Background: an optimization exercise with open tools, aiming at small area, a short achievable clock period and few clock cycles per item. Do not read the settings as production practice. The RTL was checked by simulation tests, not by an equivalence proof against the original design. Not every run is shown, and edits may drop behaviour that the tests do not exercise.

**flow/design.v**
```verilog
module SHA1_hash (       
	clk, 		
	nreset, 	
	start_hash,  
	message_addr,	
	message_size, 	
	hash, 	
	done, 		
        port_A_data_in,
        port_A_data_out,
        port_A_addr,
        port_A_we
	);
input	clk;
input	nreset; 
input	start_hash; 
input [31:0] message_addr; 
input [31:0] message_size; 
output [159:0] hash; 
input [31:0] port_A_data_out; 
output [31:0] port_A_data_in;
output [15:0] port_A_addr;
output  port_A_we;
output	done;  
parameter [2:0] State0 = 0,  
					 State1 = 1,  
			       State2 = 2,  
			       State3 = 3,  
			       State4 = 4;  
wire [159:0] hash;
wire [31:0] S_C;
wire [31:0] NEW_A;
reg [31:0] A, B, C, D, E, F, KE, H0, H1, H2, H3, H4;  
reg [511:0] All_W;  
reg [15:0] port_A_addr;  
reg [2:0] state;  
reg [1:0] position;  
reg [3:0] ct_block;  
reg [7:0] ct_pad;  
reg [6:0] ct;  
reg done;  
assign port_A_we = 0;  
assign hash = {H0,H1,H2,H3,H4};  
assign port_A_data_in = 32'h00000000;  
assign S_C = Shift_n(B, 30);  
assign NEW_A = Shift_n(A, 5) + All_W[511:480] + F + KE;  
function [3:0] calc_block;  
	input[31:0] message_size;
	begin
		calc_block = (((message_size << 3) + 7'b1000001) >> 9) + 4'b1;  
	end
endfunction
function [31:0] calc_F;  
	input [31:0] B, C, D; 
	input [6:0] ct;
	begin
		if (ct < 20)
			calc_F = ((B & C)|((~ B) & D));
		else if (ct < 40)
			calc_F = (B ^ C ^ D);
		else if (ct < 60)
			calc_F = ((B & C)|(B & D)|(C & D));
		else
			calc_F = (B ^ C ^ D);
	end
endfunction
function [7:0] calc_padding;  
   input [31:0] message_size; 
	begin 
			calc_padding = (message_size >> 2) + 7'b1;  
	end 
endfunction
function [31:0] Shift_n;  
	input [31:0] inputT;
	input [4:0] n;
	begin
		Shift_n = ((inputT << n) | (inputT >> 32-n));
	end
endfunction
function [31:0] trans_Endian;    
	input [31:0] value;
	trans_Endian = {value[7:0], value[15:8], value[23:16], value[31:24]};
endfunction
function [31:0] calc_K;  
	input [6:0] ct;
	begin
		if (ct < 20)
			calc_K = 32'h5a827999;
		else if (ct < 40)
			calc_K = 32'h6ed9eba1;
		else if (ct < 60)
			calc_K = 32'h8f1bbcdc;
		else
			calc_K = 32'hca62c1d6;
	end
endfunction
always @ (posedge clk or negedge nreset)
begin
	if(!nreset)        
		begin      
			state <= State3; 
			done <= 0;
		end
	else	 
		case(state)
			State3:  
			begin
				if(start_hash) 
				begin
					done <= 0;
					ct <= 0;	
					H0 <= 32'h67452301;
					H1 <= 32'hefcdab89;
					H2 <= 32'h98badcfe;
					H3 <= 32'h10325476;
					H4 <= 32'hc3d2e1f0;
					port_A_addr <= message_addr[15:0];
					ct_block <= calc_block(message_size);
					ct_pad <= calc_padding(message_size);
					position <= message_size[1:0];
					state <= State4;
				end 	
			end
			State4:  
				state <= State0;
			State0:  
			begin
					if (ct_pad != 0)
					begin
						All_W[511:480] <=  trans_Endian(port_A_data_out);  
						ct_pad <= ct_pad - 7'b1;  
						port_A_addr <= port_A_addr + 16'b100;  
						if(ct_pad == 1)  
						begin 
							if(position == 3)
								All_W[487:480] <= 8'h80;		 
							else if(position == 2)
								All_W[495:480] <= 16'h8000;
							else if(position == 1)
								All_W[503:480] <= 24'h800000;
							else if(position == 0)
								All_W[511:480] <= 32'h80000000;
						end
					end
					else
						All_W[511:480] <= 32'h00000000;  
					ct <= 0;		 
					state <= State1;
			end
		   State1:  
			begin  
				port_A_addr <= port_A_addr + 16'b100;
				F <= calc_F(H1,H2,H3,ct); 
				KE <= calc_K(ct) + H4;
				A <= H0;
				B <= H1;
				C <= H2;
				D <= H3;
				E <= H4;
				state <= State2;
			end 
			State2:  
			begin 
				if(ct <= 79)  
				begin 
					B <= A;
				   C <= S_C;
				   D <= C;
			      E <= D;
					All_W <= All_W >> 32;  
				   A <= NEW_A;  
				   F <= calc_F(A,S_C,C,ct+1);  
					KE <= calc_K(ct+1) + D;  
					if(ct < 15) 
					begin 
						if(ct_pad >= 1)
						begin
							All_W[511:480] <= trans_Endian(port_A_data_out);
							if(ct < 14)  
								port_A_addr <= port_A_addr + 16'b100;	
							ct_pad <= ct_pad - 7'b1;  
							if(ct_pad == 1)  
							begin 
								if(position == 3)
									All_W[487:480] <= 8'h80;		 
								else if(position == 2)
									All_W[495:480] <= 16'h8000;
								else if(position == 1)
									All_W[503:480] <= 24'h800000;
								else if(position == 0)
									All_W[511:480] <= 32'h80000000;
							end
						end 	
						else if (ct_pad == 0 && ct == 14 && ct_block == 1)  
							All_W[511:480] <= message_size << 3;  
					end 
					else
						All_W[511:480] <= Shift_n(((All_W[31:0]^All_W[95:64])^(All_W[287:256]^All_W[447:416])), 1);	 
					state <= State2;
					ct <= ct + 7'b1;
				end 	
				else  
				begin 
					H0 <= A + H0; 
					H1 <= B + H1;
					H2 <= C + H2;
					H3 <= D + H3;
					H4 <= E + H4;
				   if(ct_block == 1)  
					begin
						done <= 1;			 
						state <= State3;  
					end
					else
					begin
						ct_block <= ct_block - 4'b1;  
						state <= State0;  
					end
				end 		
			end 	
		endcase 		
end 
endmodule	
```
**flow/run.sh**
```bash
#!/bin/bash
# synth_recipe.tcl (not shown) runs the flow's synth.tcl, then flattens the netlist and writes it again
# the make line also repeats each setting of config.mk as NAME=value (left out here)
make -C /OpenROAD-flow-scripts/flow DESIGN_CONFIG=/design/flow/config.mk WORK_HOME=/design/flow/orfs CLKGATE_MAP_FILE= SYNTH_SCRIPT=/design/flow/synth_recipe.tcl finish
```
**flow/config.mk**
```make
export PLATFORM = sky130hd
export DESIGN_NAME = SHA1_hash
export DESIGN_NICKNAME = SHA1_hash
export VERILOG_FILES = /design/flow/design.v
export SDC_FILE = /design/flow/constraint.sdc
export NUM_CORES = 4
export LEC_CHECK = 0
export CAP_MARGIN = 20
export CORE_MARGIN = 2
export CORE_UTILIZATION = 45
export PLACE_DENSITY = 0.6
export SLEW_MARGIN = 20
```
**flow/constraint.sdc**
```tcl
create_clock -name core_clock -period 6.3 [get_ports {clk}]
set_input_delay 1.2600 -clock core_clock [delete_from_list [all_inputs] [get_ports {clk}]]
set_output_delay 1.2600 -clock core_clock [all_outputs]
set_load 0.01 [all_outputs]
```
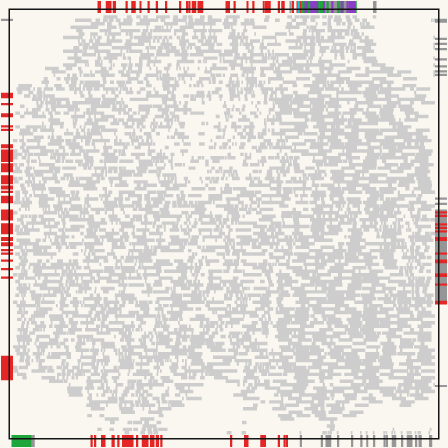
(run_1/pinout.png)
Pins as bars across the die edge, other pins in grey.
[hash] red | pins: 160 | direction: output | edge: 69 left, 39 top, 37 bottom, 15 right
[port_A_addr] purple | pins: 16 | direction: output | edge: top
[nreset] cyan | pins: 1 | direction: input | edge: top
[message_addr] green | pins: 32 | direction: input | edge: 16 top, 16 bottom
all pins by edge: 91 top, 81 bottom, 70 left, 67 right
Die X: 339 um
I/O Buffers: 256
Die Ht: 339 um

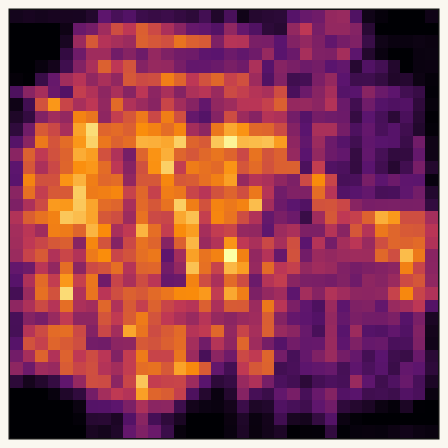
(run_1/route_heat.png)
The die is cut into 34 by 34 equal tiles; black is low, pale yellow is high, scaled to the fullest tile. Values are wire area over tile area, all layers added.
nearly empty tiles: 6.3%
tiles over half the peak: 33%
fullest tile: 0.52
mean over tiles: 0.20
DRT Wirelength: 143,000 um
total number of vias: 34,500

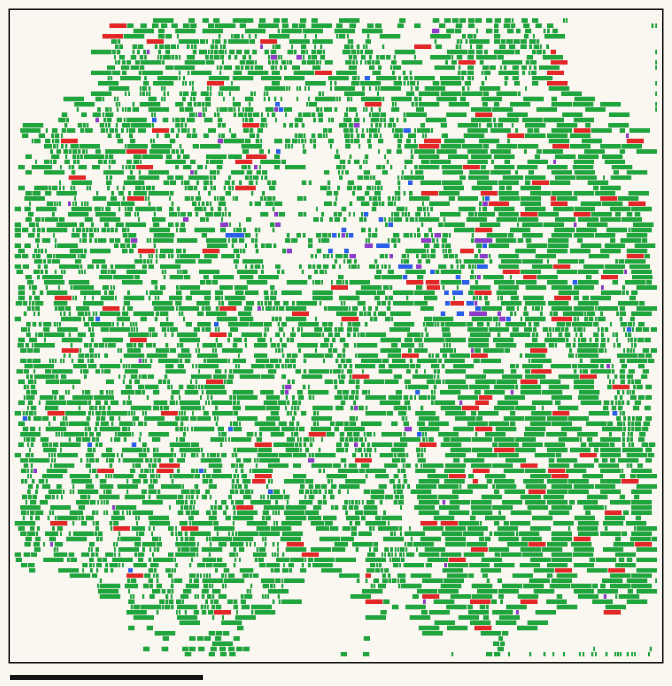
(run_1/sizing.png)
Scale bar: 100 um.
[x3 and x4] blue | cells: 47
[x6 and larger] red | cells: 126
[x1 and smaller] green | cells: 4,327
[x2] purple | cells: 59
bufs w/o clock: 296
Final WS setup: 0.648 ns
Syn-to-layout area delta: 14.9%

run 1: registers in the layout, indices dropped and copies added (netlist names):
signal,count
All_W,512
A,32
B,32
C,32
D,32
E,32
F,32
H0,32
H1,32
H2,32
H3,32
H4,32
KE,32
port_A_addr,16
ct_pad,8
ct,7
ct_block,4
state,3
position,2
done,1
run 1: worst max-delay path, delay by kind of cell, from the launching register on:
kind / cells / cell delay (ns)
AO/OA/AOI/OAI: 7 / 2.10
flip-flops: 1 / 0.49
AND/OR/NAND/NOR: 9 / 1.85
adder cells (fa/ha/maj): 2 / 0.64
buffers and inverters: 2 / 0.30
run 1: worst paths after layout:
path | start | end | slack [ns] | depth (start not counted)
max in group asynchronous | nreset | state[0] | 5.13 | 1
max | ct[0] | KE[31] | 0.65 | 20
max reg2reg | ct[0] | KE[31] | 0.65 | 20
min | All_W[358] | All_W[326] | 0.40 | 0
min reg2reg | All_W[358] | All_W[326] | 0.40 | 0
min in group asynchronous | nreset | done | 0.85 | 1
run 1: metrics by stage:
stage,worst slack (ns),cells
after floorplan,0.847,4246
after global placement,0.848,5860
after detailed placement,0.780,5860
after CTS,0.748,6047
after global routing,0.389,6047
final,0.648,6047
run 1: cell families (layout without fill, tap and decap cells):
family / Yosys count / count (layout) / share of synthesized area [%]
adder cells (fa/ha/maj): 374 / 374 / 11.2
AND/OR/NAND/NOR: 1228 / 1228 / 10.7
multiplexers: 80 / 80 / 1.59
AO/OA/AOI/OAI: 972 / 972 / 12.4
buffers and inverters: 285 / 598 / 2.41
XOR/XNOR: 337 / 337 / 5.86
other: 1 / 33 / 0.00744
flip-flops: 937 / 937 / 55.8
run 1: cells in the mapped netlist (all sizes together), types with 12 or more instances:
cell type    n  share of area [%]
nor2       268                2.0
edfxtp     933                 56
nand2b      22               0.27
o21ai      239                2.4
a21boi      19               0.28
xnor2      230                4.0
a31oi       30               0.37
a22oi       18               0.30
xor2       107                1.9
mux2i       78                1.5
and2        16               0.20
o211ai      14               0.21
buf         56               0.71
a221oi      68                1.2
a21o        91                1.4
a21oi      278                2.8
inv        115               0.86
nand2      621                4.6
fa         132                5.2
nor3        53               0.53
o31ai       21               0.31
o21bai      32               0.48
nor2b       36               0.45
a211oi      30               0.49
or2         12               0.15
ha         235                5.8
or3         26               0.32
nand3       70               0.71
nand4       14               0.17
and3        43               0.53
o21a        30               0.45
clkbuf     114               0.85
==> reports/qor.csv, run 1 <==
metric,value,unit
Synth async-reset ratio,0.427,%
clock root buffer master,clkbuf_16,
Post-synth EDFFs,933,
clk_buf instances,119,
"Remaining Overflow, GRT",0,
#MultiIn Comb,3024,
H-tree depth,3,
Worst-Skew Late Latency,0.73,ns
Longest Clk Path Bufs,3,
Slew Limit Headroom,26.2,%
Fin Clk Skew,0.0597,ns
Core ar.,111000,um^2
final worst path period need,5.65,ns
crit-path max FO,12,
Util after Layout,52.2,%
GR Util met2,38.7,%
Final Wtd Congestion,0.919,
status,"complete, no violations",
CP max-delay cell,edfxtp_1,
register area,28100,um^2
Metal-1 WL,63900,um
vias in the first global route,33400,
"most common cell after layout, fill and taps aside",edfxtp_1,
placed cell area,54600,um^2
Worst EP required,6.73,ns
most frequent cells in the layout,"edfxtp_1 (933), nand2_1 (620), a21oi_1 (275), nor2_1 (262), clkdlybuf4s50_1 (256)",
WL per Instance,23.7,um
max layer used,met5,
RSZ-0062 raised after global routing,false,
Post-CTS Setup Inserts,0,
M3 GR Usage,4.17,%
Inverters,115,
drt via density,5.70,
Hold Crit Class,reg -> reg,
Setup crit start kind,register,
pin count of the biggest net entering global routing,131,
register area share after synthesis,55.8,%
"Avg Cell Area, Syn",12.0,um^2
fin crit share,89.7,%
Routed met2 length,65500,um
Final Hold Viols,0,
Hold Worst Slack,0.404,ns
Critical Path Sink Type,register,
Multi-input gate area,21300,um^2
die footprint,115000,um^2
I/O pins,309,
# DRC,0,
Sum Neg Setup Slack,0,ns
Hold Buf Count CTS,0,
# clock sinks,937,
Testbench counts for the RTL of run 1, summed over its fixed seeds: cycles 68,916, messages 96.
==> run_1/m2.png <==
Scale bar: 100 um.
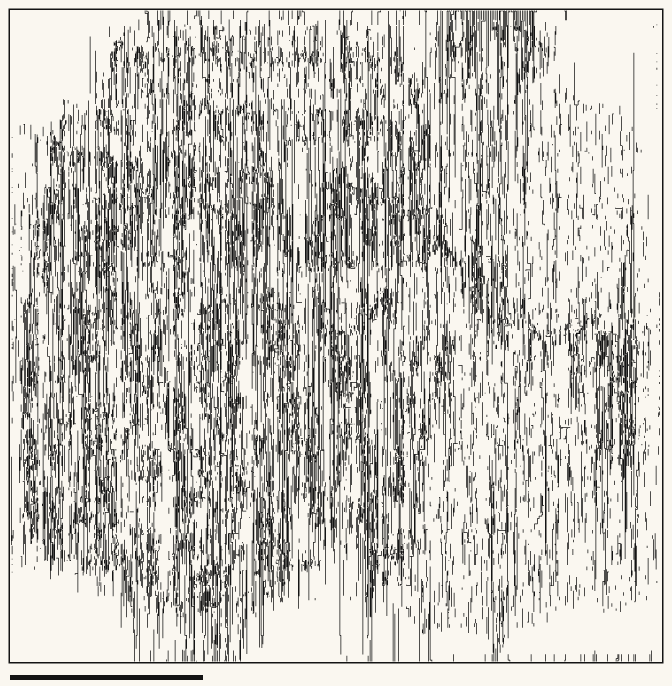

==> run 2: a larger rewrite; changed files in full <==
==> flow/design.v <==
module SHA1_hash (
	clk,
	nreset,
	start_hash,
	message_addr,
	message_size,
	hash,
	done,
	port_A_data_in,
	port_A_data_out,
	port_A_addr,
	port_A_we
	);
input          clk;
input          nreset;
input          start_hash;
input  [31:0]  message_addr;
input  [31:0]  message_size;
output [159:0] hash;
output         done;
output [31:0]  port_A_data_in;
input  [31:0]  port_A_data_out;
output [15:0]  port_A_addr;
output         port_A_we;
reg         busy, done, first;
reg  [6:0]  p;
reg         isT, rot, x30, tph, memsel, adinc, is13;
reg  [1:0]  rngF, rngK;
reg  [2:0]  ivi;
reg  [31:0] A, B, C, G, J;
reg  [31:0] H0, H1, H2, H3, H4;
reg  [511:0] W;              
reg  [13:0] addr;
reg  [7:0]  wc;              
reg         over;            
reg  [1:0]  sz;              
reg  [3:0]  blk;             
assign port_A_we      = 1'b0;
assign port_A_data_in = 32'h0;
assign port_A_addr    = {addr, 2'b00};
assign hash           = {H0, H1, H2, H3, H4};
wire start_go = start_hash & ~busy;
wire [6:0] pinc = (p == 7'd80) ? 7'd0 : p + 7'd1;
function [1:0] rng;
	input [6:0] q;
	rng = (q < 20) ? 2'd0 : (q < 40) ? 2'd1 : (q < 60) ? 2'd2 : 2'd3;
endfunction
always @(posedge clk) begin
	if (start_go) begin
		p      <= 7'd77;
		isT    <= 1'b0;
		rot    <= 1'b1;
		x30    <= 1'b1;
		tph    <= 1'b0;
		memsel <= 1'b0;
		adinc  <= 1'b0;
		is13   <= 1'b0;
		rngF   <= 2'd3;
		rngK   <= 2'd3;
		ivi    <= 3'd4;
	end else begin
		p      <= pinc;
		isT    <= (pinc == 7'd0);
		rot    <= (pinc >= 7'd77) || (pinc == 7'd0);
		x30    <= (pinc >= 7'd77) && (pinc <= 7'd79);
		tph    <= (pinc == 7'd80) || (pinc == 7'd0);
		memsel <= (pinc >= 7'd79) || (pinc <= 7'd13);
		adinc  <= (pinc >= 7'd78) || (pinc <= 7'd12);
		is13   <= (pinc == 7'd13);
		rngF   <= rng(pinc);
		rngK   <= (pinc == 7'd80) ? 2'd0 : rng(pinc + 7'd1);
		ivi    <= (pinc == 7'd0) ? 3'd0 : (pinc == 7'd80) ? 3'd1 :
		          (pinc == 7'd79) ? 3'd2 : (pinc == 7'd78) ? 3'd3 : 3'd4;
	end
end
wire [6:0] nbs = message_size[9:3] + 7'd1;    
always @(posedge clk or negedge nreset) begin
	if (!nreset) begin
		busy <= 1'b0;
		done <= 1'b0;
	end else if (start_go) begin
		busy <= 1'b1;
		done <= 1'b0;
	end else if (busy && isT && !first && blk == 4'd0) begin
		busy <= 1'b0;
		done <= 1'b1;
	end
end
always @(posedge clk) begin
	if (start_go) begin
		first <= 1'b1;
		blk   <= nbs[6:3];
	end else if (isT) begin
		first <= 1'b0;
		if (!first && blk != 4'd0)
			blk <= blk - 4'd1;
	end
end
always @(posedge clk) begin
	if (start_go)
		addr <= message_addr[15:2];
	else if (adinc)
		addr <= addr + 14'd1;
end
always @(posedge clk) begin
	if (start_go) begin
		wc   <= message_size[9:2];
		over <= 1'b0;
		sz   <= message_size[1:0];
	end else if (memsel) begin
		if (wc == 8'd0)
			over <= 1'b1;
		else
			wc <= wc - 8'd1;
	end
end
wire [31:0] mbe = {port_A_data_out[7:0], port_A_data_out[15:8],
                   port_A_data_out[23:16], port_A_data_out[31:24]};
reg  [31:0] mmask, mpad;
always @* begin
	if (over) begin
		mmask = 32'h0;
		mpad  = 32'h0;
	end else if (wc == 8'd0) begin
		case (sz)
			2'd0: begin mmask = 32'h00000000; mpad = 32'h80000000; end
			2'd1: begin mmask = 32'hff000000; mpad = 32'h00800000; end
			2'd2: begin mmask = 32'hffff0000; mpad = 32'h00008000; end
			default: begin mmask = 32'hffffff00; mpad = 32'h00000080; end
		endcase
	end else begin
		mmask = 32'hffffffff;
		mpad  = 32'h0;
	end
end
wire        islen = is13 && blk == 4'd0;
wire [31:0] wlen  = islen ? {19'd0, message_size[9:0], 3'd0} : 32'h0;
wire [31:0] wmem  = (mbe & mmask) | mpad | wlen;
wire [31:0] wx  = W[447:416] ^ W[287:256] ^ W[95:64] ^ W[31:0];
wire [31:0] wnw = memsel ? wmem : {wx[30:0], wx[31]};
always @(posedge clk)
	W <= {wnw, W[511:32]};
wire [31:0] Bi = isT ? H0 : A;
wire [31:0] Ci = isT ? H1 : {B[1:0], B[31:2]};
wire [31:0] Ds = tph ? H2 : C;
reg [31:0] fv, Kv, IVv;
always @* begin
	case (rngF)
		2'd0:    fv = (Bi & Ci) | (~Bi & Ds);
		2'd2:    fv = (Bi & Ci) | (Bi & Ds) | (Ci & Ds);
		default: fv = Bi ^ Ci ^ Ds;
	endcase
	case (rngK)
		2'd0:    Kv = 32'h5a827999;
		2'd1:    Kv = 32'h6ed9eba1;
		2'd2:    Kv = 32'h8f1bbcdc;
		default: Kv = 32'hca62c1d6;
	endcase
	case (ivi)
		3'd0:    IVv = 32'h67452301;
		3'd1:    IVv = 32'hefcdab89;
		3'd2:    IVv = 32'h98badcfe;
		3'd3:    IVv = 32'h10325476;
		default: IVv = 32'hc3d2e1f0;
	endcase
end
wire [31:0] Xv   = first ? IVv : (x30 ? {A[1:0], A[31:2]} : A);
wire [31:0] Hop  = first ? 32'h0 : H4;
wire [31:0] hsum = Hop + Xv;
wire [31:0] Anew = {A[26:0], A[31:27]} + G;
always @(posedge clk) begin
	A <= isT ? hsum : Anew;
	B <= Bi;
	C <= Ci;
	G <= fv + J;
	J <= Ds + Kv + W[511:480];
end
always @(posedge clk) begin
	if (busy && rot) begin
		H0 <= hsum;
		H1 <= H0;
		H2 <= H1;
		H3 <= H2;
		H4 <= H3;
	end
end
endmodule
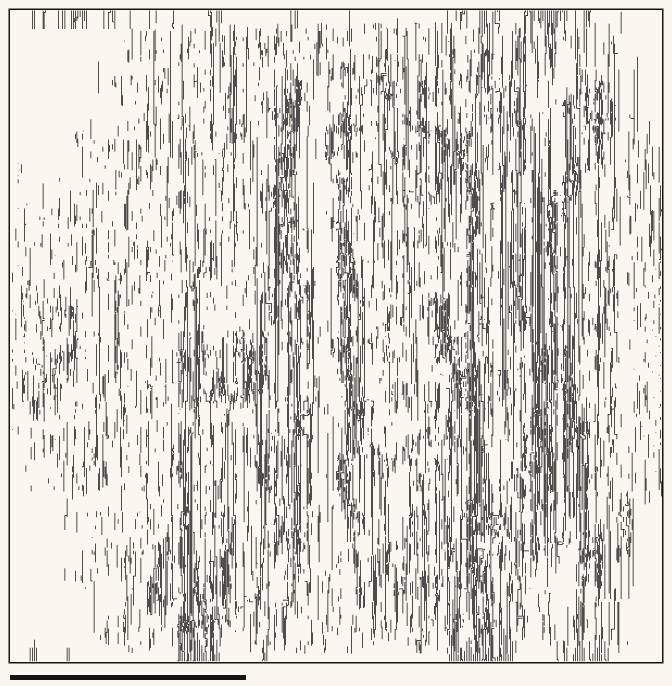
(run_2/m2.png)
Scale bar: 100 um.
longest straight run: 118 um
share of all routed wire: 45%
DRT Wirelength: 80,400 um
GR Util met2: 33.1%
total number of vias: 20,800

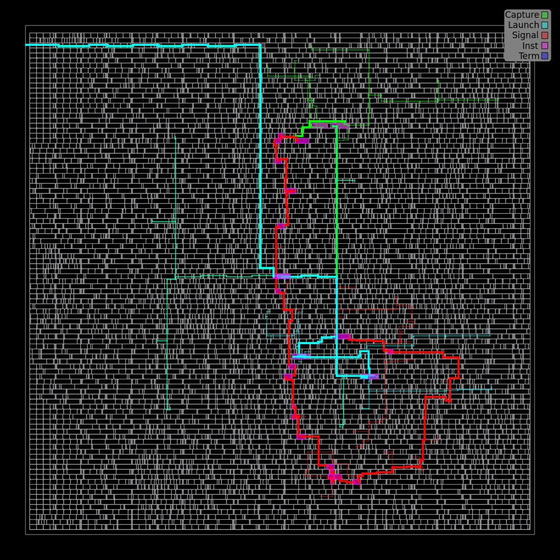
(run_2/critical_path.png)
Post-Layout Cell Count: 4,043
Sum Neg Setup Slack: 0 ns
Util after Layout: 54.2%

==> reports/qor.csv, run 2 <==
metric,value,unit,change
fin crit share,83.7,%,-6.0 points
I/O Buffers,233,,-9.0%
Worst EP required,6.85,ns,+0.12 ns
R2R setup slack,1.03,ns,+0.38 ns
Largest register FFs,512,,unchanged
pin count of the biggest net entering global routing,161,,+23%
vias in the first global route,20800,,-38%
"top cells by count, synth","dfxtp_1 (695), edfxtp_1 (188), xnor2_1 (174)",,
status,"complete, no violations",,
Final Wtd Congestion,0.893,,-2.9%
largest cells by area after synthesis,"dfxtp_1 (42%), edfxtp_1 (17%), ha_1 (5.3%)",,
Final Hold Viols,0,,unchanged
Slew Limit Headroom,24.0,%,-2.1 points
Yosys top cell by area,dfxtp_1,,
Longest Clk Path Bufs,3,,unchanged
# DRC,0,,unchanged
Hold Startpoint,W[298],,
Synth Area in Simple Gates,6.93,%,-3.8 points
Hold Path Depth,0,,unchanged
Die X,276,um,-18%
Top reg by flops,W,,
final worst path period need,5.27,ns,-0.379 ns
I/O pins,309,,unchanged
"Avg Cell Area, Syn",12.2,um^2,+1.9%
WL per Instance,19.9,um,-16%
die footprint,76200,um^2,-34%
mux share of post-synthesis cell area,6.48,%,+4.9 points
Synth Area in XOR/XNOR,6.36,%,+0.51 points
most frequent cells in the layout,"dfxtp_1 (691), clkdlybuf4s50_1 (233), edfxtp_1 (188), xnor2_1 (174), o21ai_0 (158)",,
worst reg-to-reg path cell count,17,,-15%
Setup crit start kind,register,,
Post-CTS Setup Inserts,0,,unchanged
largest family of logic cells by synthesized area,compound AO/OA/AOI/OAI gates,,
H-tree depth,3,,unchanged
RR Startpoint,isT,,
Worst R2R End,G[28],,
Post-synth EDFFs,188,,-80%
Core ar.,73100,um^2,-34%
Worst Hold End,W[266],,
Worst-Skew Late Latency,0.65,ns,-0.08 ns
Critical Path Sink Type,register,,
Fin Clk Skew,0.0227,ns,-0.0370 ns
cell with the most instances after synthesis,dfxtp_1,,
CP max-delay cell,dfxtp_4,,
synthesized-area fraction occupied by adder cells,9.12,%,-2.1 points
drt via density,5.14,,-9.9%
area share of the largest cell type after synthesis,41.8,%,-14 points
Hold Buf Count CTS,0,,unchanged
Compound-Gate Fraction of Synth Area,9.74,%,-2.7 points
crit-path max FO,38,,+26
Syn-to-layout area delta,19.0,%,
Testbench counts for the RTL of run 2, summed over its fixed seeds: cycles 67,644, messages 96.
==> run 2: final cells by class <==
cell class | count | area, um^2 | share of cell area, %
Sequential cell | 885 | 19600 | 49.5
Inverter | 82 | 308 | 0.777
Clock buffer | 119 | 2460 | 6.21
Tap cell | 959 | 1200 | 3.03
Multi-Input combinational cell | 1699 | 13000 | 32.8
Clock inverter | 49 | 569 | 1.44
Timing Repair Buffer | 250 | 2470 | 6.24
==> run 2: per-layer routing <==
metal | global-route usage (%) | vias to the layer above | routed length, um
li1 | - | 10000 | -
met1 | 29.4 | 10100 | 38400
met2 | 33.1 | 529 | 36400
met3 | 3.19 | 108 | 3780
met4 | 6.46 | 2 | 1900
met5 | 0 | - | 13
==> run 2: worst max-delay path: cells and delay by family, from the launching register on <==
family                     cells  cell delay (ns)
muxes                          2             0.74
and+or+nand+nor                3             0.58
DFF                            1             0.48
AOI/OAI and AO/OA              9             2.13
adders and majority gates      2             0.77
buffers and inverters          1             0.48
==> run 2: worst max-delay path by stage <==
stage,from,endpoint,slack [ns]
2_1_floorplan,isT,G[28],1.10
3_3_place_gp,tph,G[28],1.10
3_5_place_dp,tph,G[28],1.02
4_1_cts,tph,G[28],1.00
5_1_grt,isT,G[28],0.69
6_report,isT,G[28],1.03
==> run 2: cells by family after synthesis <==
kind of cell             count (synthesis)
AO/OA/AOI/OAI                          525
AND/OR/NAND/NOR                        493
other                                    1
XOR/XNOR                               242
buffers and inverters                  184
multiplexers                           199
flip-flops                             885
adder cells (fa/ha/maj)                205
==> run 2: metrics by stage <==
step	cell area, um^2	hold WS, ns	instances	setup WS, ns	utilization, %
3_5_place_dp	36600	0.312	3875	1.02	50.1
6_report	39600	0.317	4043	1.03	54.2
5_1_grt	39600	0.325	4043	0.693	54.2
4_1_cts	39600	0.317	4043	1.00	54.2
2_1_floorplan	33400	0.310	2768	1.10	-
3_3_place_gp	36600	0.310	3875	1.10	50.1
==> run_2/pinout.png <==
Pins as bars across the die edge, other pins in grey.
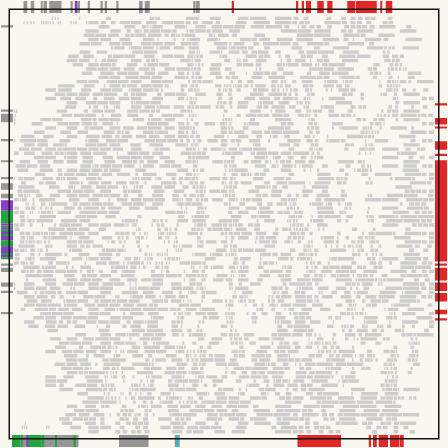

## Run 3: what changed since run 2
--- a/flow/config.mk
+++ b/flow/config.mk
@@ -9,4 +9,5 @@
 export CORE_MARGIN = 2
 export CORE_UTILIZATION = 45
 export PLACE_DENSITY = 0.6
+export SETUP_SLACK_MARGIN = 3.5
 export SLEW_MARGIN = 20
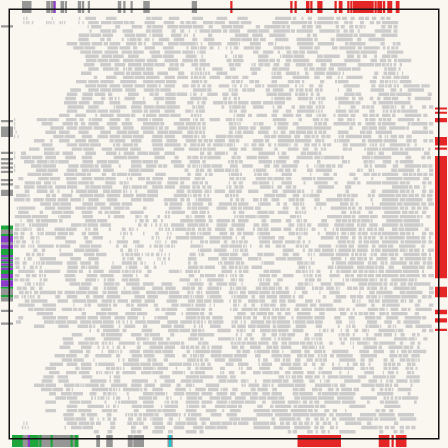
(run_3/pinout.png)
Pins as bars across the die edge, other pins in grey.
I/O Buffers: 233
Die Ht: 276 um

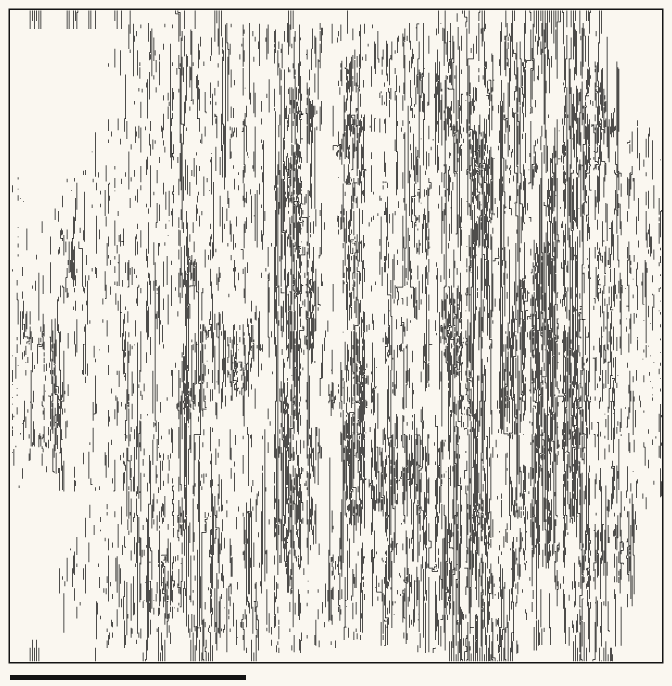
(run_3/m2.png)
Scale bar: 100 um.
total number of vias: 22,000
GR Util met2: 35.6%
DRT Wirelength: 85,800 um

==> reports/qor.csv, run 3 <==
metric,value,unit,change
most frequent cells in the layout,"dfxtp_1 (681), edfxtp_1 (188), buf_4 (169), xnor2_1 (156), nand2_1 (143)",,
placed cell area,37000,um^2,+1.0%
Largest register FFs,512,,unchanged
Hold Worst Slack,0.316,ns,-0.000729 ns
crit path launch,isT,,
largest cells by area after synthesis,"dfxtp_1 (42%), edfxtp_1 (17%), ha_1 (5.3%)",,
pin count of the biggest net entering global routing,62,,-61%
drt via density,5.11,,-0.60%
Syn-to-layout area delta,31.8,%,
worst reg-to-reg path cell count,18,,+1
Worst R2R End,G[28],,
Final WS setup,1.69,ns,+0.663 ns
status,"complete, no violations",,
R2R setup slack,1.69,ns,+0.66 ns
pre-CTS WS,1.10,ns,+0.0740 ns
Util after Layout,60.1,%,+5.8 points
Top reg by flops,W,,
area share of the largest cell type after synthesis,41.8,%,unchanged
"Avg Cell Area, Syn",12.2,um^2,unchanged
I/O pins,309,,unchanged
Hold Startpoint,W[309],,
Final Wtd Congestion,0.906,,+1.5%
H-tree depth,3,,unchanged
vias in the first global route,22400,,+7.7%
Post-synth EDFFs,188,,unchanged
Worst-Skew Late Latency,0.65,ns,about the same
Slew Limit Headroom,38.3,%,+14 points
Hold Buf Count CTS,0,,unchanged
crit-path max FO,5,,-87%
"top cells by count, synth","dfxtp_1 (695), edfxtp_1 (188), xnor2_1 (174)",,
Die X,276,um,unchanged
die footprint,76200,um^2,unchanged
WL per Instance,19.9,um,about the same
-- run 3: cell count changes in the layout (fill, tap and decap cells not counted), sizes merged, moves of 2 or more --
cell | before | now
buf | 17 | 308
bufbuf | 0 | 3
bufinv | 8 | 10
clkbuf | 119 | 134
clkdlybuf4s15 | 0 | 12
clkdlybuf4s50 | 233 | 58
clkinv | 29 | 22
clkinvlp | 5 | 7
dlygate4sd2 | 0 | 127
inv | 89 | 87
-- run 3: worst max-delay path, stage by stage (launching register included) --
cell      delay (ns)
dfxtp_4         0.38
buf_12          0.13
mux2_4          0.32
fa_2            0.38
nand2_1         0.06
o21ai_1         0.07
mux2_4          0.30
ha_4            0.16
fa_2            0.34
a211oi_2        0.24
nor2_2          0.07
o31a_1          0.31
a311o_1         0.31
o21a_1          0.20
a221o_1         0.36
a41oi_2         0.19
a211o_2         0.17
or4b_1          0.43
o211ai_1        0.10
-- run 3: layer usage --
layer | track usage (%) | vias to the layer above | share of wire (%)
li1 | - | 10600 | -
met1 | 30.2 | 10700 | 46
met2 | 35.6 | 564 | 46
met3 | 3.30 | 144 | 4.8
met4 | 7.97 | 2 | 3.5
met5 | 0 | - | 0.015
-- run 3: kinds of logic (layout without fill, tap and decap cells) --
kind of cell             count (synthesis)  count (layout)  share of synthesized area, %
flip-flops                             885             885                          58.9
AO/OA/AOI/OAI                          525             525                          9.74
AND/OR/NAND/NOR                        493             493                          6.93
XOR/XNOR                               242             242                          6.36
adder cells (fa/ha/maj)                205             205                          9.12
multiplexers                           199             199                          6.48
buffers and inverters                  184             769                          2.47
other                                    1              36                        0.0113
-- run 3: worst min path at each step --
stage                  end  slack (ns)  cells past startpoint
floorplan             W[0]        0.31                      0
global placement     W[20]        0.31                      0
detailed placement  W[216]        0.31                      0
CTS                  W[98]        0.32                      0
global route        W[210]        0.32                      0
finish              W[277]        0.32                      0
-- run 3: area by class of cell --
type	count	area, um^2	share of cell area, %
antenna	1	2.50	0.00570
multi-input combinational	1699	14700	33.5
clock buffer	125	2560	5.84
clock inverter	43	581	1.32
inverter	82	338	0.770
sequential	885	19600	44.7
timing repair inverter	1	8.76	0.0200
tap	959	1200	2.73
timing repair buffer	518	4850	11.0
==> run_3/critical_path.png <==
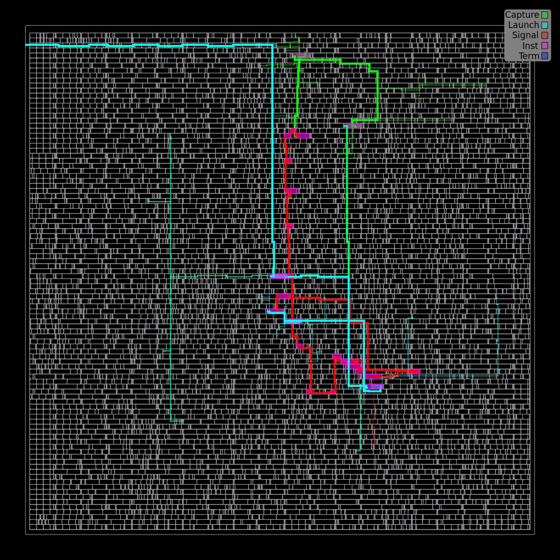

## Run 4: what changed since run 3
--- a/flow/design.v
+++ b/flow/design.v
@@ -166,14 +166,20 @@
 end
 wire [31:0] Xv   = first ? IVv : (x30 ? {A[1:0], A[31:2]} : A);
 wire [31:0] Hop  = first ? 32'h0 : H4;
-wire [31:0] hsum = Hop + Xv;
-wire [31:0] Anew = {A[26:0], A[31:27]} + G;
+wire [31:0] hsum, Anew, Gn, Jn;
+sha1_add32 u_hadd (.a(Hop), .b(Xv), .s(hsum));
+sha1_add32 u_aadd (.a({A[26:0], A[31:27]}), .b(G), .s(Anew));
+sha1_add32 u_gadd (.a(fv), .b(J), .s(Gn));
+wire [31:0] jw  = W[511:480];
+wire [31:0] jcs = Ds ^ Kv ^ jw;
+wire [31:0] jcc = (Ds & Kv) | (Ds & jw) | (Kv & jw);
+sha1_add32 u_jadd (.a(jcs), .b({jcc[30:0], 1'b0}), .s(Jn));
 always @(posedge clk) begin
 	A <= isT ? hsum : Anew;
 	B <= Bi;
 	C <= Ci;
-	G <= fv + J;
-	J <= Ds + Kv + W[511:480];
+	G <= Gn;
+	J <= Jn;
 end
 always @(posedge clk) begin
 	if (busy && rot) begin
@@ -185,3 +191,25 @@
 	end
 end
 endmodule
+module sha1_add32 (a, b, s);
+input  [31:0] a, b;
+output [31:0] s;
+wire [31:0] g0 = a & b, p0 = a ^ b;
+wire [31:0] g1, p1, g2, p2, g3, p3, g4, p4, g5;
+genvar i;
+generate
+	for (i = 0; i < 32; i = i + 1) begin : pf
+		if (i >= 1)  begin assign g1[i] = g0[i] | (p0[i] & g0[i-1]);  assign p1[i] = p0[i] & p0[i-1];  end
+		else         begin assign g1[i] = g0[i];                      assign p1[i] = p0[i];             end
+		if (i >= 2)  begin assign g2[i] = g1[i] | (p1[i] & g1[i-2]);  assign p2[i] = p1[i] & p1[i-2];  end
+		else         begin assign g2[i] = g1[i];                      assign p2[i] = p1[i];             end
+		if (i >= 4)  begin assign g3[i] = g2[i] | (p2[i] & g2[i-4]);  assign p3[i] = p2[i] & p2[i-4];  end
+		else         begin assign g3[i] = g2[i];                      assign p3[i] = p2[i];             end
+		if (i >= 8)  begin assign g4[i] = g3[i] | (p3[i] & g3[i-8]);  assign p4[i] = p3[i] & p3[i-8];  end
+		else         begin assign g4[i] = g3[i];                      assign p4[i] = p3[i];             end
+		if (i >= 16) begin assign g5[i] = g4[i] | (p4[i] & g4[i-16]); end
+		else         begin assign g5[i] = g4[i];                      end
+	end
+endgenerate
+assign s = p0 ^ {g5[30:0], 1'b0};
+endmodule
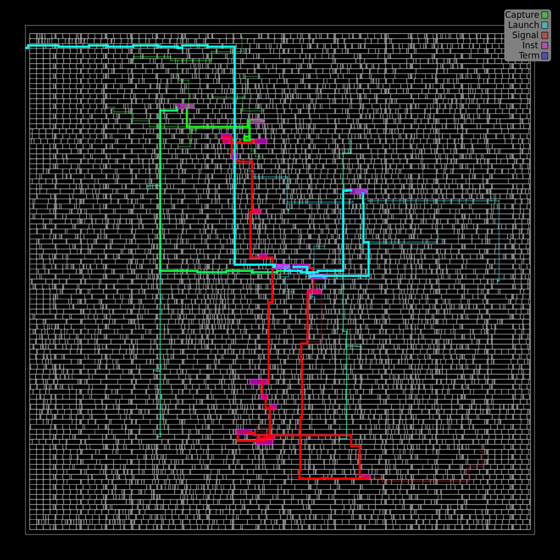
(run_4/critical_path.png)
final worst path period need: 3.97 ns
Post-Layout Cell Count: 4,365
Util after Layout: 60.7%

==> reports/qor.csv, run 4 <==
metric,value,unit,change
status,"complete, no violations",,
WL per Instance,19.8,um,-0.43%
R2R setup slack,2.33,ns,+0.64 ns
largest cells by area after synthesis,"dfxtp_1 (42%), edfxtp_1 (17%), ha_1 (5.2%)",,
clock slew at reported path FFs,0.06,ns,
Die X,276,um,+0.13%
crit-path max FO,6,,+1
"Avg Cell Area, Syn",12.0,um^2,-1.5%
Worst-Skew Late Latency,0.66,ns,about the same
largest family of logic cells by synthesized area,compound AO/OA/AOI/OAI gates,,
Post-synth EDFFs,188,,unchanged
pin count of the biggest net entering global routing,69,,+11%
crit path cell chain,buf_12 -> mux2_2 -> fa_2 -> ha_4 -> a21o_1 -> a21o_1 -> a21oi_2 -> o31a_2 -> o311ai_4 -> a221o_2 -> a221o_2 -> a211o_1 -> a221oi_2 -> xnor2_1,,
I/O pins,309,,unchanged
I/O Buffers,233,,unchanged
"top cells by count, synth","dfxtp_1 (695), edfxtp_1 (188), xnor2_1 (183)",,
DRT Wirelength,86500,um,+0.77%
synthesized-area fraction occupied by adder cells,9.02,%,-0.099 points
die footprint,76400,um^2,+0.26%
Slew Limit Headroom,31.6,%,-6.7 points
Largest register FFs,512,,unchanged
Synth Area in XOR/XNOR,6.35,%,-0.017 points
most frequent cells in the layout,"dfxtp_1 (679), buf_4 (189), edfxtp_1 (188), xnor2_1 (167), dlygate4sd2_1 (161)",,
drt via density,5.17,,+1.2%
Synth Area in Simple Gates,7.81,%,+0.88 points
area share of the largest cell type after synthesis,41.7,%,-0.11 points
Top reg by flops,W,,
CP max-delay cell,mux2_2,,
Die Ht,276,um,+0.13%
Crit path largest cell delay,0.42,ns,about the same
Testbench counts for the RTL of run 4, summed over its fixed seeds: cycles 67,644, messages 96.
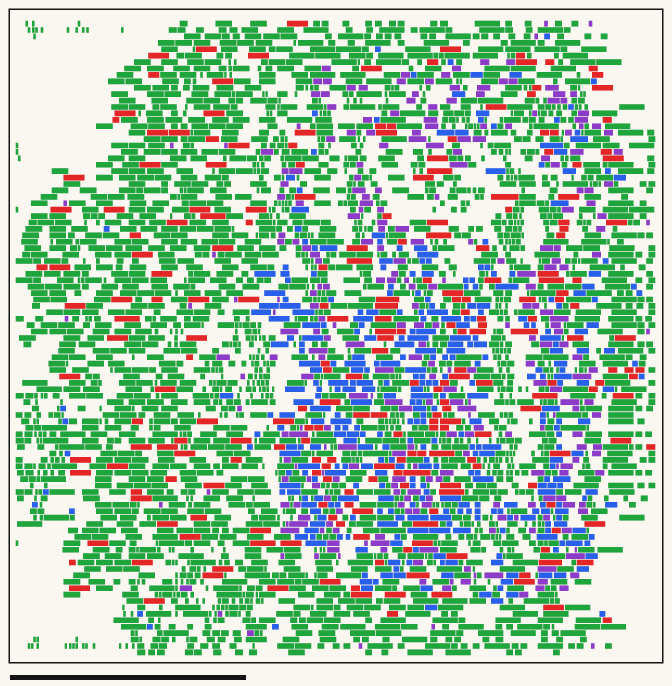
(run_4/sizing.png)
Scale bar: 100 um.
[x1 and smaller] green | cells: 2,511
[x3 and x4] blue | cells: 372
[x2] purple | cells: 288
[x6 and larger] red | cells: 234
Syn-to-layout area delta: 33.1%
Final WS setup: 2.33 ns

[run 4: worst paths after layout]
path,startpoint,end,depth (start not counted)
setup / recovery,tph,J[30],14
hold / removal,W[391],W[359],0
setup reg to reg,tph,J[30],14
hold reg to reg,W[391],W[359],0
max in group asynchronous,nreset,busy,1
min in group asynchronous,nreset,done,1
[run 4: metrics by stage]
stage / instances / worst slack (ns) / hold slack, ns / instance area (um^2)
floorplan: 2816 / 2.41 / 0.310 / 34000
global placement: 3922 / 1.58 / 0.310 / 37000
detailed placement: 3922 / 1.56 / 0.312 / 37000
CTS: 4276 / 2.24 / 0.318 / 43000
global route: 4364 / 2.15 / 0.322 / 44400
finish: 4365 / 2.33 / 0.315 / 44500
[run 4: layout make-up]
type,count,area [um^2],area share [%]
multi-input cells,1689,15000,33.7
clock inverters,42,549,1.24
diodes,1,2.50,0.00563
repair inverters,1,8.76,0.0197
clock buffers,123,2560,5.75
well taps,959,1200,2.70
repair buffers,526,4940,11.1
flip-flops and latches,885,19700,44.2
inverters,139,553,1.24
[run 4: cell families after synthesis]
family          Yosys count
compound gates          530
xor+xnor                242
fa+ha+maj               203
buf+inv                 242
flops                   885
mux                     150
other cells               1
simple gates            529
[run 4: repair_timing]
item	in CTS	in global routing
pin swaps	141	148
gates resized for setup	539	185
setup buffers	183	88
gates cloned	6	0
hold buffers	0	0
endpoints found under the setup margin	327	109
[run 4: metal layers]
layer	GRT usage, %	wire length, um	vias up
li1	-	-	10700
met1	28.4	37800	11100
met2	37.2	42000	620
met3	3.42	4370	140
met4	7.36	2300	0
met5	0	0	-
[run 4: worst max-delay path: cells and delay by family (launching register included)]
kind,cells,cell delay [ns]
AOI/OAI and AO/OA,9,2.09
xor gates and xnor gates,1,0.11
adders and majority gates,2,0.65
buffers and inverters,1,0.15
DFF,1,0.40
muxes,1,0.42
==> run_4/route_heat.png <==
The die is cut into 28 by 28 equal tiles; black is low, pale yellow is high, scaled to the fullest tile. Values are wire area over tile area, all layers added.
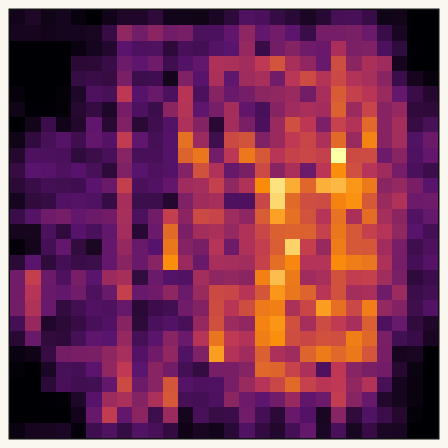

==> run 5: a larger rewrite; changed files in full <==
==> flow/design.v <==
module SHA1_hash (
	clk,
	nreset,
	start_hash,
	message_addr,
	message_size,
	hash,
	done,
	port_A_data_in,
	port_A_data_out,
	port_A_addr,
	port_A_we
	);
input          clk;
input          nreset;
input          start_hash;
input  [31:0]  message_addr;
input  [31:0]  message_size;
output [159:0] hash;
output         done;
output [31:0]  port_A_data_in;
input  [31:0]  port_A_data_out;
output [15:0]  port_A_addr;
output         port_A_we;
reg         busy, done, first;
reg  [6:0]  p;
reg         isT1, isT12, cld, rot, x30, memsel, adinc, is14;
reg         fch, fpar, fmaj;
reg  [1:0]  rngK;
reg  [2:0]  ivi;
reg  [31:0] A, B, C, G, J;
reg  [31:0] H0, H1, H2, H3, H4;
reg  [511:0] W;              
reg  [13:0] addr;
reg  [7:0]  wc;              
reg         over;            
reg  [1:0]  sz;              
reg  [3:0]  blk;             
assign port_A_we      = 1'b0;
assign port_A_data_in = 32'h0;
assign port_A_addr    = {addr, 2'b00};
assign hash           = {H0, H1, H2, H3, H4};
wire start_go = start_hash & ~busy;
wire [6:0] pinc = (p == 7'd81) ? 7'd0 : p + 7'd1;
wire [6:0] rf   = pinc - 7'd1;       
function [1:0] rng;
	input [6:0] q;
	rng = (q < 20) ? 2'd0 : (q < 40) ? 2'd1 : (q < 60) ? 2'd2 : 2'd3;
endfunction
always @(posedge clk) begin
	if (start_go) begin
		p      <= 7'd78;
		isT1   <= 1'b0;
		isT12  <= 1'b0;
		cld    <= 1'b0;
		rot    <= 1'b1;
		x30    <= 1'b1;
		memsel <= 1'b0;
		adinc  <= 1'b0;
		is14   <= 1'b0;
		fch    <= 1'b0;
		fpar   <= 1'b1;
		fmaj   <= 1'b0;
		rngK   <= 2'd3;
		ivi    <= 3'd4;
	end else begin
		p      <= pinc;
		isT1   <= (pinc == 7'd0);
		isT12  <= (pinc <= 7'd1);
		cld    <= (pinc == 7'd81) || (pinc == 7'd0);
		rot    <= (pinc >= 7'd78) || (pinc == 7'd0);
		x30    <= (pinc >= 7'd78) && (pinc <= 7'd80);
		memsel <= (pinc == 7'd81) || (pinc <= 7'd14);
		adinc  <= (pinc >= 7'd80) || (pinc <= 7'd13);
		is14   <= (pinc == 7'd14);
		fch    <= (rng(rf) == 2'd0);
		fpar   <= (rng(rf) == 2'd1) || (rng(rf) == 2'd3);
		fmaj   <= (rng(rf) == 2'd2);
		rngK   <= rng(pinc);
		ivi    <= (pinc == 7'd0) ? 3'd0 : (pinc == 7'd81) ? 3'd1 :
		          (pinc == 7'd80) ? 3'd2 : (pinc == 7'd79) ? 3'd3 : 3'd4;
	end
end
wire [6:0] nbs = message_size[9:3] + 7'd1;    
always @(posedge clk or negedge nreset) begin
	if (!nreset) begin
		busy <= 1'b0;
		done <= 1'b0;
	end else if (start_go) begin
		busy <= 1'b1;
		done <= 1'b0;
	end else if (busy && isT1 && !first && blk == 4'd0) begin
		busy <= 1'b0;
		done <= 1'b1;
	end
end
always @(posedge clk) begin
	if (start_go) begin
		first <= 1'b1;
		blk   <= nbs[6:3];
	end else if (isT1) begin
		first <= 1'b0;
		if (!first && blk != 4'd0)
			blk <= blk - 4'd1;
	end
end
always @(posedge clk) begin
	if (start_go)
		addr <= message_addr[15:2];
	else if (adinc)
		addr <= addr + 14'd1;
end
always @(posedge clk) begin
	if (start_go) begin
		wc   <= message_size[9:2];
		over <= 1'b0;
		sz   <= message_size[1:0];
	end else if (memsel) begin
		if (wc == 8'd0)
			over <= 1'b1;
		else
			wc <= wc - 8'd1;
	end
end
wire [31:0] mbe = {port_A_data_out[7:0], port_A_data_out[15:8],
                   port_A_data_out[23:16], port_A_data_out[31:24]};
reg  [31:0] mmask, mpad;
always @* begin
	if (over) begin
		mmask = 32'h0;
		mpad  = 32'h0;
	end else if (wc == 8'd0) begin
		case (sz)
			2'd0: begin mmask = 32'h00000000; mpad = 32'h80000000; end
			2'd1: begin mmask = 32'hff000000; mpad = 32'h00800000; end
			2'd2: begin mmask = 32'hffff0000; mpad = 32'h00008000; end
			default: begin mmask = 32'hffffff00; mpad = 32'h00000080; end
		endcase
	end else begin
		mmask = 32'hffffffff;
		mpad  = 32'h0;
	end
end
wire        islen = is14 && blk == 4'd0;
wire [31:0] wlen  = islen ? {19'd0, message_size[9:0], 3'd0} : 32'h0;
wire [31:0] wmem  = (mbe & mmask) | mpad | wlen;
wire [31:0] wx  = W[447:416] ^ W[287:256] ^ W[95:64] ^ W[31:0];
wire [31:0] wnw = memsel ? wmem : {wx[30:0], wx[31]};
always @(posedge clk)
	W <= {wnw, W[511:32]};
wire [31:0] Cr = {B[1:0], B[31:2]};            
reg [31:0] Kv, IVv;
always @* begin
	case (rngK)
		2'd0:    Kv = 32'h5a827999;
		2'd1:    Kv = 32'h6ed9eba1;
		2'd2:    Kv = 32'h8f1bbcdc;
		default: Kv = 32'hca62c1d6;
	endcase
	case (ivi)
		3'd0:    IVv = 32'h67452301;
		3'd1:    IVv = 32'hefcdab89;
		3'd2:    IVv = 32'h98badcfe;
		3'd3:    IVv = 32'h10325476;
		default: IVv = 32'hc3d2e1f0;
	endcase
end
wire [31:0] fv = ({32{fch}}  & ((A & Cr) | (~A & C))) |
                 ({32{fpar}} & (A ^ Cr ^ C)) |
                 ({32{fmaj}} & ((A & Cr) | (A & C) | (Cr & C)));
wire [31:0] Xv   = first ? IVv : (x30 ? {A[1:0], A[31:2]} : A);
wire [31:0] Hop  = first ? 32'h0 : H4;
wire [31:0] hsum, Anew, Gn, Jn;
sha1_add32 u_hadd (.a(Hop), .b(Xv), .s(hsum));
sha1_add32 u_aadd (.a({A[26:0], A[31:27]}), .b(G), .s(Anew));
sha1_add32 u_gadd (.a(fv), .b(J), .s(Gn));
wire [31:0] jw  = W[511:480];
wire [31:0] jcs = C ^ Kv ^ jw;
wire [31:0] jcc = (C & Kv) | (C & jw) | (Kv & jw);
sha1_add32 u_jadd (.a(jcs), .b({jcc[30:0], 1'b0}), .s(Jn));
always @(posedge clk) begin
	A <= isT12 ? H0 : Anew;
	B <= isT1 ? {H1[29:0], H1[31:30]} : A;
	C <= cld ? H2 : Cr;
	G <= Gn;
	J <= Jn;
end
always @(posedge clk) begin
	if (busy && rot) begin
		H0 <= hsum;
		H1 <= H0;
		H2 <= H1;
		H3 <= H2;
		H4 <= H3;
	end
end
endmodule
module sha1_add32 (a, b, s);
input  [31:0] a, b;
output [31:0] s;
wire [31:0] g0, p0, g1, p1, g2, p2, g3, p3, g4, p4, g5, p5;
sha1_pg          u_pg (.a(a), .b(b), .g(g0), .p(p0));
sha1_pfx #(1)    u_l1 (.gi(g0), .pi(p0), .go(g1), .po(p1));
sha1_pfx #(2)    u_l2 (.gi(g1), .pi(p1), .go(g2), .po(p2));
sha1_pfx #(4)    u_l3 (.gi(g2), .pi(p2), .go(g3), .po(p3));
sha1_pfx #(8)    u_l4 (.gi(g3), .pi(p3), .go(g4), .po(p4));
sha1_pfx #(16)   u_l5 (.gi(g4), .pi(p4), .go(g5), .po(p5));
sha1_sum         u_s  (.p(p0), .c(g5), .s(s));
endmodule
module sha1_pg (a, b, g, p);
input  [31:0] a, b;
output [31:0] g, p;
assign g = a & b;
assign p = a ^ b;
endmodule
module sha1_pfx (gi, pi, go, po);
parameter D = 1;
input  [31:0] gi, pi;
output [31:0] go, po;
genvar i;
generate
	for (i = 0; i < 32; i = i + 1) begin : b
		if (i >= D) begin
			assign go[i] = gi[i] | (pi[i] & gi[i-D]);
		end else begin
			assign go[i] = gi[i];
		end
		if (i >= 2*D) begin
			assign po[i] = pi[i] & pi[i-D];
		end else begin
			assign po[i] = pi[i];
		end
	end
endgenerate
endmodule
module sha1_sum (p, c, s);
input  [31:0] p, c;
output [31:0] s;
assign s = p ^ {c[30:0], 1'b0};
endmodule
==> flow/config.mk <==
export PLATFORM = sky130hd
export DESIGN_NAME = SHA1_hash
export DESIGN_NICKNAME = SHA1_hash
export VERILOG_FILES = /design/flow/design.v
export SDC_FILE = /design/flow/constraint.sdc
export NUM_CORES = 4
export LEC_CHECK = 0
export CAP_MARGIN = 20
export CORE_MARGIN = 2
export CORE_UTILIZATION = 45
export PLACE_DENSITY = 0.6
export SETUP_SLACK_MARGIN = 3.6
export SLEW_MARGIN = 20
export SYNTH_HIERARCHICAL = 1
export SYNTH_MINIMUM_KEEP_SIZE = 0
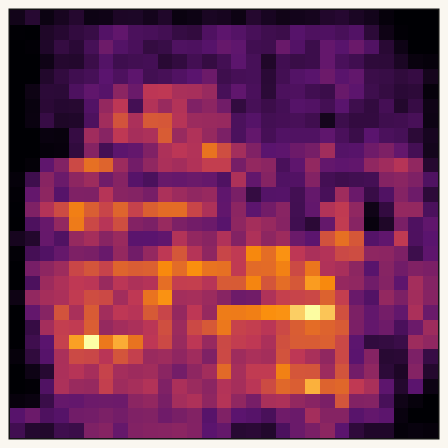
(run_5/route_heat.png)
The die is cut into 29 by 29 equal tiles; black is low, pale yellow is high, scaled to the fullest tile. Values are wire area over tile area, all layers added.
nearly empty tiles: 6.1%
mean over tiles: 0.21
tiles over half the peak: 18%
fullest tile: 0.67
total number of vias: 24,500
All-Layer GR Usage: 26.1%
WL per Instance: 24.3 um
DRT Wirelength: 113,000 um

==> reports/qor.csv, run 5 <==
metric,value,unit,change
"Most Used Layer, Global Route",met2,,
Top reg by flops,W,,
crit path cell chain,fa_1 -> a222oi_1 -> inv_1 -> ha_4 -> a21o_1 -> a21o_1 -> a21o_1 -> a21o_1 -> a21o_1 -> xor2_2,,
Setup crit start kind,register,,
layout cells sized above 1,25.0,%,
Buffers & Inverters on Critical Path,1,,unchanged
# clock sinks,887,,
drt via density,5.28,,+2.1%
Fin Clk Skew,0.0522,ns,
Slew Limit Headroom,44.2,%,+13 points
M3 GR Usage,4.30,%,+0.87 points
Die Ht,290,um,+4.9%
"antenna viol nets, final",0,,
Crit path largest cell delay,0.74,ns,+0.32 ns
"most common cell after layout, fill and taps aside",dfxtp_1,,
cell mode on critical path,a21o_1,,
dpl hpwl,82800,um,
Syn-to-layout area delta,26.4,%,
fin crit share,52.6,%,
Worst EP required,6.80,ns,
Worst-Skew Late Latency,0.67,ns,about the same
Post-Synthesis Cell Area,36800,um^2,
Largest register FFs,512,,unchanged
I/O Buffers,233,,unchanged
crit-path max FO,4,,-2
clock root buffer master,clkbuf_16,,
Final setup viols,0,,
WP data arrival,3.81,ns,
final worst path period need,3.31,ns,-0.659 ns
max_cap viols,0,,
I/O pins,309,,unchanged
Hold Buf Count CTS,0,,unchanged
pin count of the biggest net entering global routing,65,,-5.8%
# DRC,0,,
first-pass GRT wire length,164000,um,
clock slew at reported path FFs,0.07,ns,about the same
"Remaining Overflow, GRT",0,,
Layout Nets,3815,,
most frequent cells in the layout,"dfxtp_1 (632), a21o_1 (480), and2_1 (306), buf_4 (234), edfxtp_1 (188)",,
status,"complete, no violations",,
RSZ-0062 raised after global routing,true,,
initial antenna violation count,7,,
synthesized instance count,3098,,
cell family with most CP delay,compound AO/OA/AOI/OAI gates,,
vias in the first global route,24700,,
Critical Path Sink Type,register,,
die footprint,84100,um^2,+10%
"Avg Cell Area, Syn",11.9,um^2,-1.1%
grt met1 use,38.0,%,+9.5 points
Pre-antenna DRT Iters,8,,
Die X,290,um,+4.9%
Final Hold Viols,0,,
Starting Density,45.6,%,
H-tree depth,3,,
Hold Worst Slack,0.304,ns,-0.0106 ns
CP max-delay cell,a222oi_1,,
kind of critical path,reg -> reg,,
Testbench counts for the RTL of run 5, summed over its fixed seeds: cycles 68,472, messages 96.
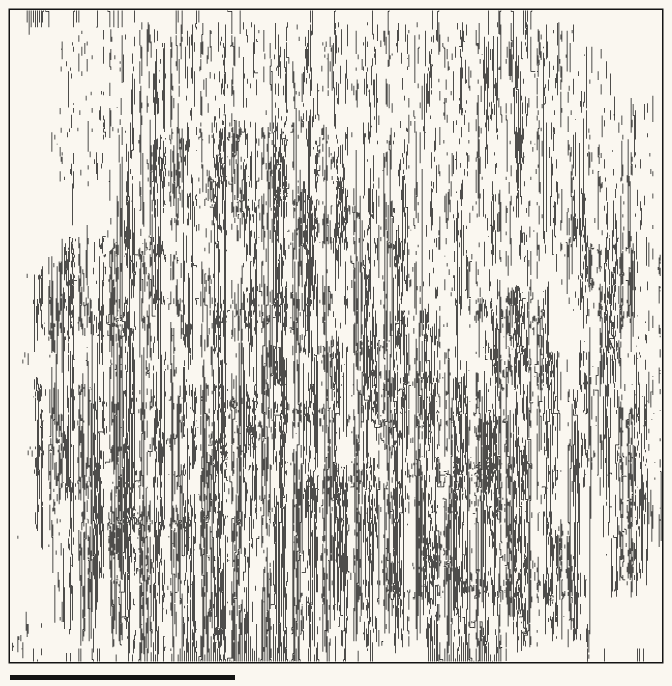
(run_5/m2.png)
Scale bar: 100 um.
main direction: vertical
longest straight run: 146 um
wire length on this layer: 50.7 mm
nets with wire on the layer: 3,454
share of all routed wire: 45%
GR Util met2: 41.0%

run 5: area by class of cell:
class,count,area (um^2)
Tap cell,1060,1330
Antenna cell,2,5.00
Timing Repair inverter,1,6.26
Clock buffer,131,2630
Inverter,103,403
Fill cell,6755,34200
Sequential cell,887,19800
Multi-Input combinational cell,1925,17400
Timing Repair Buffer,506,4390
Clock inverter,33,517
run 5: path summary, 6_finish.rpt:
kind                            cells past startpoint  slack (ns)    from  endpoint
worst max-delay path                               10        2.99   C[18]     G[29]
worst min register to register                      0        0.30  W[470]    W[438]
worst max register to register                     10        2.99   C[18]     G[29]
min in group asynchronous                           1        0.79  nreset      done
worst min-delay path                                0        0.30  W[470]    W[438]
max in group asynchronous                           1        5.37  nreset      busy
run 5: stage by stage:
step / worst slack [ns] / area (um^2) / util, % / instances
floorplan: 3.60 / 37000 / - / 3133
global placement: 2.53 / 39300 / 48.7 / 4220
detailed placement: 2.54 / 39300 / 48.7 / 4220
CTS: 3.02 / 45100 / 56.0 / 4583
global route: 2.96 / 46500 / 57.6 / 4646
finish: 2.99 / 46500 / 57.6 / 4648
run 5: per-layer routing:
metal	share of wire, %	wire length [um]
met1	47	52600
met2	45	50700
met3	6.8	7630
met4	1.8	2070
met5	0.0062	7
run 5: what timing repair did:
item                       4_1_cts  5_1_grt
buffers inserted               196       62
cloned                           3        1
pin swaps                      157      157
resized for setup              554      168
setup endpoints to repair      264       91
==> run_5/critical_path.png <==
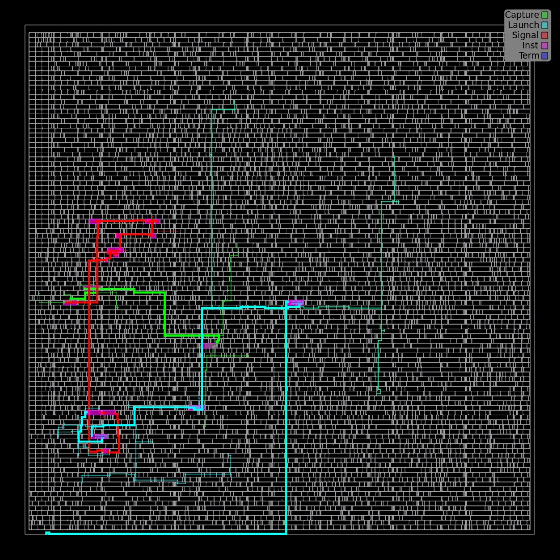

## Run 6: what changed since run 5
--- a/flow/design.v
+++ b/flow/design.v
@@ -24,9 +24,10 @@
 output         port_A_we;
 reg         busy, done, first;
 reg  [6:0]  p;
-reg         isT1, isT12, cld, rot, x30, memsel, adinc, is14;
+reg         isT1, isT12, cld, rot, memsel, adinc, is14;
 reg         fch, fpar, fmaj;
-reg  [1:0]  rngK;
+reg         k0, k1, k2, k3;
+reg         xiv, x30, xa, nfirst;
 reg  [2:0]  ivi;
 reg  [31:0] A, B, C, G, J;
 reg  [31:0] H0, H1, H2, H3, H4;
@@ -54,14 +55,20 @@
 		isT12  <= 1'b0;
 		cld    <= 1'b0;
 		rot    <= 1'b1;
-		x30    <= 1'b1;
+		x30    <= 1'b0;
 		memsel <= 1'b0;
 		adinc  <= 1'b0;
 		is14   <= 1'b0;
 		fch    <= 1'b0;
 		fpar   <= 1'b1;
 		fmaj   <= 1'b0;
-		rngK   <= 2'd3;
+		k0     <= 1'b0;
+		k1     <= 1'b0;
+		k2     <= 1'b0;
+		k3     <= 1'b1;
+		xiv    <= 1'b1;
+		xa     <= 1'b0;
+		nfirst <= 1'b0;
 		ivi    <= 3'd4;
 	end else begin
 		p      <= pinc;
@@ -69,14 +76,20 @@
 		isT12  <= (pinc <= 7'd1);
 		cld    <= (pinc == 7'd81) || (pinc == 7'd0);
 		rot    <= (pinc >= 7'd78) || (pinc == 7'd0);
-		x30    <= (pinc >= 7'd78) && (pinc <= 7'd80);
+		x30    <= !(first && !isT1) && (pinc >= 7'd78) && (pinc <= 7'd80);
 		memsel <= (pinc == 7'd81) || (pinc <= 7'd14);
 		adinc  <= (pinc >= 7'd80) || (pinc <= 7'd13);
 		is14   <= (pinc == 7'd14);
 		fch    <= (rng(rf) == 2'd0);
 		fpar   <= (rng(rf) == 2'd1) || (rng(rf) == 2'd3);
 		fmaj   <= (rng(rf) == 2'd2);
-		rngK   <= rng(pinc);
+		k0     <= (rng(pinc) == 2'd0);
+		k1     <= (rng(pinc) == 2'd1);
+		k2     <= (rng(pinc) == 2'd2);
+		k3     <= (rng(pinc) == 2'd3);
+		xiv    <= first && !isT1;
+		xa     <= !(first && !isT1) && ((pinc == 7'd81) || (pinc == 7'd0));
+		nfirst <= !(first && !isT1);
 		ivi    <= (pinc == 7'd0) ? 3'd0 : (pinc == 7'd81) ? 3'd1 :
 		          (pinc == 7'd80) ? 3'd2 : (pinc == 7'd79) ? 3'd3 : 3'd4;
 	end
@@ -151,12 +164,8 @@
 wire [31:0] Cr = {B[1:0], B[31:2]};            
 reg [31:0] Kv, IVv;
 always @* begin
-	case (rngK)
-		2'd0:    Kv = 32'h5a827999;
-		2'd1:    Kv = 32'h6ed9eba1;
-		2'd2:    Kv = 32'h8f1bbcdc;
-		default: Kv = 32'hca62c1d6;
-	endcase
+	Kv = ({32{k0}} & 32'h5a827999) | ({32{k1}} & 32'h6ed9eba1) |
+	     ({32{k2}} & 32'h8f1bbcdc) | ({32{k3}} & 32'hca62c1d6);
 	case (ivi)
 		3'd0:    IVv = 32'h67452301;
 		3'd1:    IVv = 32'hefcdab89;
@@ -166,17 +175,18 @@
 	endcase
 end
 wire [31:0] fv = ({32{fch}}  & ((A & Cr) | (~A & C))) |
-                 ({32{fpar}} & (A ^ Cr ^ C)) |
+                 (({32{fpar}} & A) ^ ({32{fpar}} & Cr) ^ ({32{fpar}} & C)) |
                  ({32{fmaj}} & ((A & Cr) | (A & C) | (Cr & C)));
-wire [31:0] Xv   = first ? IVv : (x30 ? {A[1:0], A[31:2]} : A);
-wire [31:0] Hop  = first ? 32'h0 : H4;
+wire [31:0] Xv   = ({32{xiv}} & IVv) | ({32{x30}} & {A[1:0], A[31:2]}) | ({32{xa}} & A);
+wire [31:0] Hop  = {32{nfirst}} & H4;
 wire [31:0] hsum, Anew, Gn, Jn;
 sha1_add32 u_hadd (.a(Hop), .b(Xv), .s(hsum));
 sha1_add32 u_aadd (.a({A[26:0], A[31:27]}), .b(G), .s(Anew));
 sha1_add32 u_gadd (.a(fv), .b(J), .s(Gn));
 wire [31:0] jw  = W[511:480];
-wire [31:0] jcs = C ^ Kv ^ jw;
-wire [31:0] jcc = (C & Kv) | (C & jw) | (Kv & jw);
+wire [31:0] jcs, jcc;
+sha1_xor3 u_jcs (.a(C), .b(Kv), .c(jw), .y(jcs));
+sha1_maj  u_jcc (.a(C), .b(Kv), .c(jw), .y(jcc));
 sha1_add32 u_jadd (.a(jcs), .b({jcc[30:0], 1'b0}), .s(Jn));
 always @(posedge clk) begin
 	A <= isT12 ? H0 : Anew;
@@ -210,8 +220,28 @@
 module sha1_pg (a, b, g, p);
 input  [31:0] a, b;
 output [31:0] g, p;
-assign g = a & b;
-assign p = a ^ b;
+sha1_and2 u_g (.a(a), .b(b), .y(g));
+sha1_xor2 u_p (.a(a), .b(b), .y(p));
+endmodule
+module sha1_and2 (a, b, y);
+input  [31:0] a, b;
+output [31:0] y;
+assign y = a & b;
+endmodule
+module sha1_xor2 (a, b, y);
+input  [31:0] a, b;
+output [31:0] y;
+assign y = a ^ b;
+endmodule
+module sha1_xor3 (a, b, c, y);
+input  [31:0] a, b, c;
+output [31:0] y;
+assign y = a ^ b ^ c;
+endmodule
+module sha1_maj (a, b, c, y);
+input  [31:0] a, b, c;
+output [31:0] y;
+assign y = (a & b) | (a & c) | (b & c);
 endmodule
 module sha1_pfx (gi, pi, go, po);
 parameter D = 1;
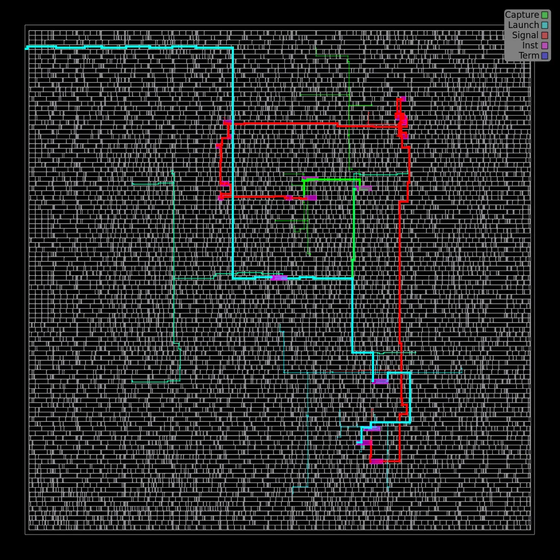
(run_6/critical_path.png)
Final WS setup: 3.41 ns
Post-Layout Cell Count: 4,846
Util after Layout: 56.6%
final worst path period need: 2.89 ns

==> reports/qor.csv, run 6 <==
metric,value,unit,change
status,"complete, no violations",,
most frequent cells in the layout,"dfxtp_1 (641), a21o_1 (482), and2_1 (440), xor2_1 (229), buf_4 (193)",,
crit-path max FO,13,,+9
total number of vias,25500,,+4.1%
WP data arrival,3.39,ns,-0.42 ns
register area,19900,um^2,+0.15%
Final setup viols,0,,unchanged
drt via density,5.27,,-0.14%
Post-Synthesis Cell Area,37900,um^2,+3.1%
kind of critical path,reg -> reg,,
DRT Wirelength,113000,um,-0.11%
worst reg-to-reg path cell count,13,,+3
Slew Limit Headroom,35.1,%,-9.1 points
Top reg by flops,W,,
Starting Density,45.4,%,-0.22 points
I/O Buffers,233,,unchanged
Final Hold Viols,0,,unchanged
"Avg Cell Area, Syn",11.4,um^2,-3.7%
pin count of the biggest net entering global routing,69,,+6.2%
max_cap viols,0,,unchanged
Layout Nets,3790,,-0.66%
RSZ-0062 raised after global routing,true,,
Fillers,7071,,+4.7%
dpl hpwl,83600,um,+0.97%
Worst EP required,6.81,ns,about the same
"antenna viol nets, final",0,,unchanged
die footprint,86600,um^2,+3.0%
layout cells sized above 1,24.2,%,-0.87 points
first-pass GRT wire length,166000,um,+1.1%
Pre-antenna DRT Iters,5,,-3
All-Layer GR Usage,25.7,%,-0.40 points
clock slew at reported path FFs,0.07,ns,about the same
Multi-input gate area,18300,um^2,+5.3%
I/O pins,309,,unchanged
"most common cell after layout, fill and taps aside",dfxtp_1,,
Critical Path Sink Type,register,,
Syn-to-layout area delta,24.6,%,
Fin Clk Skew,0.0480,ns,-0.00418 ns
clock root buffer master,clkbuf_16,,
vias in the first global route,26200,,+5.9%
initial antenna violation count,1,,-6
Worst-Skew Late Latency,0.67,ns,about the same
"Remaining Overflow, GRT",0,,unchanged
Hold Buf Count CTS,0,,unchanged
fin crit share,45.8,%,-6.8 points
Testbench counts for the RTL of run 6, summed over its fixed seeds: cycles 68,472, messages 96.
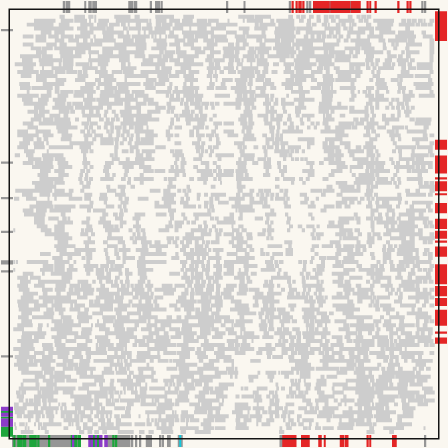
(run_6/pinout.png)
Pins as bars across the die edge, other pins in grey.
[nreset] cyan | pins: 1 | direction: input | edge: bottom
[port_A_addr] purple | pins: 16 | direction: output | edge: 8 left, 8 bottom
[message_addr] green | pins: 32 | direction: input | edge: 25 bottom, 7 left
[hash] red | pins: 160 | direction: output | edge: 87 right, 44 top, 29 bottom
all pins by edge: 126 bottom, 87 right, 73 top, 23 left
Die X: 294 um
Die Ht: 294 um

run 6: cell count changes in the layout (fill, tap and decap cells not counted), moves of 31 or more:
cell	before	now
a222oi_1	32	0
and2_1	306	440
buf_4	234	193
fa_1	56	0
ha_1	68	7
ha_4	71	0
inv_1	97	11
maj3_2	0	37
nor2_1	36	75
nor2b_1	35	3
o32a_1	0	31
xor2_1	115	229
xor2_2	28	73
run 6: path summary, 6_finish.rpt:
path	from	slack (ns)	end
worst max-delay path	fpar	3.41	G[31]
worst min-delay path	W[46]	0.32	W[14]
worst max register to register	fpar	3.41	G[31]
worst min register to register	W[46]	0.32	W[14]
max in group asynchronous	nreset	5.42	done
min in group asynchronous	nreset	0.76	busy
run 6: cell type report:
class | instances | area share (%)
Clock inverter | 47 | 1.38
Tap cell | 1080 | 2.86
Clock buffer | 130 | 5.89
Timing Repair Buffer | 464 | 8.96
Inverter | 13 | 0.122
Multi-Input combinational cell | 2218 | 38.8
Sequential cell | 892 | 42.0
Antenna cell | 2 | 0.0106
run 6: routing by layer:
| layer | vias to the layer above | share of wire [%] | track usage [%] |
|---|---|---|---|
| met3 | 164 | 4.1 | 3.15 |
| met4 | 0 | 3.9 | 9.77 |
| met1 | 12700 | 44 | 33.2 |
| met2 | 646 | 48 | 44.1 |
| met5 | - | 0 | 0 |
| li1 | 12000 | - | - |
run 6: critical path: stages (launching register included):
cell and delay, ns:
dfxtp_4 0.40, buf_12 0.16, buf_4 0.13, a21boi_1 0.20
o32a_1 0.18, nor2_1 0.07, nor3_4 0.37, xor2_2 0.15
and2_1 0.20, and2_1 0.16, and2_1 0.17, and2_1 0.16
a21o_1 0.21, xor2_1 0.17
run 6: stage by stage:
step | instance area [um^2] | hold WS [ns] | setup WS [ns]
after CTS | 46500 | 0.314 | 3.41
after global placement | 40400 | 0.310 | 2.36
after detailed placement | 40400 | 0.312 | 2.29
final | 47300 | 0.315 | 3.41
after global routing | 47200 | 0.324 | 3.34
after floorplan | 38100 | 0.310 | 3.64
run 6: timing repair:
item,CTS,global route
resized for setup,549,138
pin swaps,157,116
setup endpoints to repair,268,102
gates cloned,6,0
hold endpoints to repair,0,0
setup buffers,166,46
==> run_6/m2.png <==
Scale bar: 100 um.
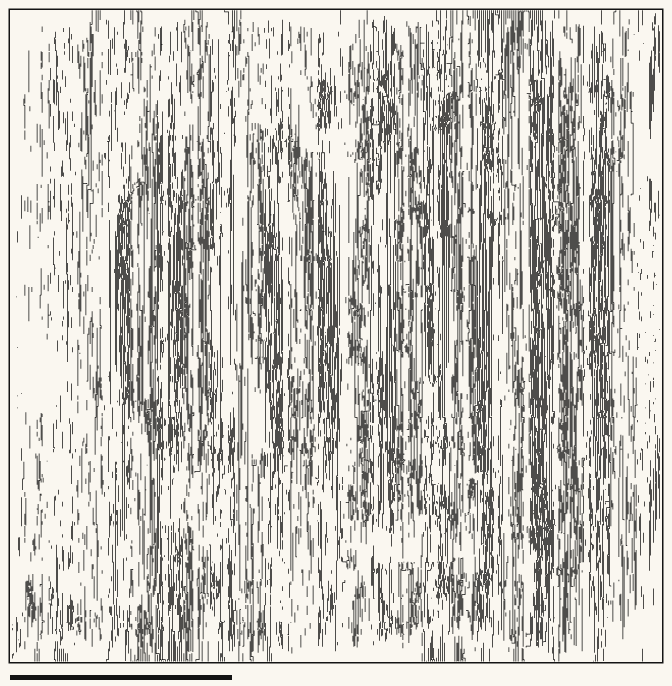

--- run 7 (changed files replaced; the others as in run 6) ---
==> flow/design.v <==
module SHA1_hash (
	clk,
	nreset,
	start_hash,
	message_addr,
	message_size,
	hash,
	done,
	port_A_data_in,
	port_A_data_out,
	port_A_addr,
	port_A_we
	);
input          clk;
input          nreset;
input          start_hash;
input  [31:0]  message_addr;
input  [31:0]  message_size;
output [159:0] hash;
output         done;
output [31:0]  port_A_data_in;
input  [31:0]  port_A_data_out;
output [15:0]  port_A_addr;
output         port_A_we;
reg         busy, done, first;
reg  [6:0]  p;
reg         isT1, isT12, cld, rot, memsel, adinc, is15;
reg         fch, fpar, fmaj;
reg         k0, k1, k2, k3;
reg         xiv, x30, xa, nfirst;
reg  [2:0]  ivi;
reg  [31:0] A, B, C, D, F, J;
reg  [31:0] H0, H1, H2, H3, H4;
reg  [511:0] W;              
reg  [13:0] addr;
reg  [7:0]  wc;              
reg         over;            
reg  [1:0]  sz;              
reg  [3:0]  blk;             
assign port_A_we      = 1'b0;
assign port_A_data_in = 32'h0;
assign port_A_addr    = {addr, 2'b00};
assign hash           = {H0, H1, H2, H3, H4};
wire start_go = start_hash & ~busy;
wire [6:0] pinc = (p == 7'd81) ? 7'd0 : p + 7'd1;
wire [6:0] rf   = pinc - 7'd1;       
function [1:0] rng;
	input [6:0] q;
	rng = (q < 20) ? 2'd0 : (q < 40) ? 2'd1 : (q < 60) ? 2'd2 : 2'd3;
endfunction
always @(posedge clk) begin
	if (start_go) begin
		p      <= 7'd78;
		isT1   <= 1'b0;
		isT12  <= 1'b0;
		cld    <= 1'b0;
		rot    <= 1'b1;
		x30    <= 1'b0;
		memsel <= 1'b0;
		adinc  <= 1'b0;
		is15   <= 1'b0;
		fch    <= 1'b0;
		fpar   <= 1'b1;
		fmaj   <= 1'b0;
		k0     <= 1'b0;
		k1     <= 1'b0;
		k2     <= 1'b0;
		k3     <= 1'b1;
		xiv    <= 1'b1;
		xa     <= 1'b0;
		nfirst <= 1'b0;
		ivi    <= 3'd4;
	end else begin
		p      <= pinc;
		isT1   <= (pinc == 7'd0);
		isT12  <= (pinc <= 7'd1);
		cld    <= (pinc == 7'd81) || (pinc == 7'd0);
		rot    <= (pinc >= 7'd78) || (pinc == 7'd0);
		x30    <= !(first && !isT1) && (pinc >= 7'd78) && (pinc <= 7'd80);
		memsel <= (pinc <= 7'd15);
		adinc  <= (pinc == 7'd81) || (pinc <= 7'd14);
		is15   <= (pinc == 7'd15);
		fch    <= (rng(rf) == 2'd0);
		fpar   <= (rng(rf) == 2'd1) || (rng(rf) == 2'd3);
		fmaj   <= (rng(rf) == 2'd2);
		k0     <= (rng(rf) == 2'd0);
		k1     <= (rng(rf) == 2'd1);
		k2     <= (rng(rf) == 2'd2);
		k3     <= (rng(rf) == 2'd3);
		xiv    <= first && !isT1;
		xa     <= !(first && !isT1) && ((pinc == 7'd81) || (pinc == 7'd0));
		nfirst <= !(first && !isT1);
		ivi    <= (pinc == 7'd0) ? 3'd0 : (pinc == 7'd81) ? 3'd1 :
		          (pinc == 7'd80) ? 3'd2 : (pinc == 7'd79) ? 3'd3 : 3'd4;
	end
end
wire [6:0] nbs = message_size[9:3] + 7'd1;    
always @(posedge clk or negedge nreset) begin
	if (!nreset) begin
		busy <= 1'b0;
		done <= 1'b0;
	end else if (start_go) begin
		busy <= 1'b1;
		done <= 1'b0;
	end else if (busy && isT1 && !first && blk == 4'd0) begin
		busy <= 1'b0;
		done <= 1'b1;
	end
end
always @(posedge clk) begin
	if (start_go) begin
		first <= 1'b1;
		blk   <= nbs[6:3];
	end else if (isT1) begin
		first <= 1'b0;
		if (!first && blk != 4'd0)
			blk <= blk - 4'd1;
	end
end
always @(posedge clk) begin
	if (start_go)
		addr <= message_addr[15:2];
	else if (adinc)
		addr <= addr + 14'd1;
end
always @(posedge clk) begin
	if (start_go) begin
		wc   <= message_size[9:2];
		over <= 1'b0;
		sz   <= message_size[1:0];
	end else if (memsel) begin
		if (wc == 8'd0)
			over <= 1'b1;
		else
			wc <= wc - 8'd1;
	end
end
wire [31:0] mbe = {port_A_data_out[7:0], port_A_data_out[15:8],
                   port_A_data_out[23:16], port_A_data_out[31:24]};
reg  [31:0] mmask, mpad;
always @* begin
	if (over) begin
		mmask = 32'h0;
		mpad  = 32'h0;
	end else if (wc == 8'd0) begin
		case (sz)
			2'd0: begin mmask = 32'h00000000; mpad = 32'h80000000; end
			2'd1: begin mmask = 32'hff000000; mpad = 32'h00800000; end
			2'd2: begin mmask = 32'hffff0000; mpad = 32'h00008000; end
			default: begin mmask = 32'hffffff00; mpad = 32'h00000080; end
		endcase
	end else begin
		mmask = 32'hffffffff;
		mpad  = 32'h0;
	end
end
wire        islen = is15 && blk == 4'd0;
wire [31:0] wlen  = islen ? {19'd0, message_size[9:0], 3'd0} : 32'h0;
wire [31:0] wmem  = (mbe & mmask) | mpad | wlen;
wire [31:0] wx  = W[447:416] ^ W[287:256] ^ W[95:64] ^ W[31:0];
wire [31:0] wnw = memsel ? wmem : {wx[30:0], wx[31]};
always @(posedge clk)
	W <= {wnw, W[511:32]};
wire [31:0] Cr = {B[1:0], B[31:2]};            
reg [31:0] Kv, IVv;
always @* begin
	Kv = ({32{k0}} & 32'h5a827999) | ({32{k1}} & 32'h6ed9eba1) |
	     ({32{k2}} & 32'h8f1bbcdc) | ({32{k3}} & 32'hca62c1d6);
	case (ivi)
		3'd0:    IVv = 32'h67452301;
		3'd1:    IVv = 32'hefcdab89;
		3'd2:    IVv = 32'h98badcfe;
		3'd3:    IVv = 32'h10325476;
		default: IVv = 32'hc3d2e1f0;
	endcase
end
wire [31:0] fv = ({32{fch}}  & ((A & Cr) | (~A & C))) |
                 (({32{fpar}} & A) ^ ({32{fpar}} & Cr) ^ ({32{fpar}} & C)) |
                 ({32{fmaj}} & ((A & Cr) | (A & C) | (Cr & C)));
wire [31:0] Xv   = ({32{xiv}} & IVv) | ({32{x30}} & {A[1:0], A[31:2]}) | ({32{xa}} & A);
wire [31:0] Hop  = {32{nfirst}} & H4;
wire [31:0] hsum, Anew, Jn;
sha1_add32 u_hadd (.a(Hop), .b(Xv), .s(hsum));
sha1_add3  u_aadd (.a({A[26:0], A[31:27]}), .b(F), .c(J), .s(Anew));
sha1_add3  u_jadd (.a(D), .b(Kv), .c(W[511:480]), .s(Jn));
always @(posedge clk) begin
	A <= isT12 ? H0 : Anew;
	B <= isT1 ? {H1[29:0], H1[31:30]} : A;
	C <= cld ? H2 : Cr;
	D <= C;
	F <= fv;
	J <= Jn;
end
always @(posedge clk) begin
	if (busy && rot) begin
		H0 <= hsum;
		H1 <= H0;
		H2 <= H1;
		H3 <= H2;
		H4 <= H3;
	end
end
endmodule
module sha1_add3 (a, b, c, s);
input  [31:0] a, b, c;
output [31:0] s;
wire [31:0] cs, cc;
sha1_xor3 u_s (.a(a), .b(b), .c(c), .y(cs));
sha1_maj  u_c (.a(a), .b(b), .c(c), .y(cc));
sha1_add32 u_add (.a(cs), .b({cc[30:0], 1'b0}), .s(s));
endmodule
module sha1_add32 (a, b, s);
input  [31:0] a, b;
output [31:0] s;
wire [31:0] g0, p0, g1, g2, g3, g4, g5;
wire [31:2] p1;
wire [31:4] p2;
wire [31:8] p3;
wire [31:16] p4;
sha1_and #(32) u_g (.a(a), .b(b), .y(g0));
sha1_xor #(32) u_p (.a(a), .b(b), .y(p0));
assign g1[0] = g0[0];
sha1_ao  #(31) u_g1 (.g(g0[31:1]),  .p(p0[31:1]),  .c(g0[30:0]), .y(g1[31:1]));
sha1_and #(30) u_p1 (.a(p0[31:2]),  .b(p0[30:1]),  .y(p1[31:2]));
assign g2[1:0] = g1[1:0];
sha1_ao  #(30) u_g2 (.g(g1[31:2]),  .p(p1[31:2]),  .c(g1[29:0]), .y(g2[31:2]));
sha1_and #(28) u_p2 (.a(p1[31:4]),  .b(p1[29:2]),  .y(p2[31:4]));
assign g3[3:0] = g2[3:0];
sha1_ao  #(28) u_g3 (.g(g2[31:4]),  .p(p2[31:4]),  .c(g2[27:0]), .y(g3[31:4]));
sha1_and #(24) u_p3 (.a(p2[31:8]),  .b(p2[27:4]),  .y(p3[31:8]));
assign g4[7:0] = g3[7:0];
sha1_ao  #(24) u_g4 (.g(g3[31:8]),  .p(p3[31:8]),  .c(g3[23:0]), .y(g4[31:8]));
sha1_and #(16) u_p4 (.a(p3[31:16]), .b(p3[23:8]),  .y(p4[31:16]));
assign g5[15:0] = g4[15:0];
sha1_ao  #(16) u_g5 (.g(g4[31:16]), .p(p4[31:16]), .c(g4[15:0]), .y(g5[31:16]));
assign s[0] = p0[0];
sha1_xor #(31) u_s (.a(p0[31:1]), .b(g5[30:0]), .y(s[31:1]));
endmodule
module sha1_and (a, b, y);
parameter N = 32;
input  [N-1:0] a, b;
output [N-1:0] y;
assign y = a & b;
endmodule
module sha1_xor (a, b, y);
parameter N = 32;
input  [N-1:0] a, b;
output [N-1:0] y;
assign y = a ^ b;
endmodule
module sha1_ao (g, p, c, y);
parameter N = 32;
input  [N-1:0] g, p, c;
output [N-1:0] y;
assign y = g | (p & c);
endmodule
module sha1_xor3 (a, b, c, y);
input  [31:0] a, b, c;
output [31:0] y;
assign y = a ^ b ^ c;
endmodule
module sha1_maj (a, b, c, y);
input  [31:0] a, b, c;
output [31:0] y;
assign y = (a & b) | (a & c) | (b & c);
endmodule
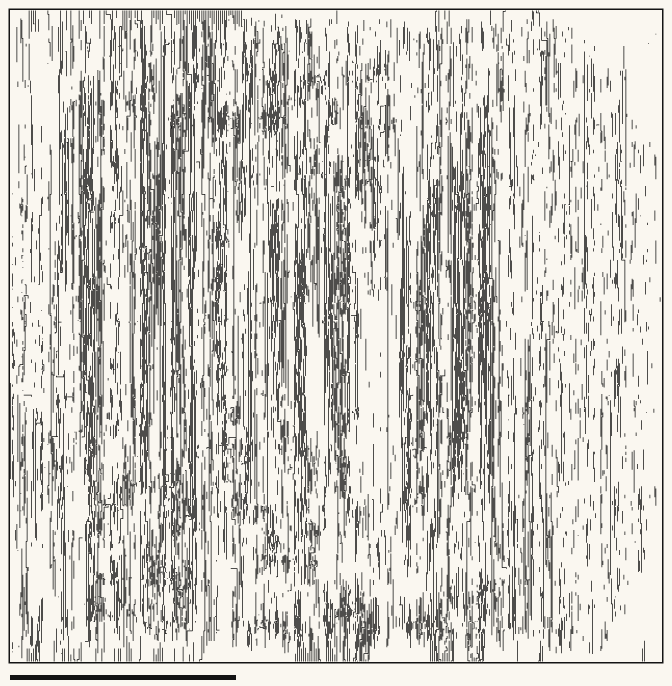
(run_7/m2.png)
Scale bar: 100 um.
wire length on this layer: 47.5 mm
main direction: vertical
nets with wire on the layer: 3,170
share of all routed wire: 47%
longest straight run: 156 um
total number of vias: 23,800
GR Util met2: 39.1%
DRT Wirelength: 102,000 um

==> reports/qor.csv, run 7 <==
metric,value,unit,change
Layout Nets,3582,,-5.5%
Buffers & Inverters on Critical Path,0,,-2
Worst Hold End,W[417],,
Post-Synthesis Cell Area,36400,um^2,-3.9%
drt via density,5.15,,-2.3%
Top reg by flops,W,,
"most common cell after layout, fill and taps aside",dfxtp_1,,
Critical Path Sink Type,register,,
pin count of the biggest net entering global routing,161,,+130%
Pre-antenna DRT Iters,5,,unchanged
Worst-Skew Late Latency,0.67,ns,about the same
RR Startpoint,k1,,
"Remaining Overflow, GRT",0,,unchanged
Die X,289,um,-2.0%
Starting Density,45.4,%,about the same
initial antenna violation count,7,,+6
Syn-to-layout area delta,24.2,%,
Final Hold Viols,0,,unchanged
dpl hpwl,73100,um,-12%
die footprint,83300,um^2,-3.9%
first-pass GRT wire length,149000,um,-10%
"antenna viol nets, final",0,,unchanged
Die Ht,289,um,-2.0%
Hold Buf Count CTS,0,,unchanged
CP max-delay cell,dfxtp_4,,
status,"complete, no violations",,
Testbench counts for the RTL of run 7, summed over its fixed seeds: cycles 68,472, messages 96.
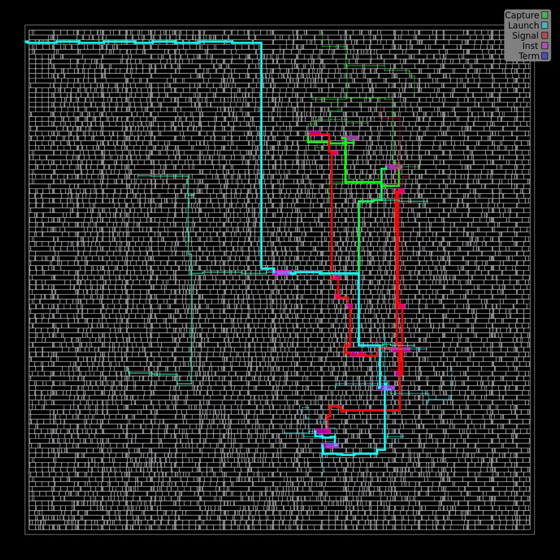
(run_7/critical_path.png)
Util after Layout: 56.4%
Final WS setup: 3.47 ns
Post-Layout Cell Count: 4,617
final worst path period need: 2.83 ns

## run 7: cell type report
| cell class | count | area [um^2] | share of cell area (%) |
|---|---|---|---|
| flip-flops and latches | 922 | 20500 | 45.3 |
| multi-input cells | 2031 | 16500 | 36.5 |
| repair buffers | 413 | 3560 | 7.86 |
| clock buffers | 121 | 2520 | 5.58 |
| well taps | 1060 | 1330 | 2.93 |
| clock inverters | 56 | 746 | 1.65 |
| inverters | 13 | 57.6 | 0.127 |
| diodes | 1 | 2.50 | 0.00553 |
## run 7: layer usage
metal / GRT usage [%] / share of wire (%) / up-vias / wire length, um
met5: 0 / 0 / - / 0
met4: 9.12 / 3.5 / 0 / 3560
met3: 3.00 / 4.1 / 154 / 4190
met2: 39.1 / 47 / 653 / 47500
met1: 32.9 / 46 / 11700 / 46400
li1: - / - / 11300 / -
## run 7: how the worst max path moves through the flow
stage / from / end / slack, ns / cells past startpoint
6_report: k1 / J[29] / 3.47 / 10
5_1_grt: k1 / J[29] / 3.44 / 10
4_1_cts: ivi[2] / H0[31] / 3.46 / 10
3_5_place_dp: start_hash / x30 / 2.80 / 8
3_3_place_gp: start_hash / x30 / 2.82 / 8
2_1_floorplan: k2 / J[30] / 3.57 / 12
## run 7: timing repair
item / CTS / global route
setup buffers: 130 / 38
pin swaps: 30 / 61
setup endpoints to repair: 256 / 78
resized for setup: 352 / 129
gates cloned: 0 / 1
## run 7: through the flow
| stage | hold WS [ns] | instance area, um^2 | instances | util (%) |
|---|---|---|---|---|
| after floorplan | 0.310 | 36700 | 3065 | - |
| after global placement | 0.310 | 39900 | 4270 | 49.7 |
| after detailed placement | 0.312 | 39900 | 4270 | 49.7 |
| after CTS | 0.307 | 44500 | 4577 | 55.4 |
| after global routing | 0.327 | 45300 | 4616 | 56.4 |
| final | 0.316 | 45300 | 4617 | 56.4 |
## run 7: worst reg2reg max path: stages (launching register included)
cell and delay (ns):
dfxtp_4 0.39, or2_4 0.31, or2_4 0.30, maj3_2 0.37
xor2_4 0.18, and2_4 0.17, a21o_1 0.20, a21o_1 0.18
a21o_1 0.17, a21o_1 0.23, xor2_1 0.18
==> run_7/sizing.png <==
Scale bar: 100 um.
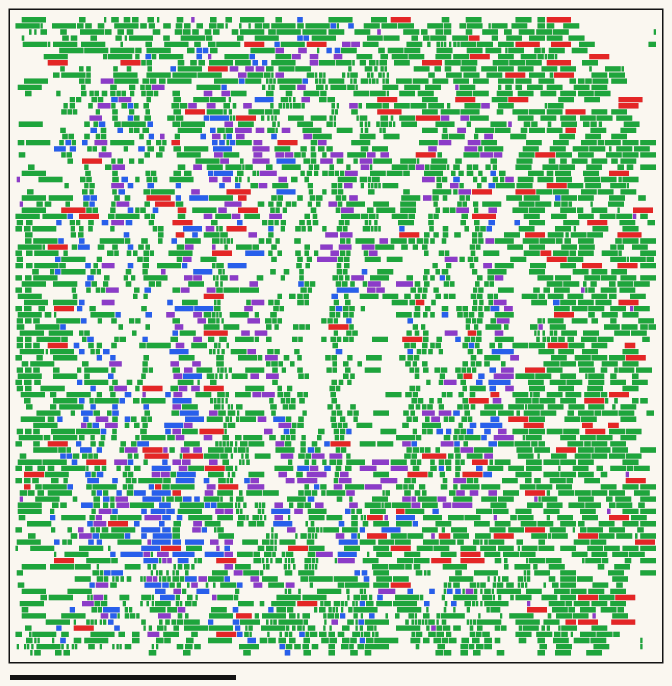

## Run 8: what changed since run 7
--- a/flow/config.mk
+++ b/flow/config.mk
@@ -7,8 +7,8 @@
 export LEC_CHECK = 0
 export CAP_MARGIN = 20
 export CORE_MARGIN = 2
-export CORE_UTILIZATION = 45
-export PLACE_DENSITY = 0.6
+export CORE_UTILIZATION = 65
+export PLACE_DENSITY = 0.75
 export SETUP_SLACK_MARGIN = 3.6
 export SLEW_MARGIN = 20
 export SYNTH_HIERARCHICAL = 1
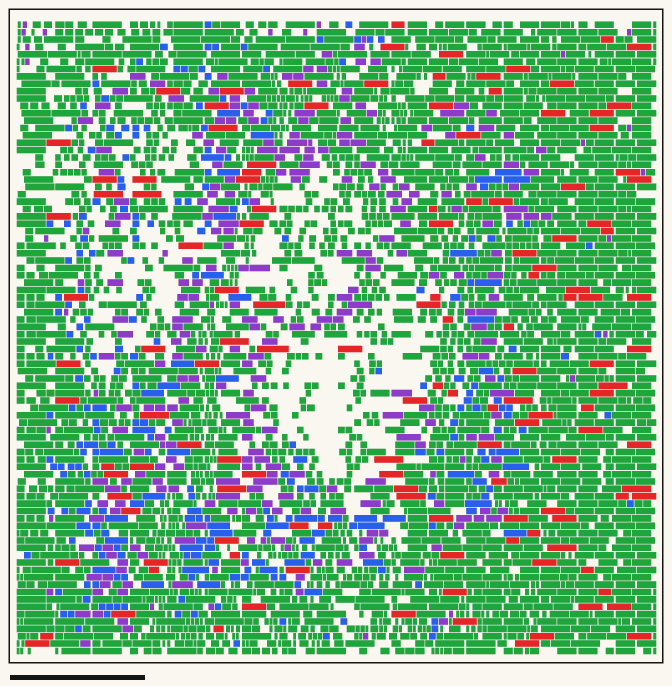
(run_8/sizing.png)
Scale bar: 50 um.
[x6 and larger] red | cells: 135
[x1 and smaller] green | cells: 2,810
[x2] purple | cells: 302
[x3 and x4] blue | cells: 273
Syn-to-layout area delta: 22.4%
bufs w/o clock: 393
final instance area: 44,600 um^2

==> reports/qor.csv, run 8 <==
metric,value,unit,change
status,"complete, no violations",,
CP max-delay cell,dfxtp_4,,
Die X,241,um,-17%
Worst-Skew Late Latency,0.67,ns,about the same
Hold Startpoint,W[133],,
Fin Clk Skew,0.0479,ns,
Hold Buf Count CTS,0,,unchanged
crit path launch,k1,,
Final Hold Viols,0,,unchanged
crit-path max FO,9,,
Pre-antenna DRT Iters,5,,unchanged
"antenna viol nets, final",0,,unchanged
Buffers & Inverters on Critical Path,0,,unchanged
M3 GR Usage,8.57,%,+5.6 points
final worst path period need,3.11,ns,+0.279 ns
Hold Worst Slack,0.323,ns,+0.00769 ns
RR Startpoint,k1,,
first-pass GRT wire length,163000,um,+9.6%
Die Ht,241,um,-17%
Post-Synthesis Cell Area,36400,um^2,unchanged
Starting Density,65.9,%,+20 points
initial antenna violation count,5,,-2
Top reg by flops,W,,
Layout Nets,3554,,-0.78%
most frequent cells in the layout,"dfxtp_1 (684), and2_1 (374), a21o_1 (364), edfxtp_1 (188), xor2_1 (174)",,
Critical Path Sink Type,register,,
max_cap viols,0,,
"most common cell after layout, fill and taps aside",dfxtp_1,,
placed cell area,39500,um^2,-0.95%
pin count of the biggest net entering global routing,85,,-47%
"Remaining Overflow, GRT",0,,unchanged
die footprint,58000,um^2,-30%
Worst EP required,6.86,ns,
row count,86,,
"Avg Cell Area, Syn",12.0,um^2,
Inst Count DP,3961,,-7.2%
Largest register FFs,512,,
dpl hpwl,71900,um,-1.7%
Post-Layout Cell Count,4270,,-7.5%
"Most Used Layer, Global Route",met2,,
WP data arrival,3.66,ns,
YS warnings,7,,
crit path cell chain,or2_4 -> or2_4 -> xor3_1 -> xor2_4 -> and2_1 -> and2_1 -> and2_1 -> and2_1 -> a21o_4 -> xor2_1,,
H-tree depth,3,,
grt met1 use,48.0,%,+15 points
drt via density,6.07,,+18%
Worst-Margin Slew,1.06,ns,
total CTS buffers,86,,
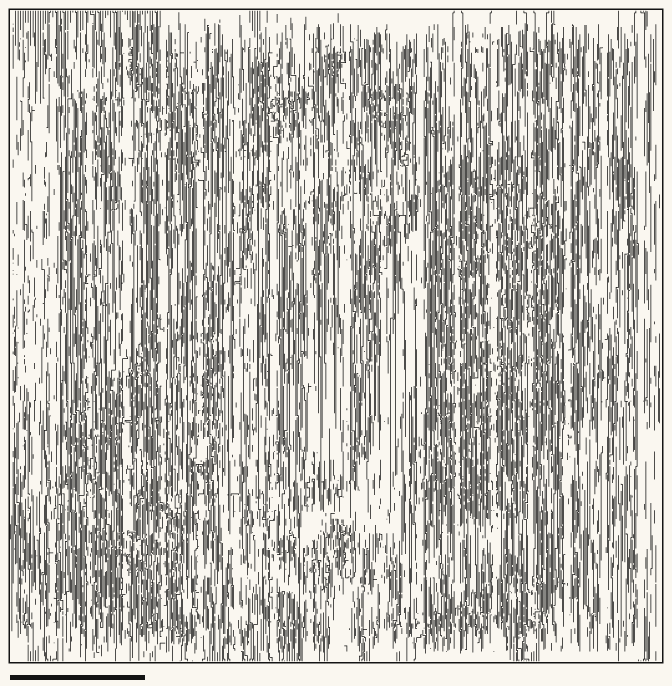
(run_8/m2.png)
Scale bar: 50 um.
main direction: vertical
wire length on this layer: 54.9 mm
total number of vias: 25,900
GR Util met2: 63.9%
DRT Wirelength: 115,000 um

==> run 8: worst paths after layout <==
kind / end / slack, ns / cells after the start
worst max register to register: J[26] / 3.19 / 10
min in group asynchronous: busy / 0.77 / 1
worst min register to register: W[101] / 0.32 / 0
worst max-delay path: J[26] / 3.19 / 10
max in group asynchronous: done / 5.41 / 1
worst min-delay path: W[101] / 0.32 / 0
==> run 8: area by class of cell <==
cell class / instances / area (um^2)
Antenna cell: 2 / 5.00
Multi-Input combinational cell: 2031 / 16600
Fill cell: 2984 / 10700
Inverter: 13 / 55.1
Clock buffer: 107 / 2420
Sequential cell: 922 / 20500
Timing Repair Buffer: 393 / 3420
Tap cell: 748 / 936
Clock inverter: 54 / 697
==> run 8: layer usage <==
layer	vias up	routed length, um
met2	1594	54900
met3	411	10000
met5	-	32
met1	12700	44300
met4	4	5700
li1	11200	-
==> run 8: what timing repair did <==
item,4_1_cts,5_1_grt
hold endpoints to repair,0,0
setup buffers,88,55
cloned,2,1
resized for setup,333,137
setup endpoints to repair,269,108
pin swaps,35,62
==> run 8: stage by stage <==
stage	utilization [%]	worst slack, ns
3_5_place_dp	71.4	2.83
2_1_floorplan	-	3.57
3_3_place_gp	71.4	2.90
5_1_grt	80.6	3.21
6_report	80.6	3.19
4_1_cts	78.9	3.38
==> run_8/critical_path.png <==
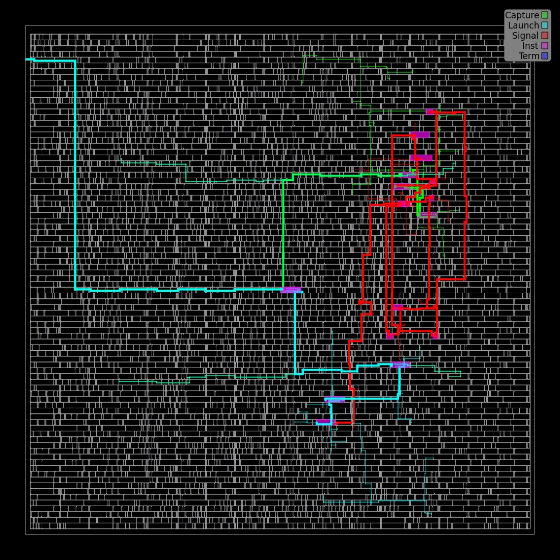

## Run 9: what changed since run 8
--- a/flow/design.v
+++ b/flow/design.v
@@ -26,9 +26,8 @@
 reg  [6:0]  p;
 reg         isT1, isT12, cld, rot, memsel, adinc, is15;
 reg         fch, fpar, fmaj;
-reg         k0, k1, k2, k3;
 reg         xiv, x30, xa, nfirst;
-reg  [2:0]  ivi;
+reg  [31:0] Kv, IVv;        
 reg  [31:0] A, B, C, D, F, J;
 reg  [31:0] H0, H1, H2, H3, H4;
 reg  [511:0] W;              
@@ -43,7 +42,6 @@
 assign hash           = {H0, H1, H2, H3, H4};
 wire start_go = start_hash & ~busy;
 wire [6:0] pinc = (p == 7'd81) ? 7'd0 : p + 7'd1;
-wire [6:0] rf   = pinc - 7'd1;       
 function [1:0] rng;
 	input [6:0] q;
 	rng = (q < 20) ? 2'd0 : (q < 40) ? 2'd1 : (q < 60) ? 2'd2 : 2'd3;
@@ -62,36 +60,36 @@
 		fch    <= 1'b0;
 		fpar   <= 1'b1;
 		fmaj   <= 1'b0;
-		k0     <= 1'b0;
-		k1     <= 1'b0;
-		k2     <= 1'b0;
-		k3     <= 1'b1;
 		xiv    <= 1'b1;
 		xa     <= 1'b0;
 		nfirst <= 1'b0;
-		ivi    <= 3'd4;
+		Kv     <= 32'hca62c1d6;
+		IVv    <= 32'hc3d2e1f0;
 	end else begin
 		p      <= pinc;
-		isT1   <= (pinc == 7'd0);
-		isT12  <= (pinc <= 7'd1);
-		cld    <= (pinc == 7'd81) || (pinc == 7'd0);
-		rot    <= (pinc >= 7'd78) || (pinc == 7'd0);
-		x30    <= !(first && !isT1) && (pinc >= 7'd78) && (pinc <= 7'd80);
-		memsel <= (pinc <= 7'd15);
-		adinc  <= (pinc == 7'd81) || (pinc <= 7'd14);
-		is15   <= (pinc == 7'd15);
-		fch    <= (rng(rf) == 2'd0);
-		fpar   <= (rng(rf) == 2'd1) || (rng(rf) == 2'd3);
-		fmaj   <= (rng(rf) == 2'd2);
-		k0     <= (rng(rf) == 2'd0);
-		k1     <= (rng(rf) == 2'd1);
-		k2     <= (rng(rf) == 2'd2);
-		k3     <= (rng(rf) == 2'd3);
+		isT1   <= (p == 7'd81);
+		isT12  <= (p == 7'd81) || (p == 7'd0);
+		cld    <= (p == 7'd80) || (p == 7'd81);
+		rot    <= (p >= 7'd77);
+		x30    <= !(first && !isT1) && (p >= 7'd77) && (p <= 7'd79);
+		memsel <= (p == 7'd81) || (p <= 7'd14);
+		adinc  <= (p >= 7'd80) || (p <= 7'd13);
+		is15   <= (p == 7'd14);
+		fch    <= (rng(p) == 2'd0);
+		fpar   <= (rng(p) == 2'd1) || (rng(p) == 2'd3);
+		fmaj   <= (rng(p) == 2'd2);
+		case (rng(p))
+			2'd0:    Kv <= 32'h5a827999;
+			2'd1:    Kv <= 32'h6ed9eba1;
+			2'd2:    Kv <= 32'h8f1bbcdc;
+			default: Kv <= 32'hca62c1d6;
+		endcase
 		xiv    <= first && !isT1;
-		xa     <= !(first && !isT1) && ((pinc == 7'd81) || (pinc == 7'd0));
+		xa     <= !(first && !isT1) && ((p == 7'd80) || (p == 7'd81));
 		nfirst <= !(first && !isT1);
-		ivi    <= (pinc == 7'd0) ? 3'd0 : (pinc == 7'd81) ? 3'd1 :
-		          (pinc == 7'd80) ? 3'd2 : (pinc == 7'd79) ? 3'd3 : 3'd4;
+		IVv    <= (p == 7'd81) ? 32'h67452301 : (p == 7'd80) ? 32'hefcdab89 :
+		          (p == 7'd79) ? 32'h98badcfe : (p == 7'd78) ? 32'h10325476 :
+		          32'hc3d2e1f0;
 	end
 end
 wire [6:0] nbs = message_size[9:3] + 7'd1;    
@@ -162,18 +160,6 @@
 always @(posedge clk)
 	W <= {wnw, W[511:32]};
 wire [31:0] Cr = {B[1:0], B[31:2]};            
-reg [31:0] Kv, IVv;
-always @* begin
-	Kv = ({32{k0}} & 32'h5a827999) | ({32{k1}} & 32'h6ed9eba1) |
-	     ({32{k2}} & 32'h8f1bbcdc) | ({32{k3}} & 32'hca62c1d6);
-	case (ivi)
-		3'd0:    IVv = 32'h67452301;
-		3'd1:    IVv = 32'hefcdab89;
-		3'd2:    IVv = 32'h98badcfe;
-		3'd3:    IVv = 32'h10325476;
-		default: IVv = 32'hc3d2e1f0;
-	endcase
-end
 wire [31:0] fv = ({32{fch}}  & ((A & Cr) | (~A & C))) |
                  (({32{fpar}} & A) ^ ({32{fpar}} & Cr) ^ ({32{fpar}} & C)) |
                  ({32{fmaj}} & ((A & Cr) | (A & C) | (Cr & C)));
==> flow/flow/run.sh (new file) <==
#!/bin/bash
# The standard layout, with the port buffers made as buf_1 cells instead of
# the resizer's default choice (a delay buffer). Full output in standard.log.
set -e
export BUFFER_PORTS_ARGS="-buffer_cell sky130_fd_sc_hd__buf_1"
bash standard.sh > standard.log 2>&1
==> flow/standard.sh (new file) <==
#!/bin/bash
# synth_recipe.tcl (not shown) runs the flow's synth.tcl, then flattens the netlist and writes it again
# the make line also repeats each setting of config.mk as NAME=value (left out here)
make -C /OpenROAD-flow-scripts/flow DESIGN_CONFIG=/design/flow/config.mk WORK_HOME=/design/flow/orfs CLKGATE_MAP_FILE= SYNTH_SCRIPT=/design/flow/synth_recipe.tcl "${@:-finish}"
--- a/flow/config.mk
+++ b/flow/config.mk
@@ -7,8 +7,8 @@
 export LEC_CHECK = 0
 export CAP_MARGIN = 20
 export CORE_MARGIN = 2
-export CORE_UTILIZATION = 65
-export PLACE_DENSITY = 0.75
+export CORE_UTILIZATION = 45
+export PLACE_DENSITY = 0.6
 export SETUP_SLACK_MARGIN = 3.6
 export SLEW_MARGIN = 20
 export SYNTH_HIERARCHICAL = 1
removed: flow/run.sh
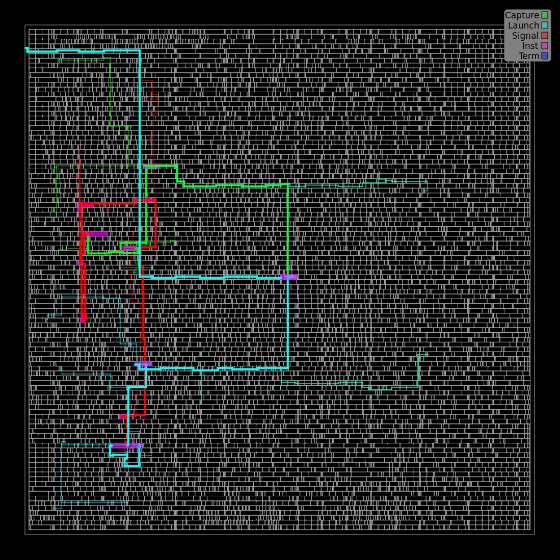
(run_9/critical_path.png)
Post-Layout Cell Count: 4,414
Util after Layout: 53.1%
Final WS setup: 3.63 ns
final worst path period need: 2.67 ns

==> reports/qor.csv, run 9 <==
metric,value,unit,change
"Remaining Overflow, GRT",0,,unchanged
crit path launch,x30,,
Top reg by flops,W,,
Largest register FFs,512,,unchanged
initial antenna violation count,6,,+1
Post-Synthesis Cell Area,36300,um^2,-0.32%
Fin Clk Skew,0.0584,ns,+0.0105 ns
All-Layer GR Usage,22.8,%,
Worst-Skew Late Latency,0.68,ns,about the same
Die Ht,288,um,+20%
drt first-iter violations,1184,,
YS warnings,7,,unchanged
"most common cell after layout, fill and taps aside",dfxtp_1,,
die footprint,83000,um^2,+43%
Pre-antenna DRT Iters,5,,unchanged
Die X,288,um,+20%
Sum Neg Setup Slack,0,ns,
crit-path max FO,16,,+7
Layout Nets,3389,,-4.6%
Final setup viols,0,,
total CTS buffers,93,,+8.1%
drt via density,5.13,,-16%
first-pass GRT wire length,141000,um,-13%
row count,104,,+21%
worst reg-to-reg path cell count,10,,unchanged
CP Capture Point,H0[17],,
Worst EP required,6.69,ns,-0.17 ns
Worst path depth,10,,unchanged
fmax,0.374,GHz,
register area,20700,um^2,+1.1%
Worst R2R End,H0[17],,
CP max-delay cell,dfxtp_4,,
R2R setup slack,3.63,ns,+0.44 ns
Starting Density,45.3,%,-21 points
Final Wtd Congestion,0.918,,
I/O pins,309,,
Fillers,7009,,+130%
"Avg Cell Area, Syn",12.3,um^2,+2.3%
status,"complete, no violations",,
Buffers & Inverters on Critical Path,1,,+1
crit path cell chain,buf_6 -> a22oi_1 -> nand2_1 -> xor2_2 -> and2_1 -> and2_1 -> and2_1 -> and2_1 -> a21o_1 -> xor2_1,,
most frequent cells in the layout,"dfxtp_1 (687), and2_1 (405), a21o_1 (366), buf_1 (233), xor2_1 (200)",,
Worst-Margin Slew,0.989,ns,-0.0685 ns
Hold Buf Count CTS,0,,unchanged
H-tree depth,3,,unchanged
Syn-to-layout area delta,17.2,%,
layout cells sized above 1,15.5,%,
"antenna viol nets, final",0,,unchanged
Critical Path Sink Type,register,,
Final Hold Viols,0,,unchanged
Multi-input gate area,15800,um^2,-4.6%
dpl hpwl,72000,um,+0.15%
Testbench counts for the RTL of run 9, summed over its fixed seeds: cycles 68,472, messages 96.
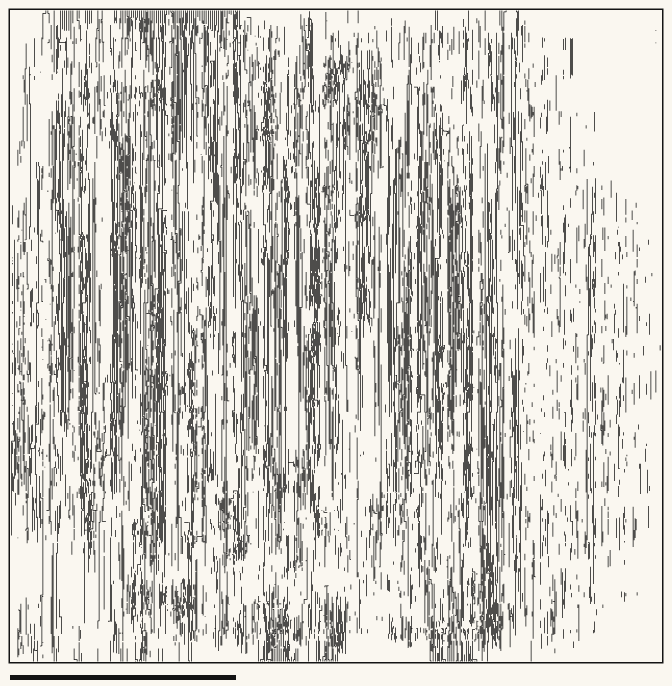
(run_9/m2.png)
Scale bar: 100 um.
longest straight run: 162 um
wire length on this layer: 47.7 mm
GR Util met2: 39.1%
total number of vias: 22,600
DRT Wirelength: 96,700 um

==> run 9: cell count changes in the layout (fill, tap and decap cells not counted), moves of 33 or more <==
cell	delta
nand2_1	+34
a21oi_1	-33
nor2_1	-90
buf_1	+233
buf_4	-107
nor3_1	-62
dlygate4sd2_1	-136
clkdlybuf4s50_1	-58
==> run 9: worst min-delay path by stage <==
stage,from,endpoint,cells past startpoint
2_1_floorplan,W[32],W[0],0
3_3_place_gp,W[99],W[67],0
3_5_place_dp,W[96],W[64],0
4_1_cts,W[170],W[138],0
5_1_grt,W[106],W[74],0
6_report,W[293],W[261],0
==> run 9: metal layers <==
metal  vias up  track usage, %  wire length [um]
met2       520            39.1             47700
met1     11100            29.9             42300
met4         0            6.98              2810
met5         -               0                 0
met3       153            3.34              3940
li1      10800               -                 -
==> run 9: area by class of cell <==
cell class | instances | area share [%]
clock inverters | 40 | 1.38
clock buffers | 132 | 6.32
diodes | 3 | 0.0176
well taps | 1060 | 3.12
flip-flops and latches | 933 | 48.7
repair buffers | 284 | 3.17
inverters | 16 | 0.141
multi-input cells | 1946 | 37.2
==> run 9: repair_timing <==
action | 4_1_cts | 5_1_grt
gates resized for setup | 95 | 89
setup endpoints to repair | 74 | 48
pin swaps | 10 | 31
cloned | 0 | 0
buffers inserted | 8 | 32
==> run 9: per-stage QoR <==
step | hold WS, ns | setup WS (ns) | instance area [um^2] | std cells
final | 0.316 | 3.63 | 42600 | 4414
after global routing | 0.317 | 3.58 | 42600 | 4411
after CTS | 0.310 | 3.59 | 41900 | 4379
after detailed placement | 0.312 | 2.85 | 38200 | 4199
after global placement | 0.310 | 2.89 | 38200 | 4199
after floorplan | 0.310 | 3.87 | 36500 | 2994
==> run_9/route_heat.png <==
The die is cut into 29 by 29 equal tiles; black is low, pale yellow is high, scaled to the fullest tile. Values are wire area over tile area, all layers added.
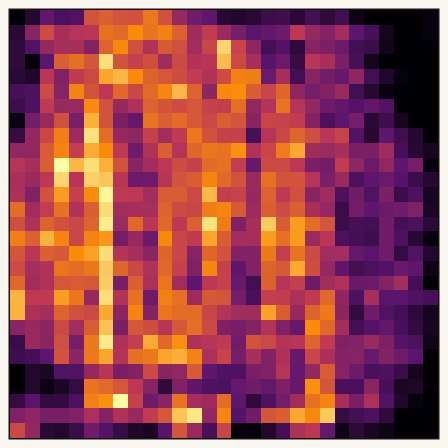

## Run 10: what changed since run 9
--- a/flow/config.mk
+++ b/flow/config.mk
@@ -8,6 +8,8 @@
 export CAP_MARGIN = 20
 export CORE_MARGIN = 2
 export CORE_UTILIZATION = 45
+export CTS_CLUSTER_DIAMETER = 70
+export CTS_CLUSTER_SIZE = 28
 export PLACE_DENSITY = 0.6
 export SETUP_SLACK_MARGIN = 3.6
 export SLEW_MARGIN = 20
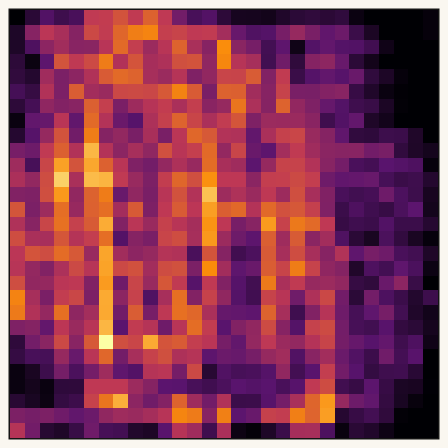
(run_10/route_heat.png)
The die is cut into 29 by 29 equal tiles; black is low, pale yellow is high, scaled to the fullest tile. Values are wire area over tile area, all layers added.
emptiest ninth of the die: top right
nearly empty tiles: 5.2%
tiles over half the peak: 27%
mean over tiles: 0.18
fullest tile: 0.50
WL per Instance: 22.1 um
DRT Wirelength: 95,400 um

==> reports/qor.csv, run 10 <==
metric,value,unit,change
die footprint,83000,um^2,unchanged
drt via density,5.15,,+0.50%
max_cap viols,0,,
most frequent cells in the layout,"dfxtp_1 (686), and2_1 (409), a21o_1 (370), buf_1 (233), xor2_1 (198)",,
All-Layer GR Usage,22.6,%,-0.28 points
Die X,288,um,unchanged
"antenna viol nets, final",0,,unchanged
Layout Nets,3338,,-1.5%
YS warnings,7,,unchanged
Final setup viols,0,,unchanged
status,"complete, no violations",,
Worst-Skew Late Latency,0.65,ns,-0.03 ns
"Remaining Overflow, GRT",0,,unchanged
layout cells sized above 1,13.4,%,-2.1 points
fmax,0.372,GHz,-0.52%
Final Wtd Congestion,0.918,,unchanged
Starting Density,45.3,%,unchanged
Critical Path Sink Type,register,,
Post-Synthesis Cell Area,36300,um^2,unchanged
first-pass GRT wire length,140000,um,-1.1%
Die Ht,288,um,unchanged
crit path cell chain,xor3_2 -> xor2_2 -> and2_1 -> and2_1 -> and2_1 -> and2_1 -> a21o_1 -> xor2_2 -> mux2_2,,
total CTS buffers,52,,-44%
# clock sinks,933,,
Syn-to-layout area delta,12.8,%,
initial antenna violation count,6,,unchanged
Worst EP required,6.82,ns,+0.13 ns
Hold Buf Count CTS,0,,unchanged
dpl hpwl,72000,um,unchanged
Largest register FFs,512,,unchanged
Buffers & Inverters on Critical Path,0,,-1
final worst path period need,2.69,ns,+0.0140 ns
crit-path max FO,4,,-12
CP max-delay cell,xor3_2,,
row count,104,,unchanged
Fin Clk Skew,0.0425,ns,-0.0159 ns
Final Hold Viols,0,,unchanged
H-tree depth,2,,-1
"Avg Cell Area, Syn",12.3,um^2,unchanged
I/O pins,309,,unchanged
Top reg by flops,W,,
drt first-iter violations,1214,,+2.5%
"most common cell after layout, fill and taps aside",dfxtp_1,,
Slew Limit Headroom,34.9,%,
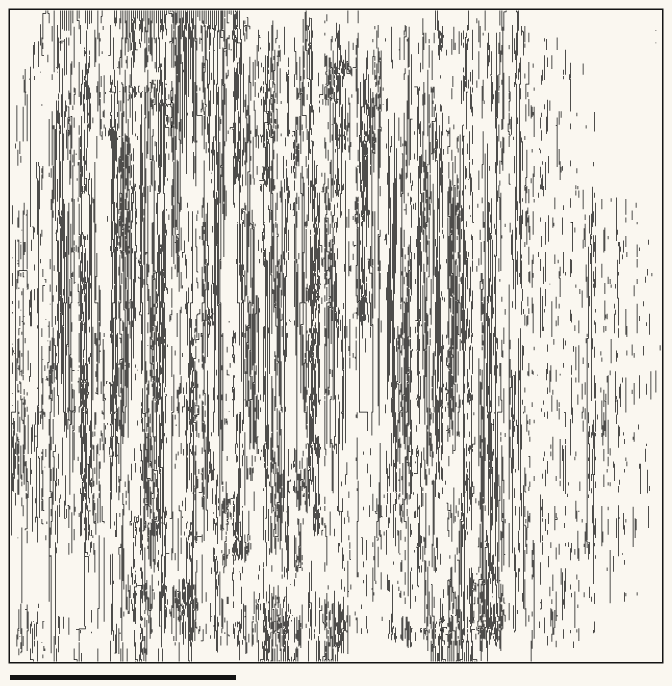
(run_10/m2.png)
Scale bar: 100 um.
longest straight run: 160 um
share of all routed wire: 49%
nets with wire on the layer: 2,931
total number of vias: 22,200
GR Util met2: 39.1%

-- run 10: layer usage --
layer | track usage, % | vias up | wire length, um
met2 | 39.1 | 413 | 47100
met1 | 29.8 | 11000 | 42500
met5 | 0 | - | 0
met3 | 2.46 | 117 | 3150
li1 | - | 10700 | -
met4 | 6.41 | 0 | 2700
-- run 10: timing repair --
action	CTS	global route
gates resized for setup	79	95
buffers inserted	11	19
endpoints found under the setup margin	75	48
pin swaps	4	20
-- run 10: cell type report --
type,instances,area [um^2]
clock inverters,29,453
inverters,16,60.1
flip-flops and latches,933,20700
well taps,1060,1330
multi-input cells,1946,15800
fillers,7169,39200
clock buffers,57,1340
repair buffers,274,1270
diodes,1,2.50
-- run 10: final timing paths --
kind | slack (ns) | endpoint | startpoint | cells after the start
worst max-delay path | 3.61 | A[26] | J[19] | 9
worst min-delay path | 0.32 | W[156] | W[188] | 0
worst max register to register | 3.61 | A[26] | J[19] | 9
worst min register to register | 0.32 | W[156] | W[188] | 0
max in group asynchronous | 5.78 | done | nreset | 1
min in group asynchronous | 0.39 | busy | nreset | 1
-- run 10: worst reg2reg max path, cell delays in order (launching register included) --
cell and delay [ns]:
dfxtp_2 0.37, xor3_2 0.47, xor2_2 0.28, and2_1 0.24, and2_1 0.19, and2_1 0.21
and2_1 0.15, a21o_1 0.25, xor2_2 0.13, mux2_2 0.27
-- run 10: through the flow --
stage	worst slack [ns]	utilization, %	area, um^2	hold slack [ns]	cells
after floorplan	3.87	-	36500	0.310	2994
after global placement	2.89	47.7	38200	0.310	4199
after detailed placement	2.85	47.7	38200	0.312	4199
after CTS	3.55	50.4	40400	0.318	4296
after global routing	3.54	51.1	41000	0.316	4315
final	3.61	51.1	41000	0.324	4316
==> run_10/sizing.png <==
Scale bar: 100 um.
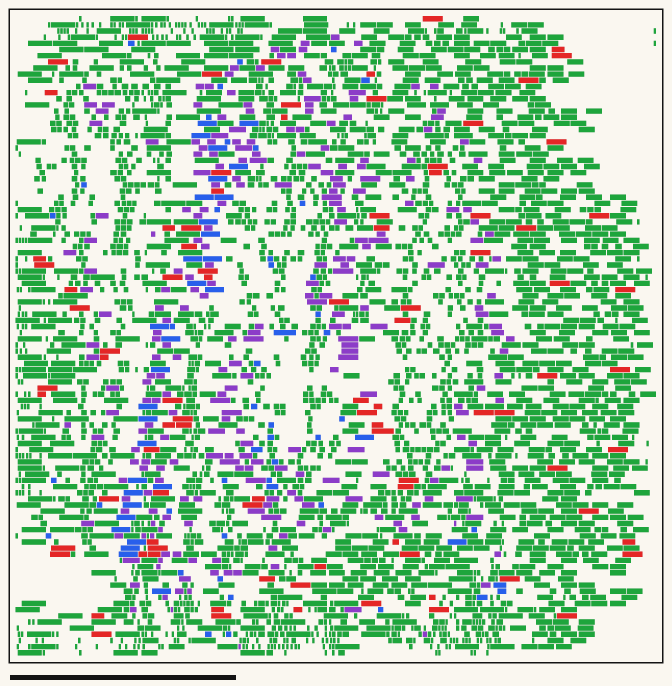

## Run 11: what changed since run 10
==> flow/run.sh (new file) <==
#!/bin/bash
# synth_recipe.tcl (not shown) runs the flow's synth.tcl, then flattens the netlist and writes it again
# the make line also repeats each setting of config.mk as NAME=value (left out here)
make -C /OpenROAD-flow-scripts/flow DESIGN_CONFIG=/design/flow/config.mk WORK_HOME=/design/flow/orfs CLKGATE_MAP_FILE= SYNTH_SCRIPT=/design/flow/synth_recipe.tcl finish
--- a/flow/config.mk
+++ b/flow/config.mk
@@ -8,8 +8,6 @@
 export CAP_MARGIN = 20
 export CORE_MARGIN = 2
 export CORE_UTILIZATION = 45
-export CTS_CLUSTER_DIAMETER = 70
-export CTS_CLUSTER_SIZE = 28
 export PLACE_DENSITY = 0.6
 export SETUP_SLACK_MARGIN = 3.6
 export SLEW_MARGIN = 20
removed: flow/flow/run.sh
removed: flow/standard.sh
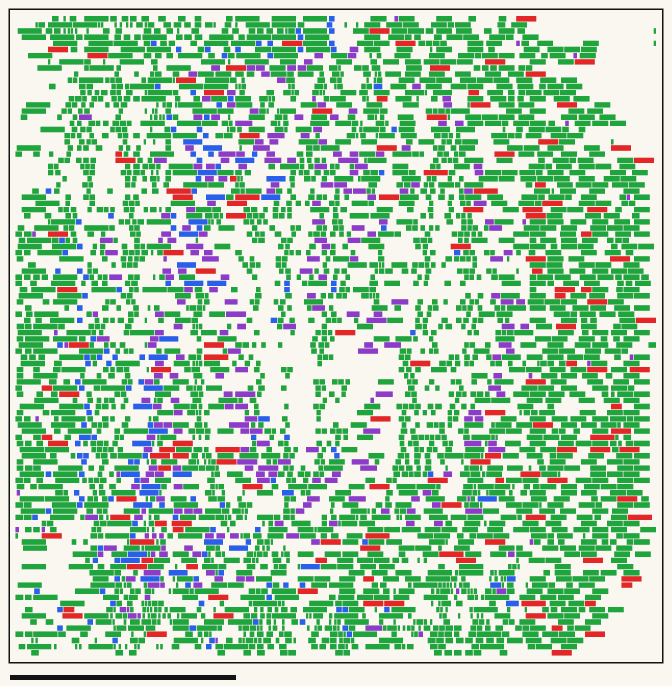
(run_11/sizing.png)
Scale bar: 100 um.
Syn-to-layout area delta: 21.9%
Final WS setup: 3.62 ns
bufs w/o clock: 373
final instance area: 44,300 um^2

==> reports/qor.csv, run 11 <==
metric,value,unit,change
Largest register FFs,512,,unchanged
YS warnings,7,,unchanged
Fin Clk Skew,0.0474,ns,+0.00487 ns
# clock sinks,933,,unchanged
Final Wtd Congestion,0.880,,-4.1%
final worst path period need,2.68,ns,-0.00790 ns
# DRC,0,,
Hold Path Depth,0,,unchanged
Util after Layout,55.2,%,+4.1 points
grt met1 use,31.5,%,+1.7 points
"antenna viol nets, final",0,,unchanged
Top reg by flops,W,,
H-tree depth,3,,+1
"Avg Cell Area, Syn",12.3,um^2,unchanged
Longest Clk Path Bufs,3,,
most frequent cells in the layout,"dfxtp_1 (694), and2_1 (411), a21o_1 (370), xor2_1 (207), edfxtp_1 (188)",,
Die Ht,288,um,unchanged
Die X,288,um,unchanged
crit-path max FO,4,,unchanged
Worst-Skew Late Latency,0.67,ns,+0.02 ns
Final setup viols,0,,unchanged
"most common cell after layout, fill and taps aside",dfxtp_1,,
dpl hpwl,72300,um,+0.44%
status,"complete, no violations",,
Layout Nets,3479,,+4.2%
first-pass GRT wire length,145000,um,+3.7%
Hold Buf Count CTS,0,,unchanged
Slew Limit Headroom,29.1,%,-5.8 points
row count,104,,unchanged
WL per Instance,22.4,um,+1.2%
drt first-iter violations,1400,,+15%
pre-CTS WS,2.86,ns,+0.00656 ns
Worst EP required,6.83,ns,about the same
All-Layer GR Usage,23.6,%,+0.99 points
Post-Synthesis Cell Area,36300,um^2,unchanged
Final Hold Viols,0,,unchanged
max_cap viols,0,,unchanged
fmax,0.373,GHz,+0.30%
clock slew at reported path FFs,0.06,ns,
clock root buffer master,clkbuf_16,,
total CTS buffers,94,,+81%
I/O Buffers,233,,
"Slew Viols, Final",0,,
die footprint,83000,um^2,unchanged
layout cells sized above 1,17.0,%,+3.6 points
Fillers,6981,,-2.6%
Critical Path Sink Type,register,,
total number of vias,23200,,+4.1%
"Most Used Layer, Global Route",met2,,
initial antenna violation count,8,,+2
M3 GR Usage,2.98,%,+0.52 points
Starting Density,45.3,%,unchanged
worst reg-to-reg path cell count,9,,unchanged
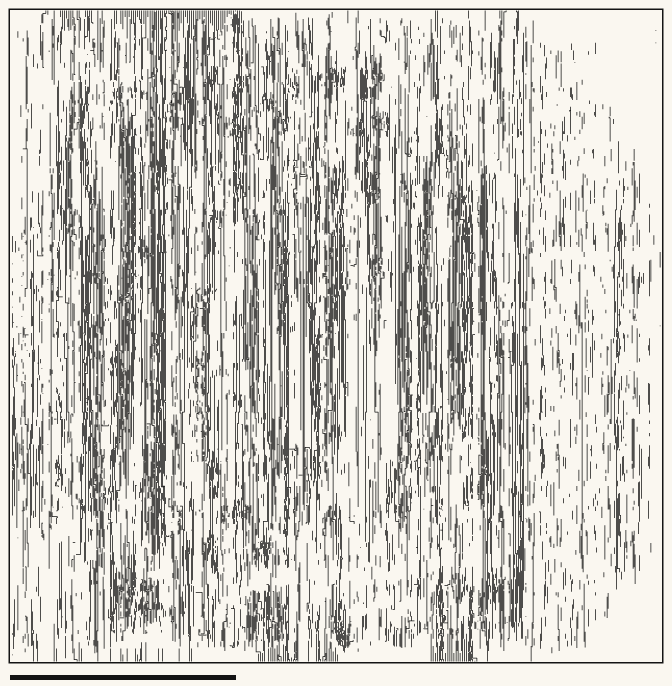
(run_11/m2.png)
Scale bar: 100 um.
DRT Wirelength: 101,000 um
GR Util met2: 39.9%

-- run 11: repair_timing --
| item | in CTS | in global routing |
|---|---|---|
| endpoints found under the setup margin | 251 | 62 |
| setup buffers | 101 | 29 |
| gates resized for setup | 290 | 82 |
| pin swaps | 0 | 19 |
| cloned | 0 | 0 |
-- run 11: layer usage --
layer  routed length, um  share of wire (%)  vias up
met4                3050                3.0        0
met2               48600                 48      554
met5                   0                  0        -
met3                4120                4.1      150
li1                    -                  -    11000
met1               45000                 45    11400
-- run 11: area by class of cell --
cell class | instances | area, um^2 | share of cell area [%]
antenna | 3 | 7.51 | 0.0170
clock buffer | 130 | 2660 | 6.00
clock inverter | 44 | 558 | 1.26
inverter | 16 | 60.1 | 0.136
multi-input combinational | 1946 | 15700 | 35.5
sequential | 933 | 20700 | 46.8
tap | 1060 | 1330 | 2.99
timing repair buffer | 373 | 3260 | 7.35
-- run 11: worst paths after layout --
check	endpoint	from	slack, ns
max in group asynchronous	done	nreset	5.38
max reg2reg	A[30]	J[5]	3.62
min reg2reg	W[165]	W[197]	0.31
min	W[165]	W[197]	0.31
max	A[30]	J[5]	3.62
min in group asynchronous	busy	nreset	0.79
-- run 11: critical path, cell delays in order (launching register included) --
cell     delay [ns]
dfxtp_2        0.36
xor3_2         0.48
xor2_2         0.19
and2_1         0.19
a21o_1         0.20
a21o_1         0.22
a21o_1         0.23
a21o_1         0.19
xor2_1         0.20
mux2_2         0.28
-- run 11: stage by stage --
stage / hold slack (ns) / instance area (um^2) / std cells
2_1_floorplan: 0.310 / 36500 / 2994
3_3_place_gp: 0.310 / 39700 / 4198
3_5_place_dp: 0.312 / 39700 / 4198
4_1_cts: 0.306 / 43700 / 4473
5_1_grt: 0.312 / 44300 / 4502
6_report: 0.307 / 44300 / 4505

re-timing with driven ports:
Ports are ideal in the flow. The routed layouts listed here were re-timed in OpenROAD. Step 1 assumes that a clkbuf_16 drives the clock port and a buf_2 every other input. Step 2 also shifts input and output timing later by t, the mid clock arrival at the registers, as if the neighbouring blocks saw the same clock. Slacks: ideal / step 1 / step 2; pairs: ideal / step 1.
run	shift t [ns]	setup WS [ns]	pins driven straight from the clock port
run 1	0.780	0.648 / 0.648 / 0.648	1
run 2	0.695	1.027 / 1.027 / 1.027	1
run 3	0.693	1.691 / 1.691 / 1.691	1
run 4	0.712	2.326 / 2.326 / 2.326	1
run 5	0.704	2.985 / 2.985 / 2.985	1
run 6	0.718	3.415 / 3.415 / 3.073	1
run 7	0.718	3.471 / 3.471 / 3.059	1
run 8	0.712	3.192 / 3.192 / 3.169	1
run 9	0.718	3.627 / 3.601 / 3.515	1
run 10	0.699	3.613 / 3.579 / 3.508	1
run 11	0.718	3.621 / 3.555 / 3.109	1
After both steps every run listed still meets setup and hold. The setup slack of run 11, which loses most, moves by -0.066 ns with the drivers and by -0.512 ns with both steps.
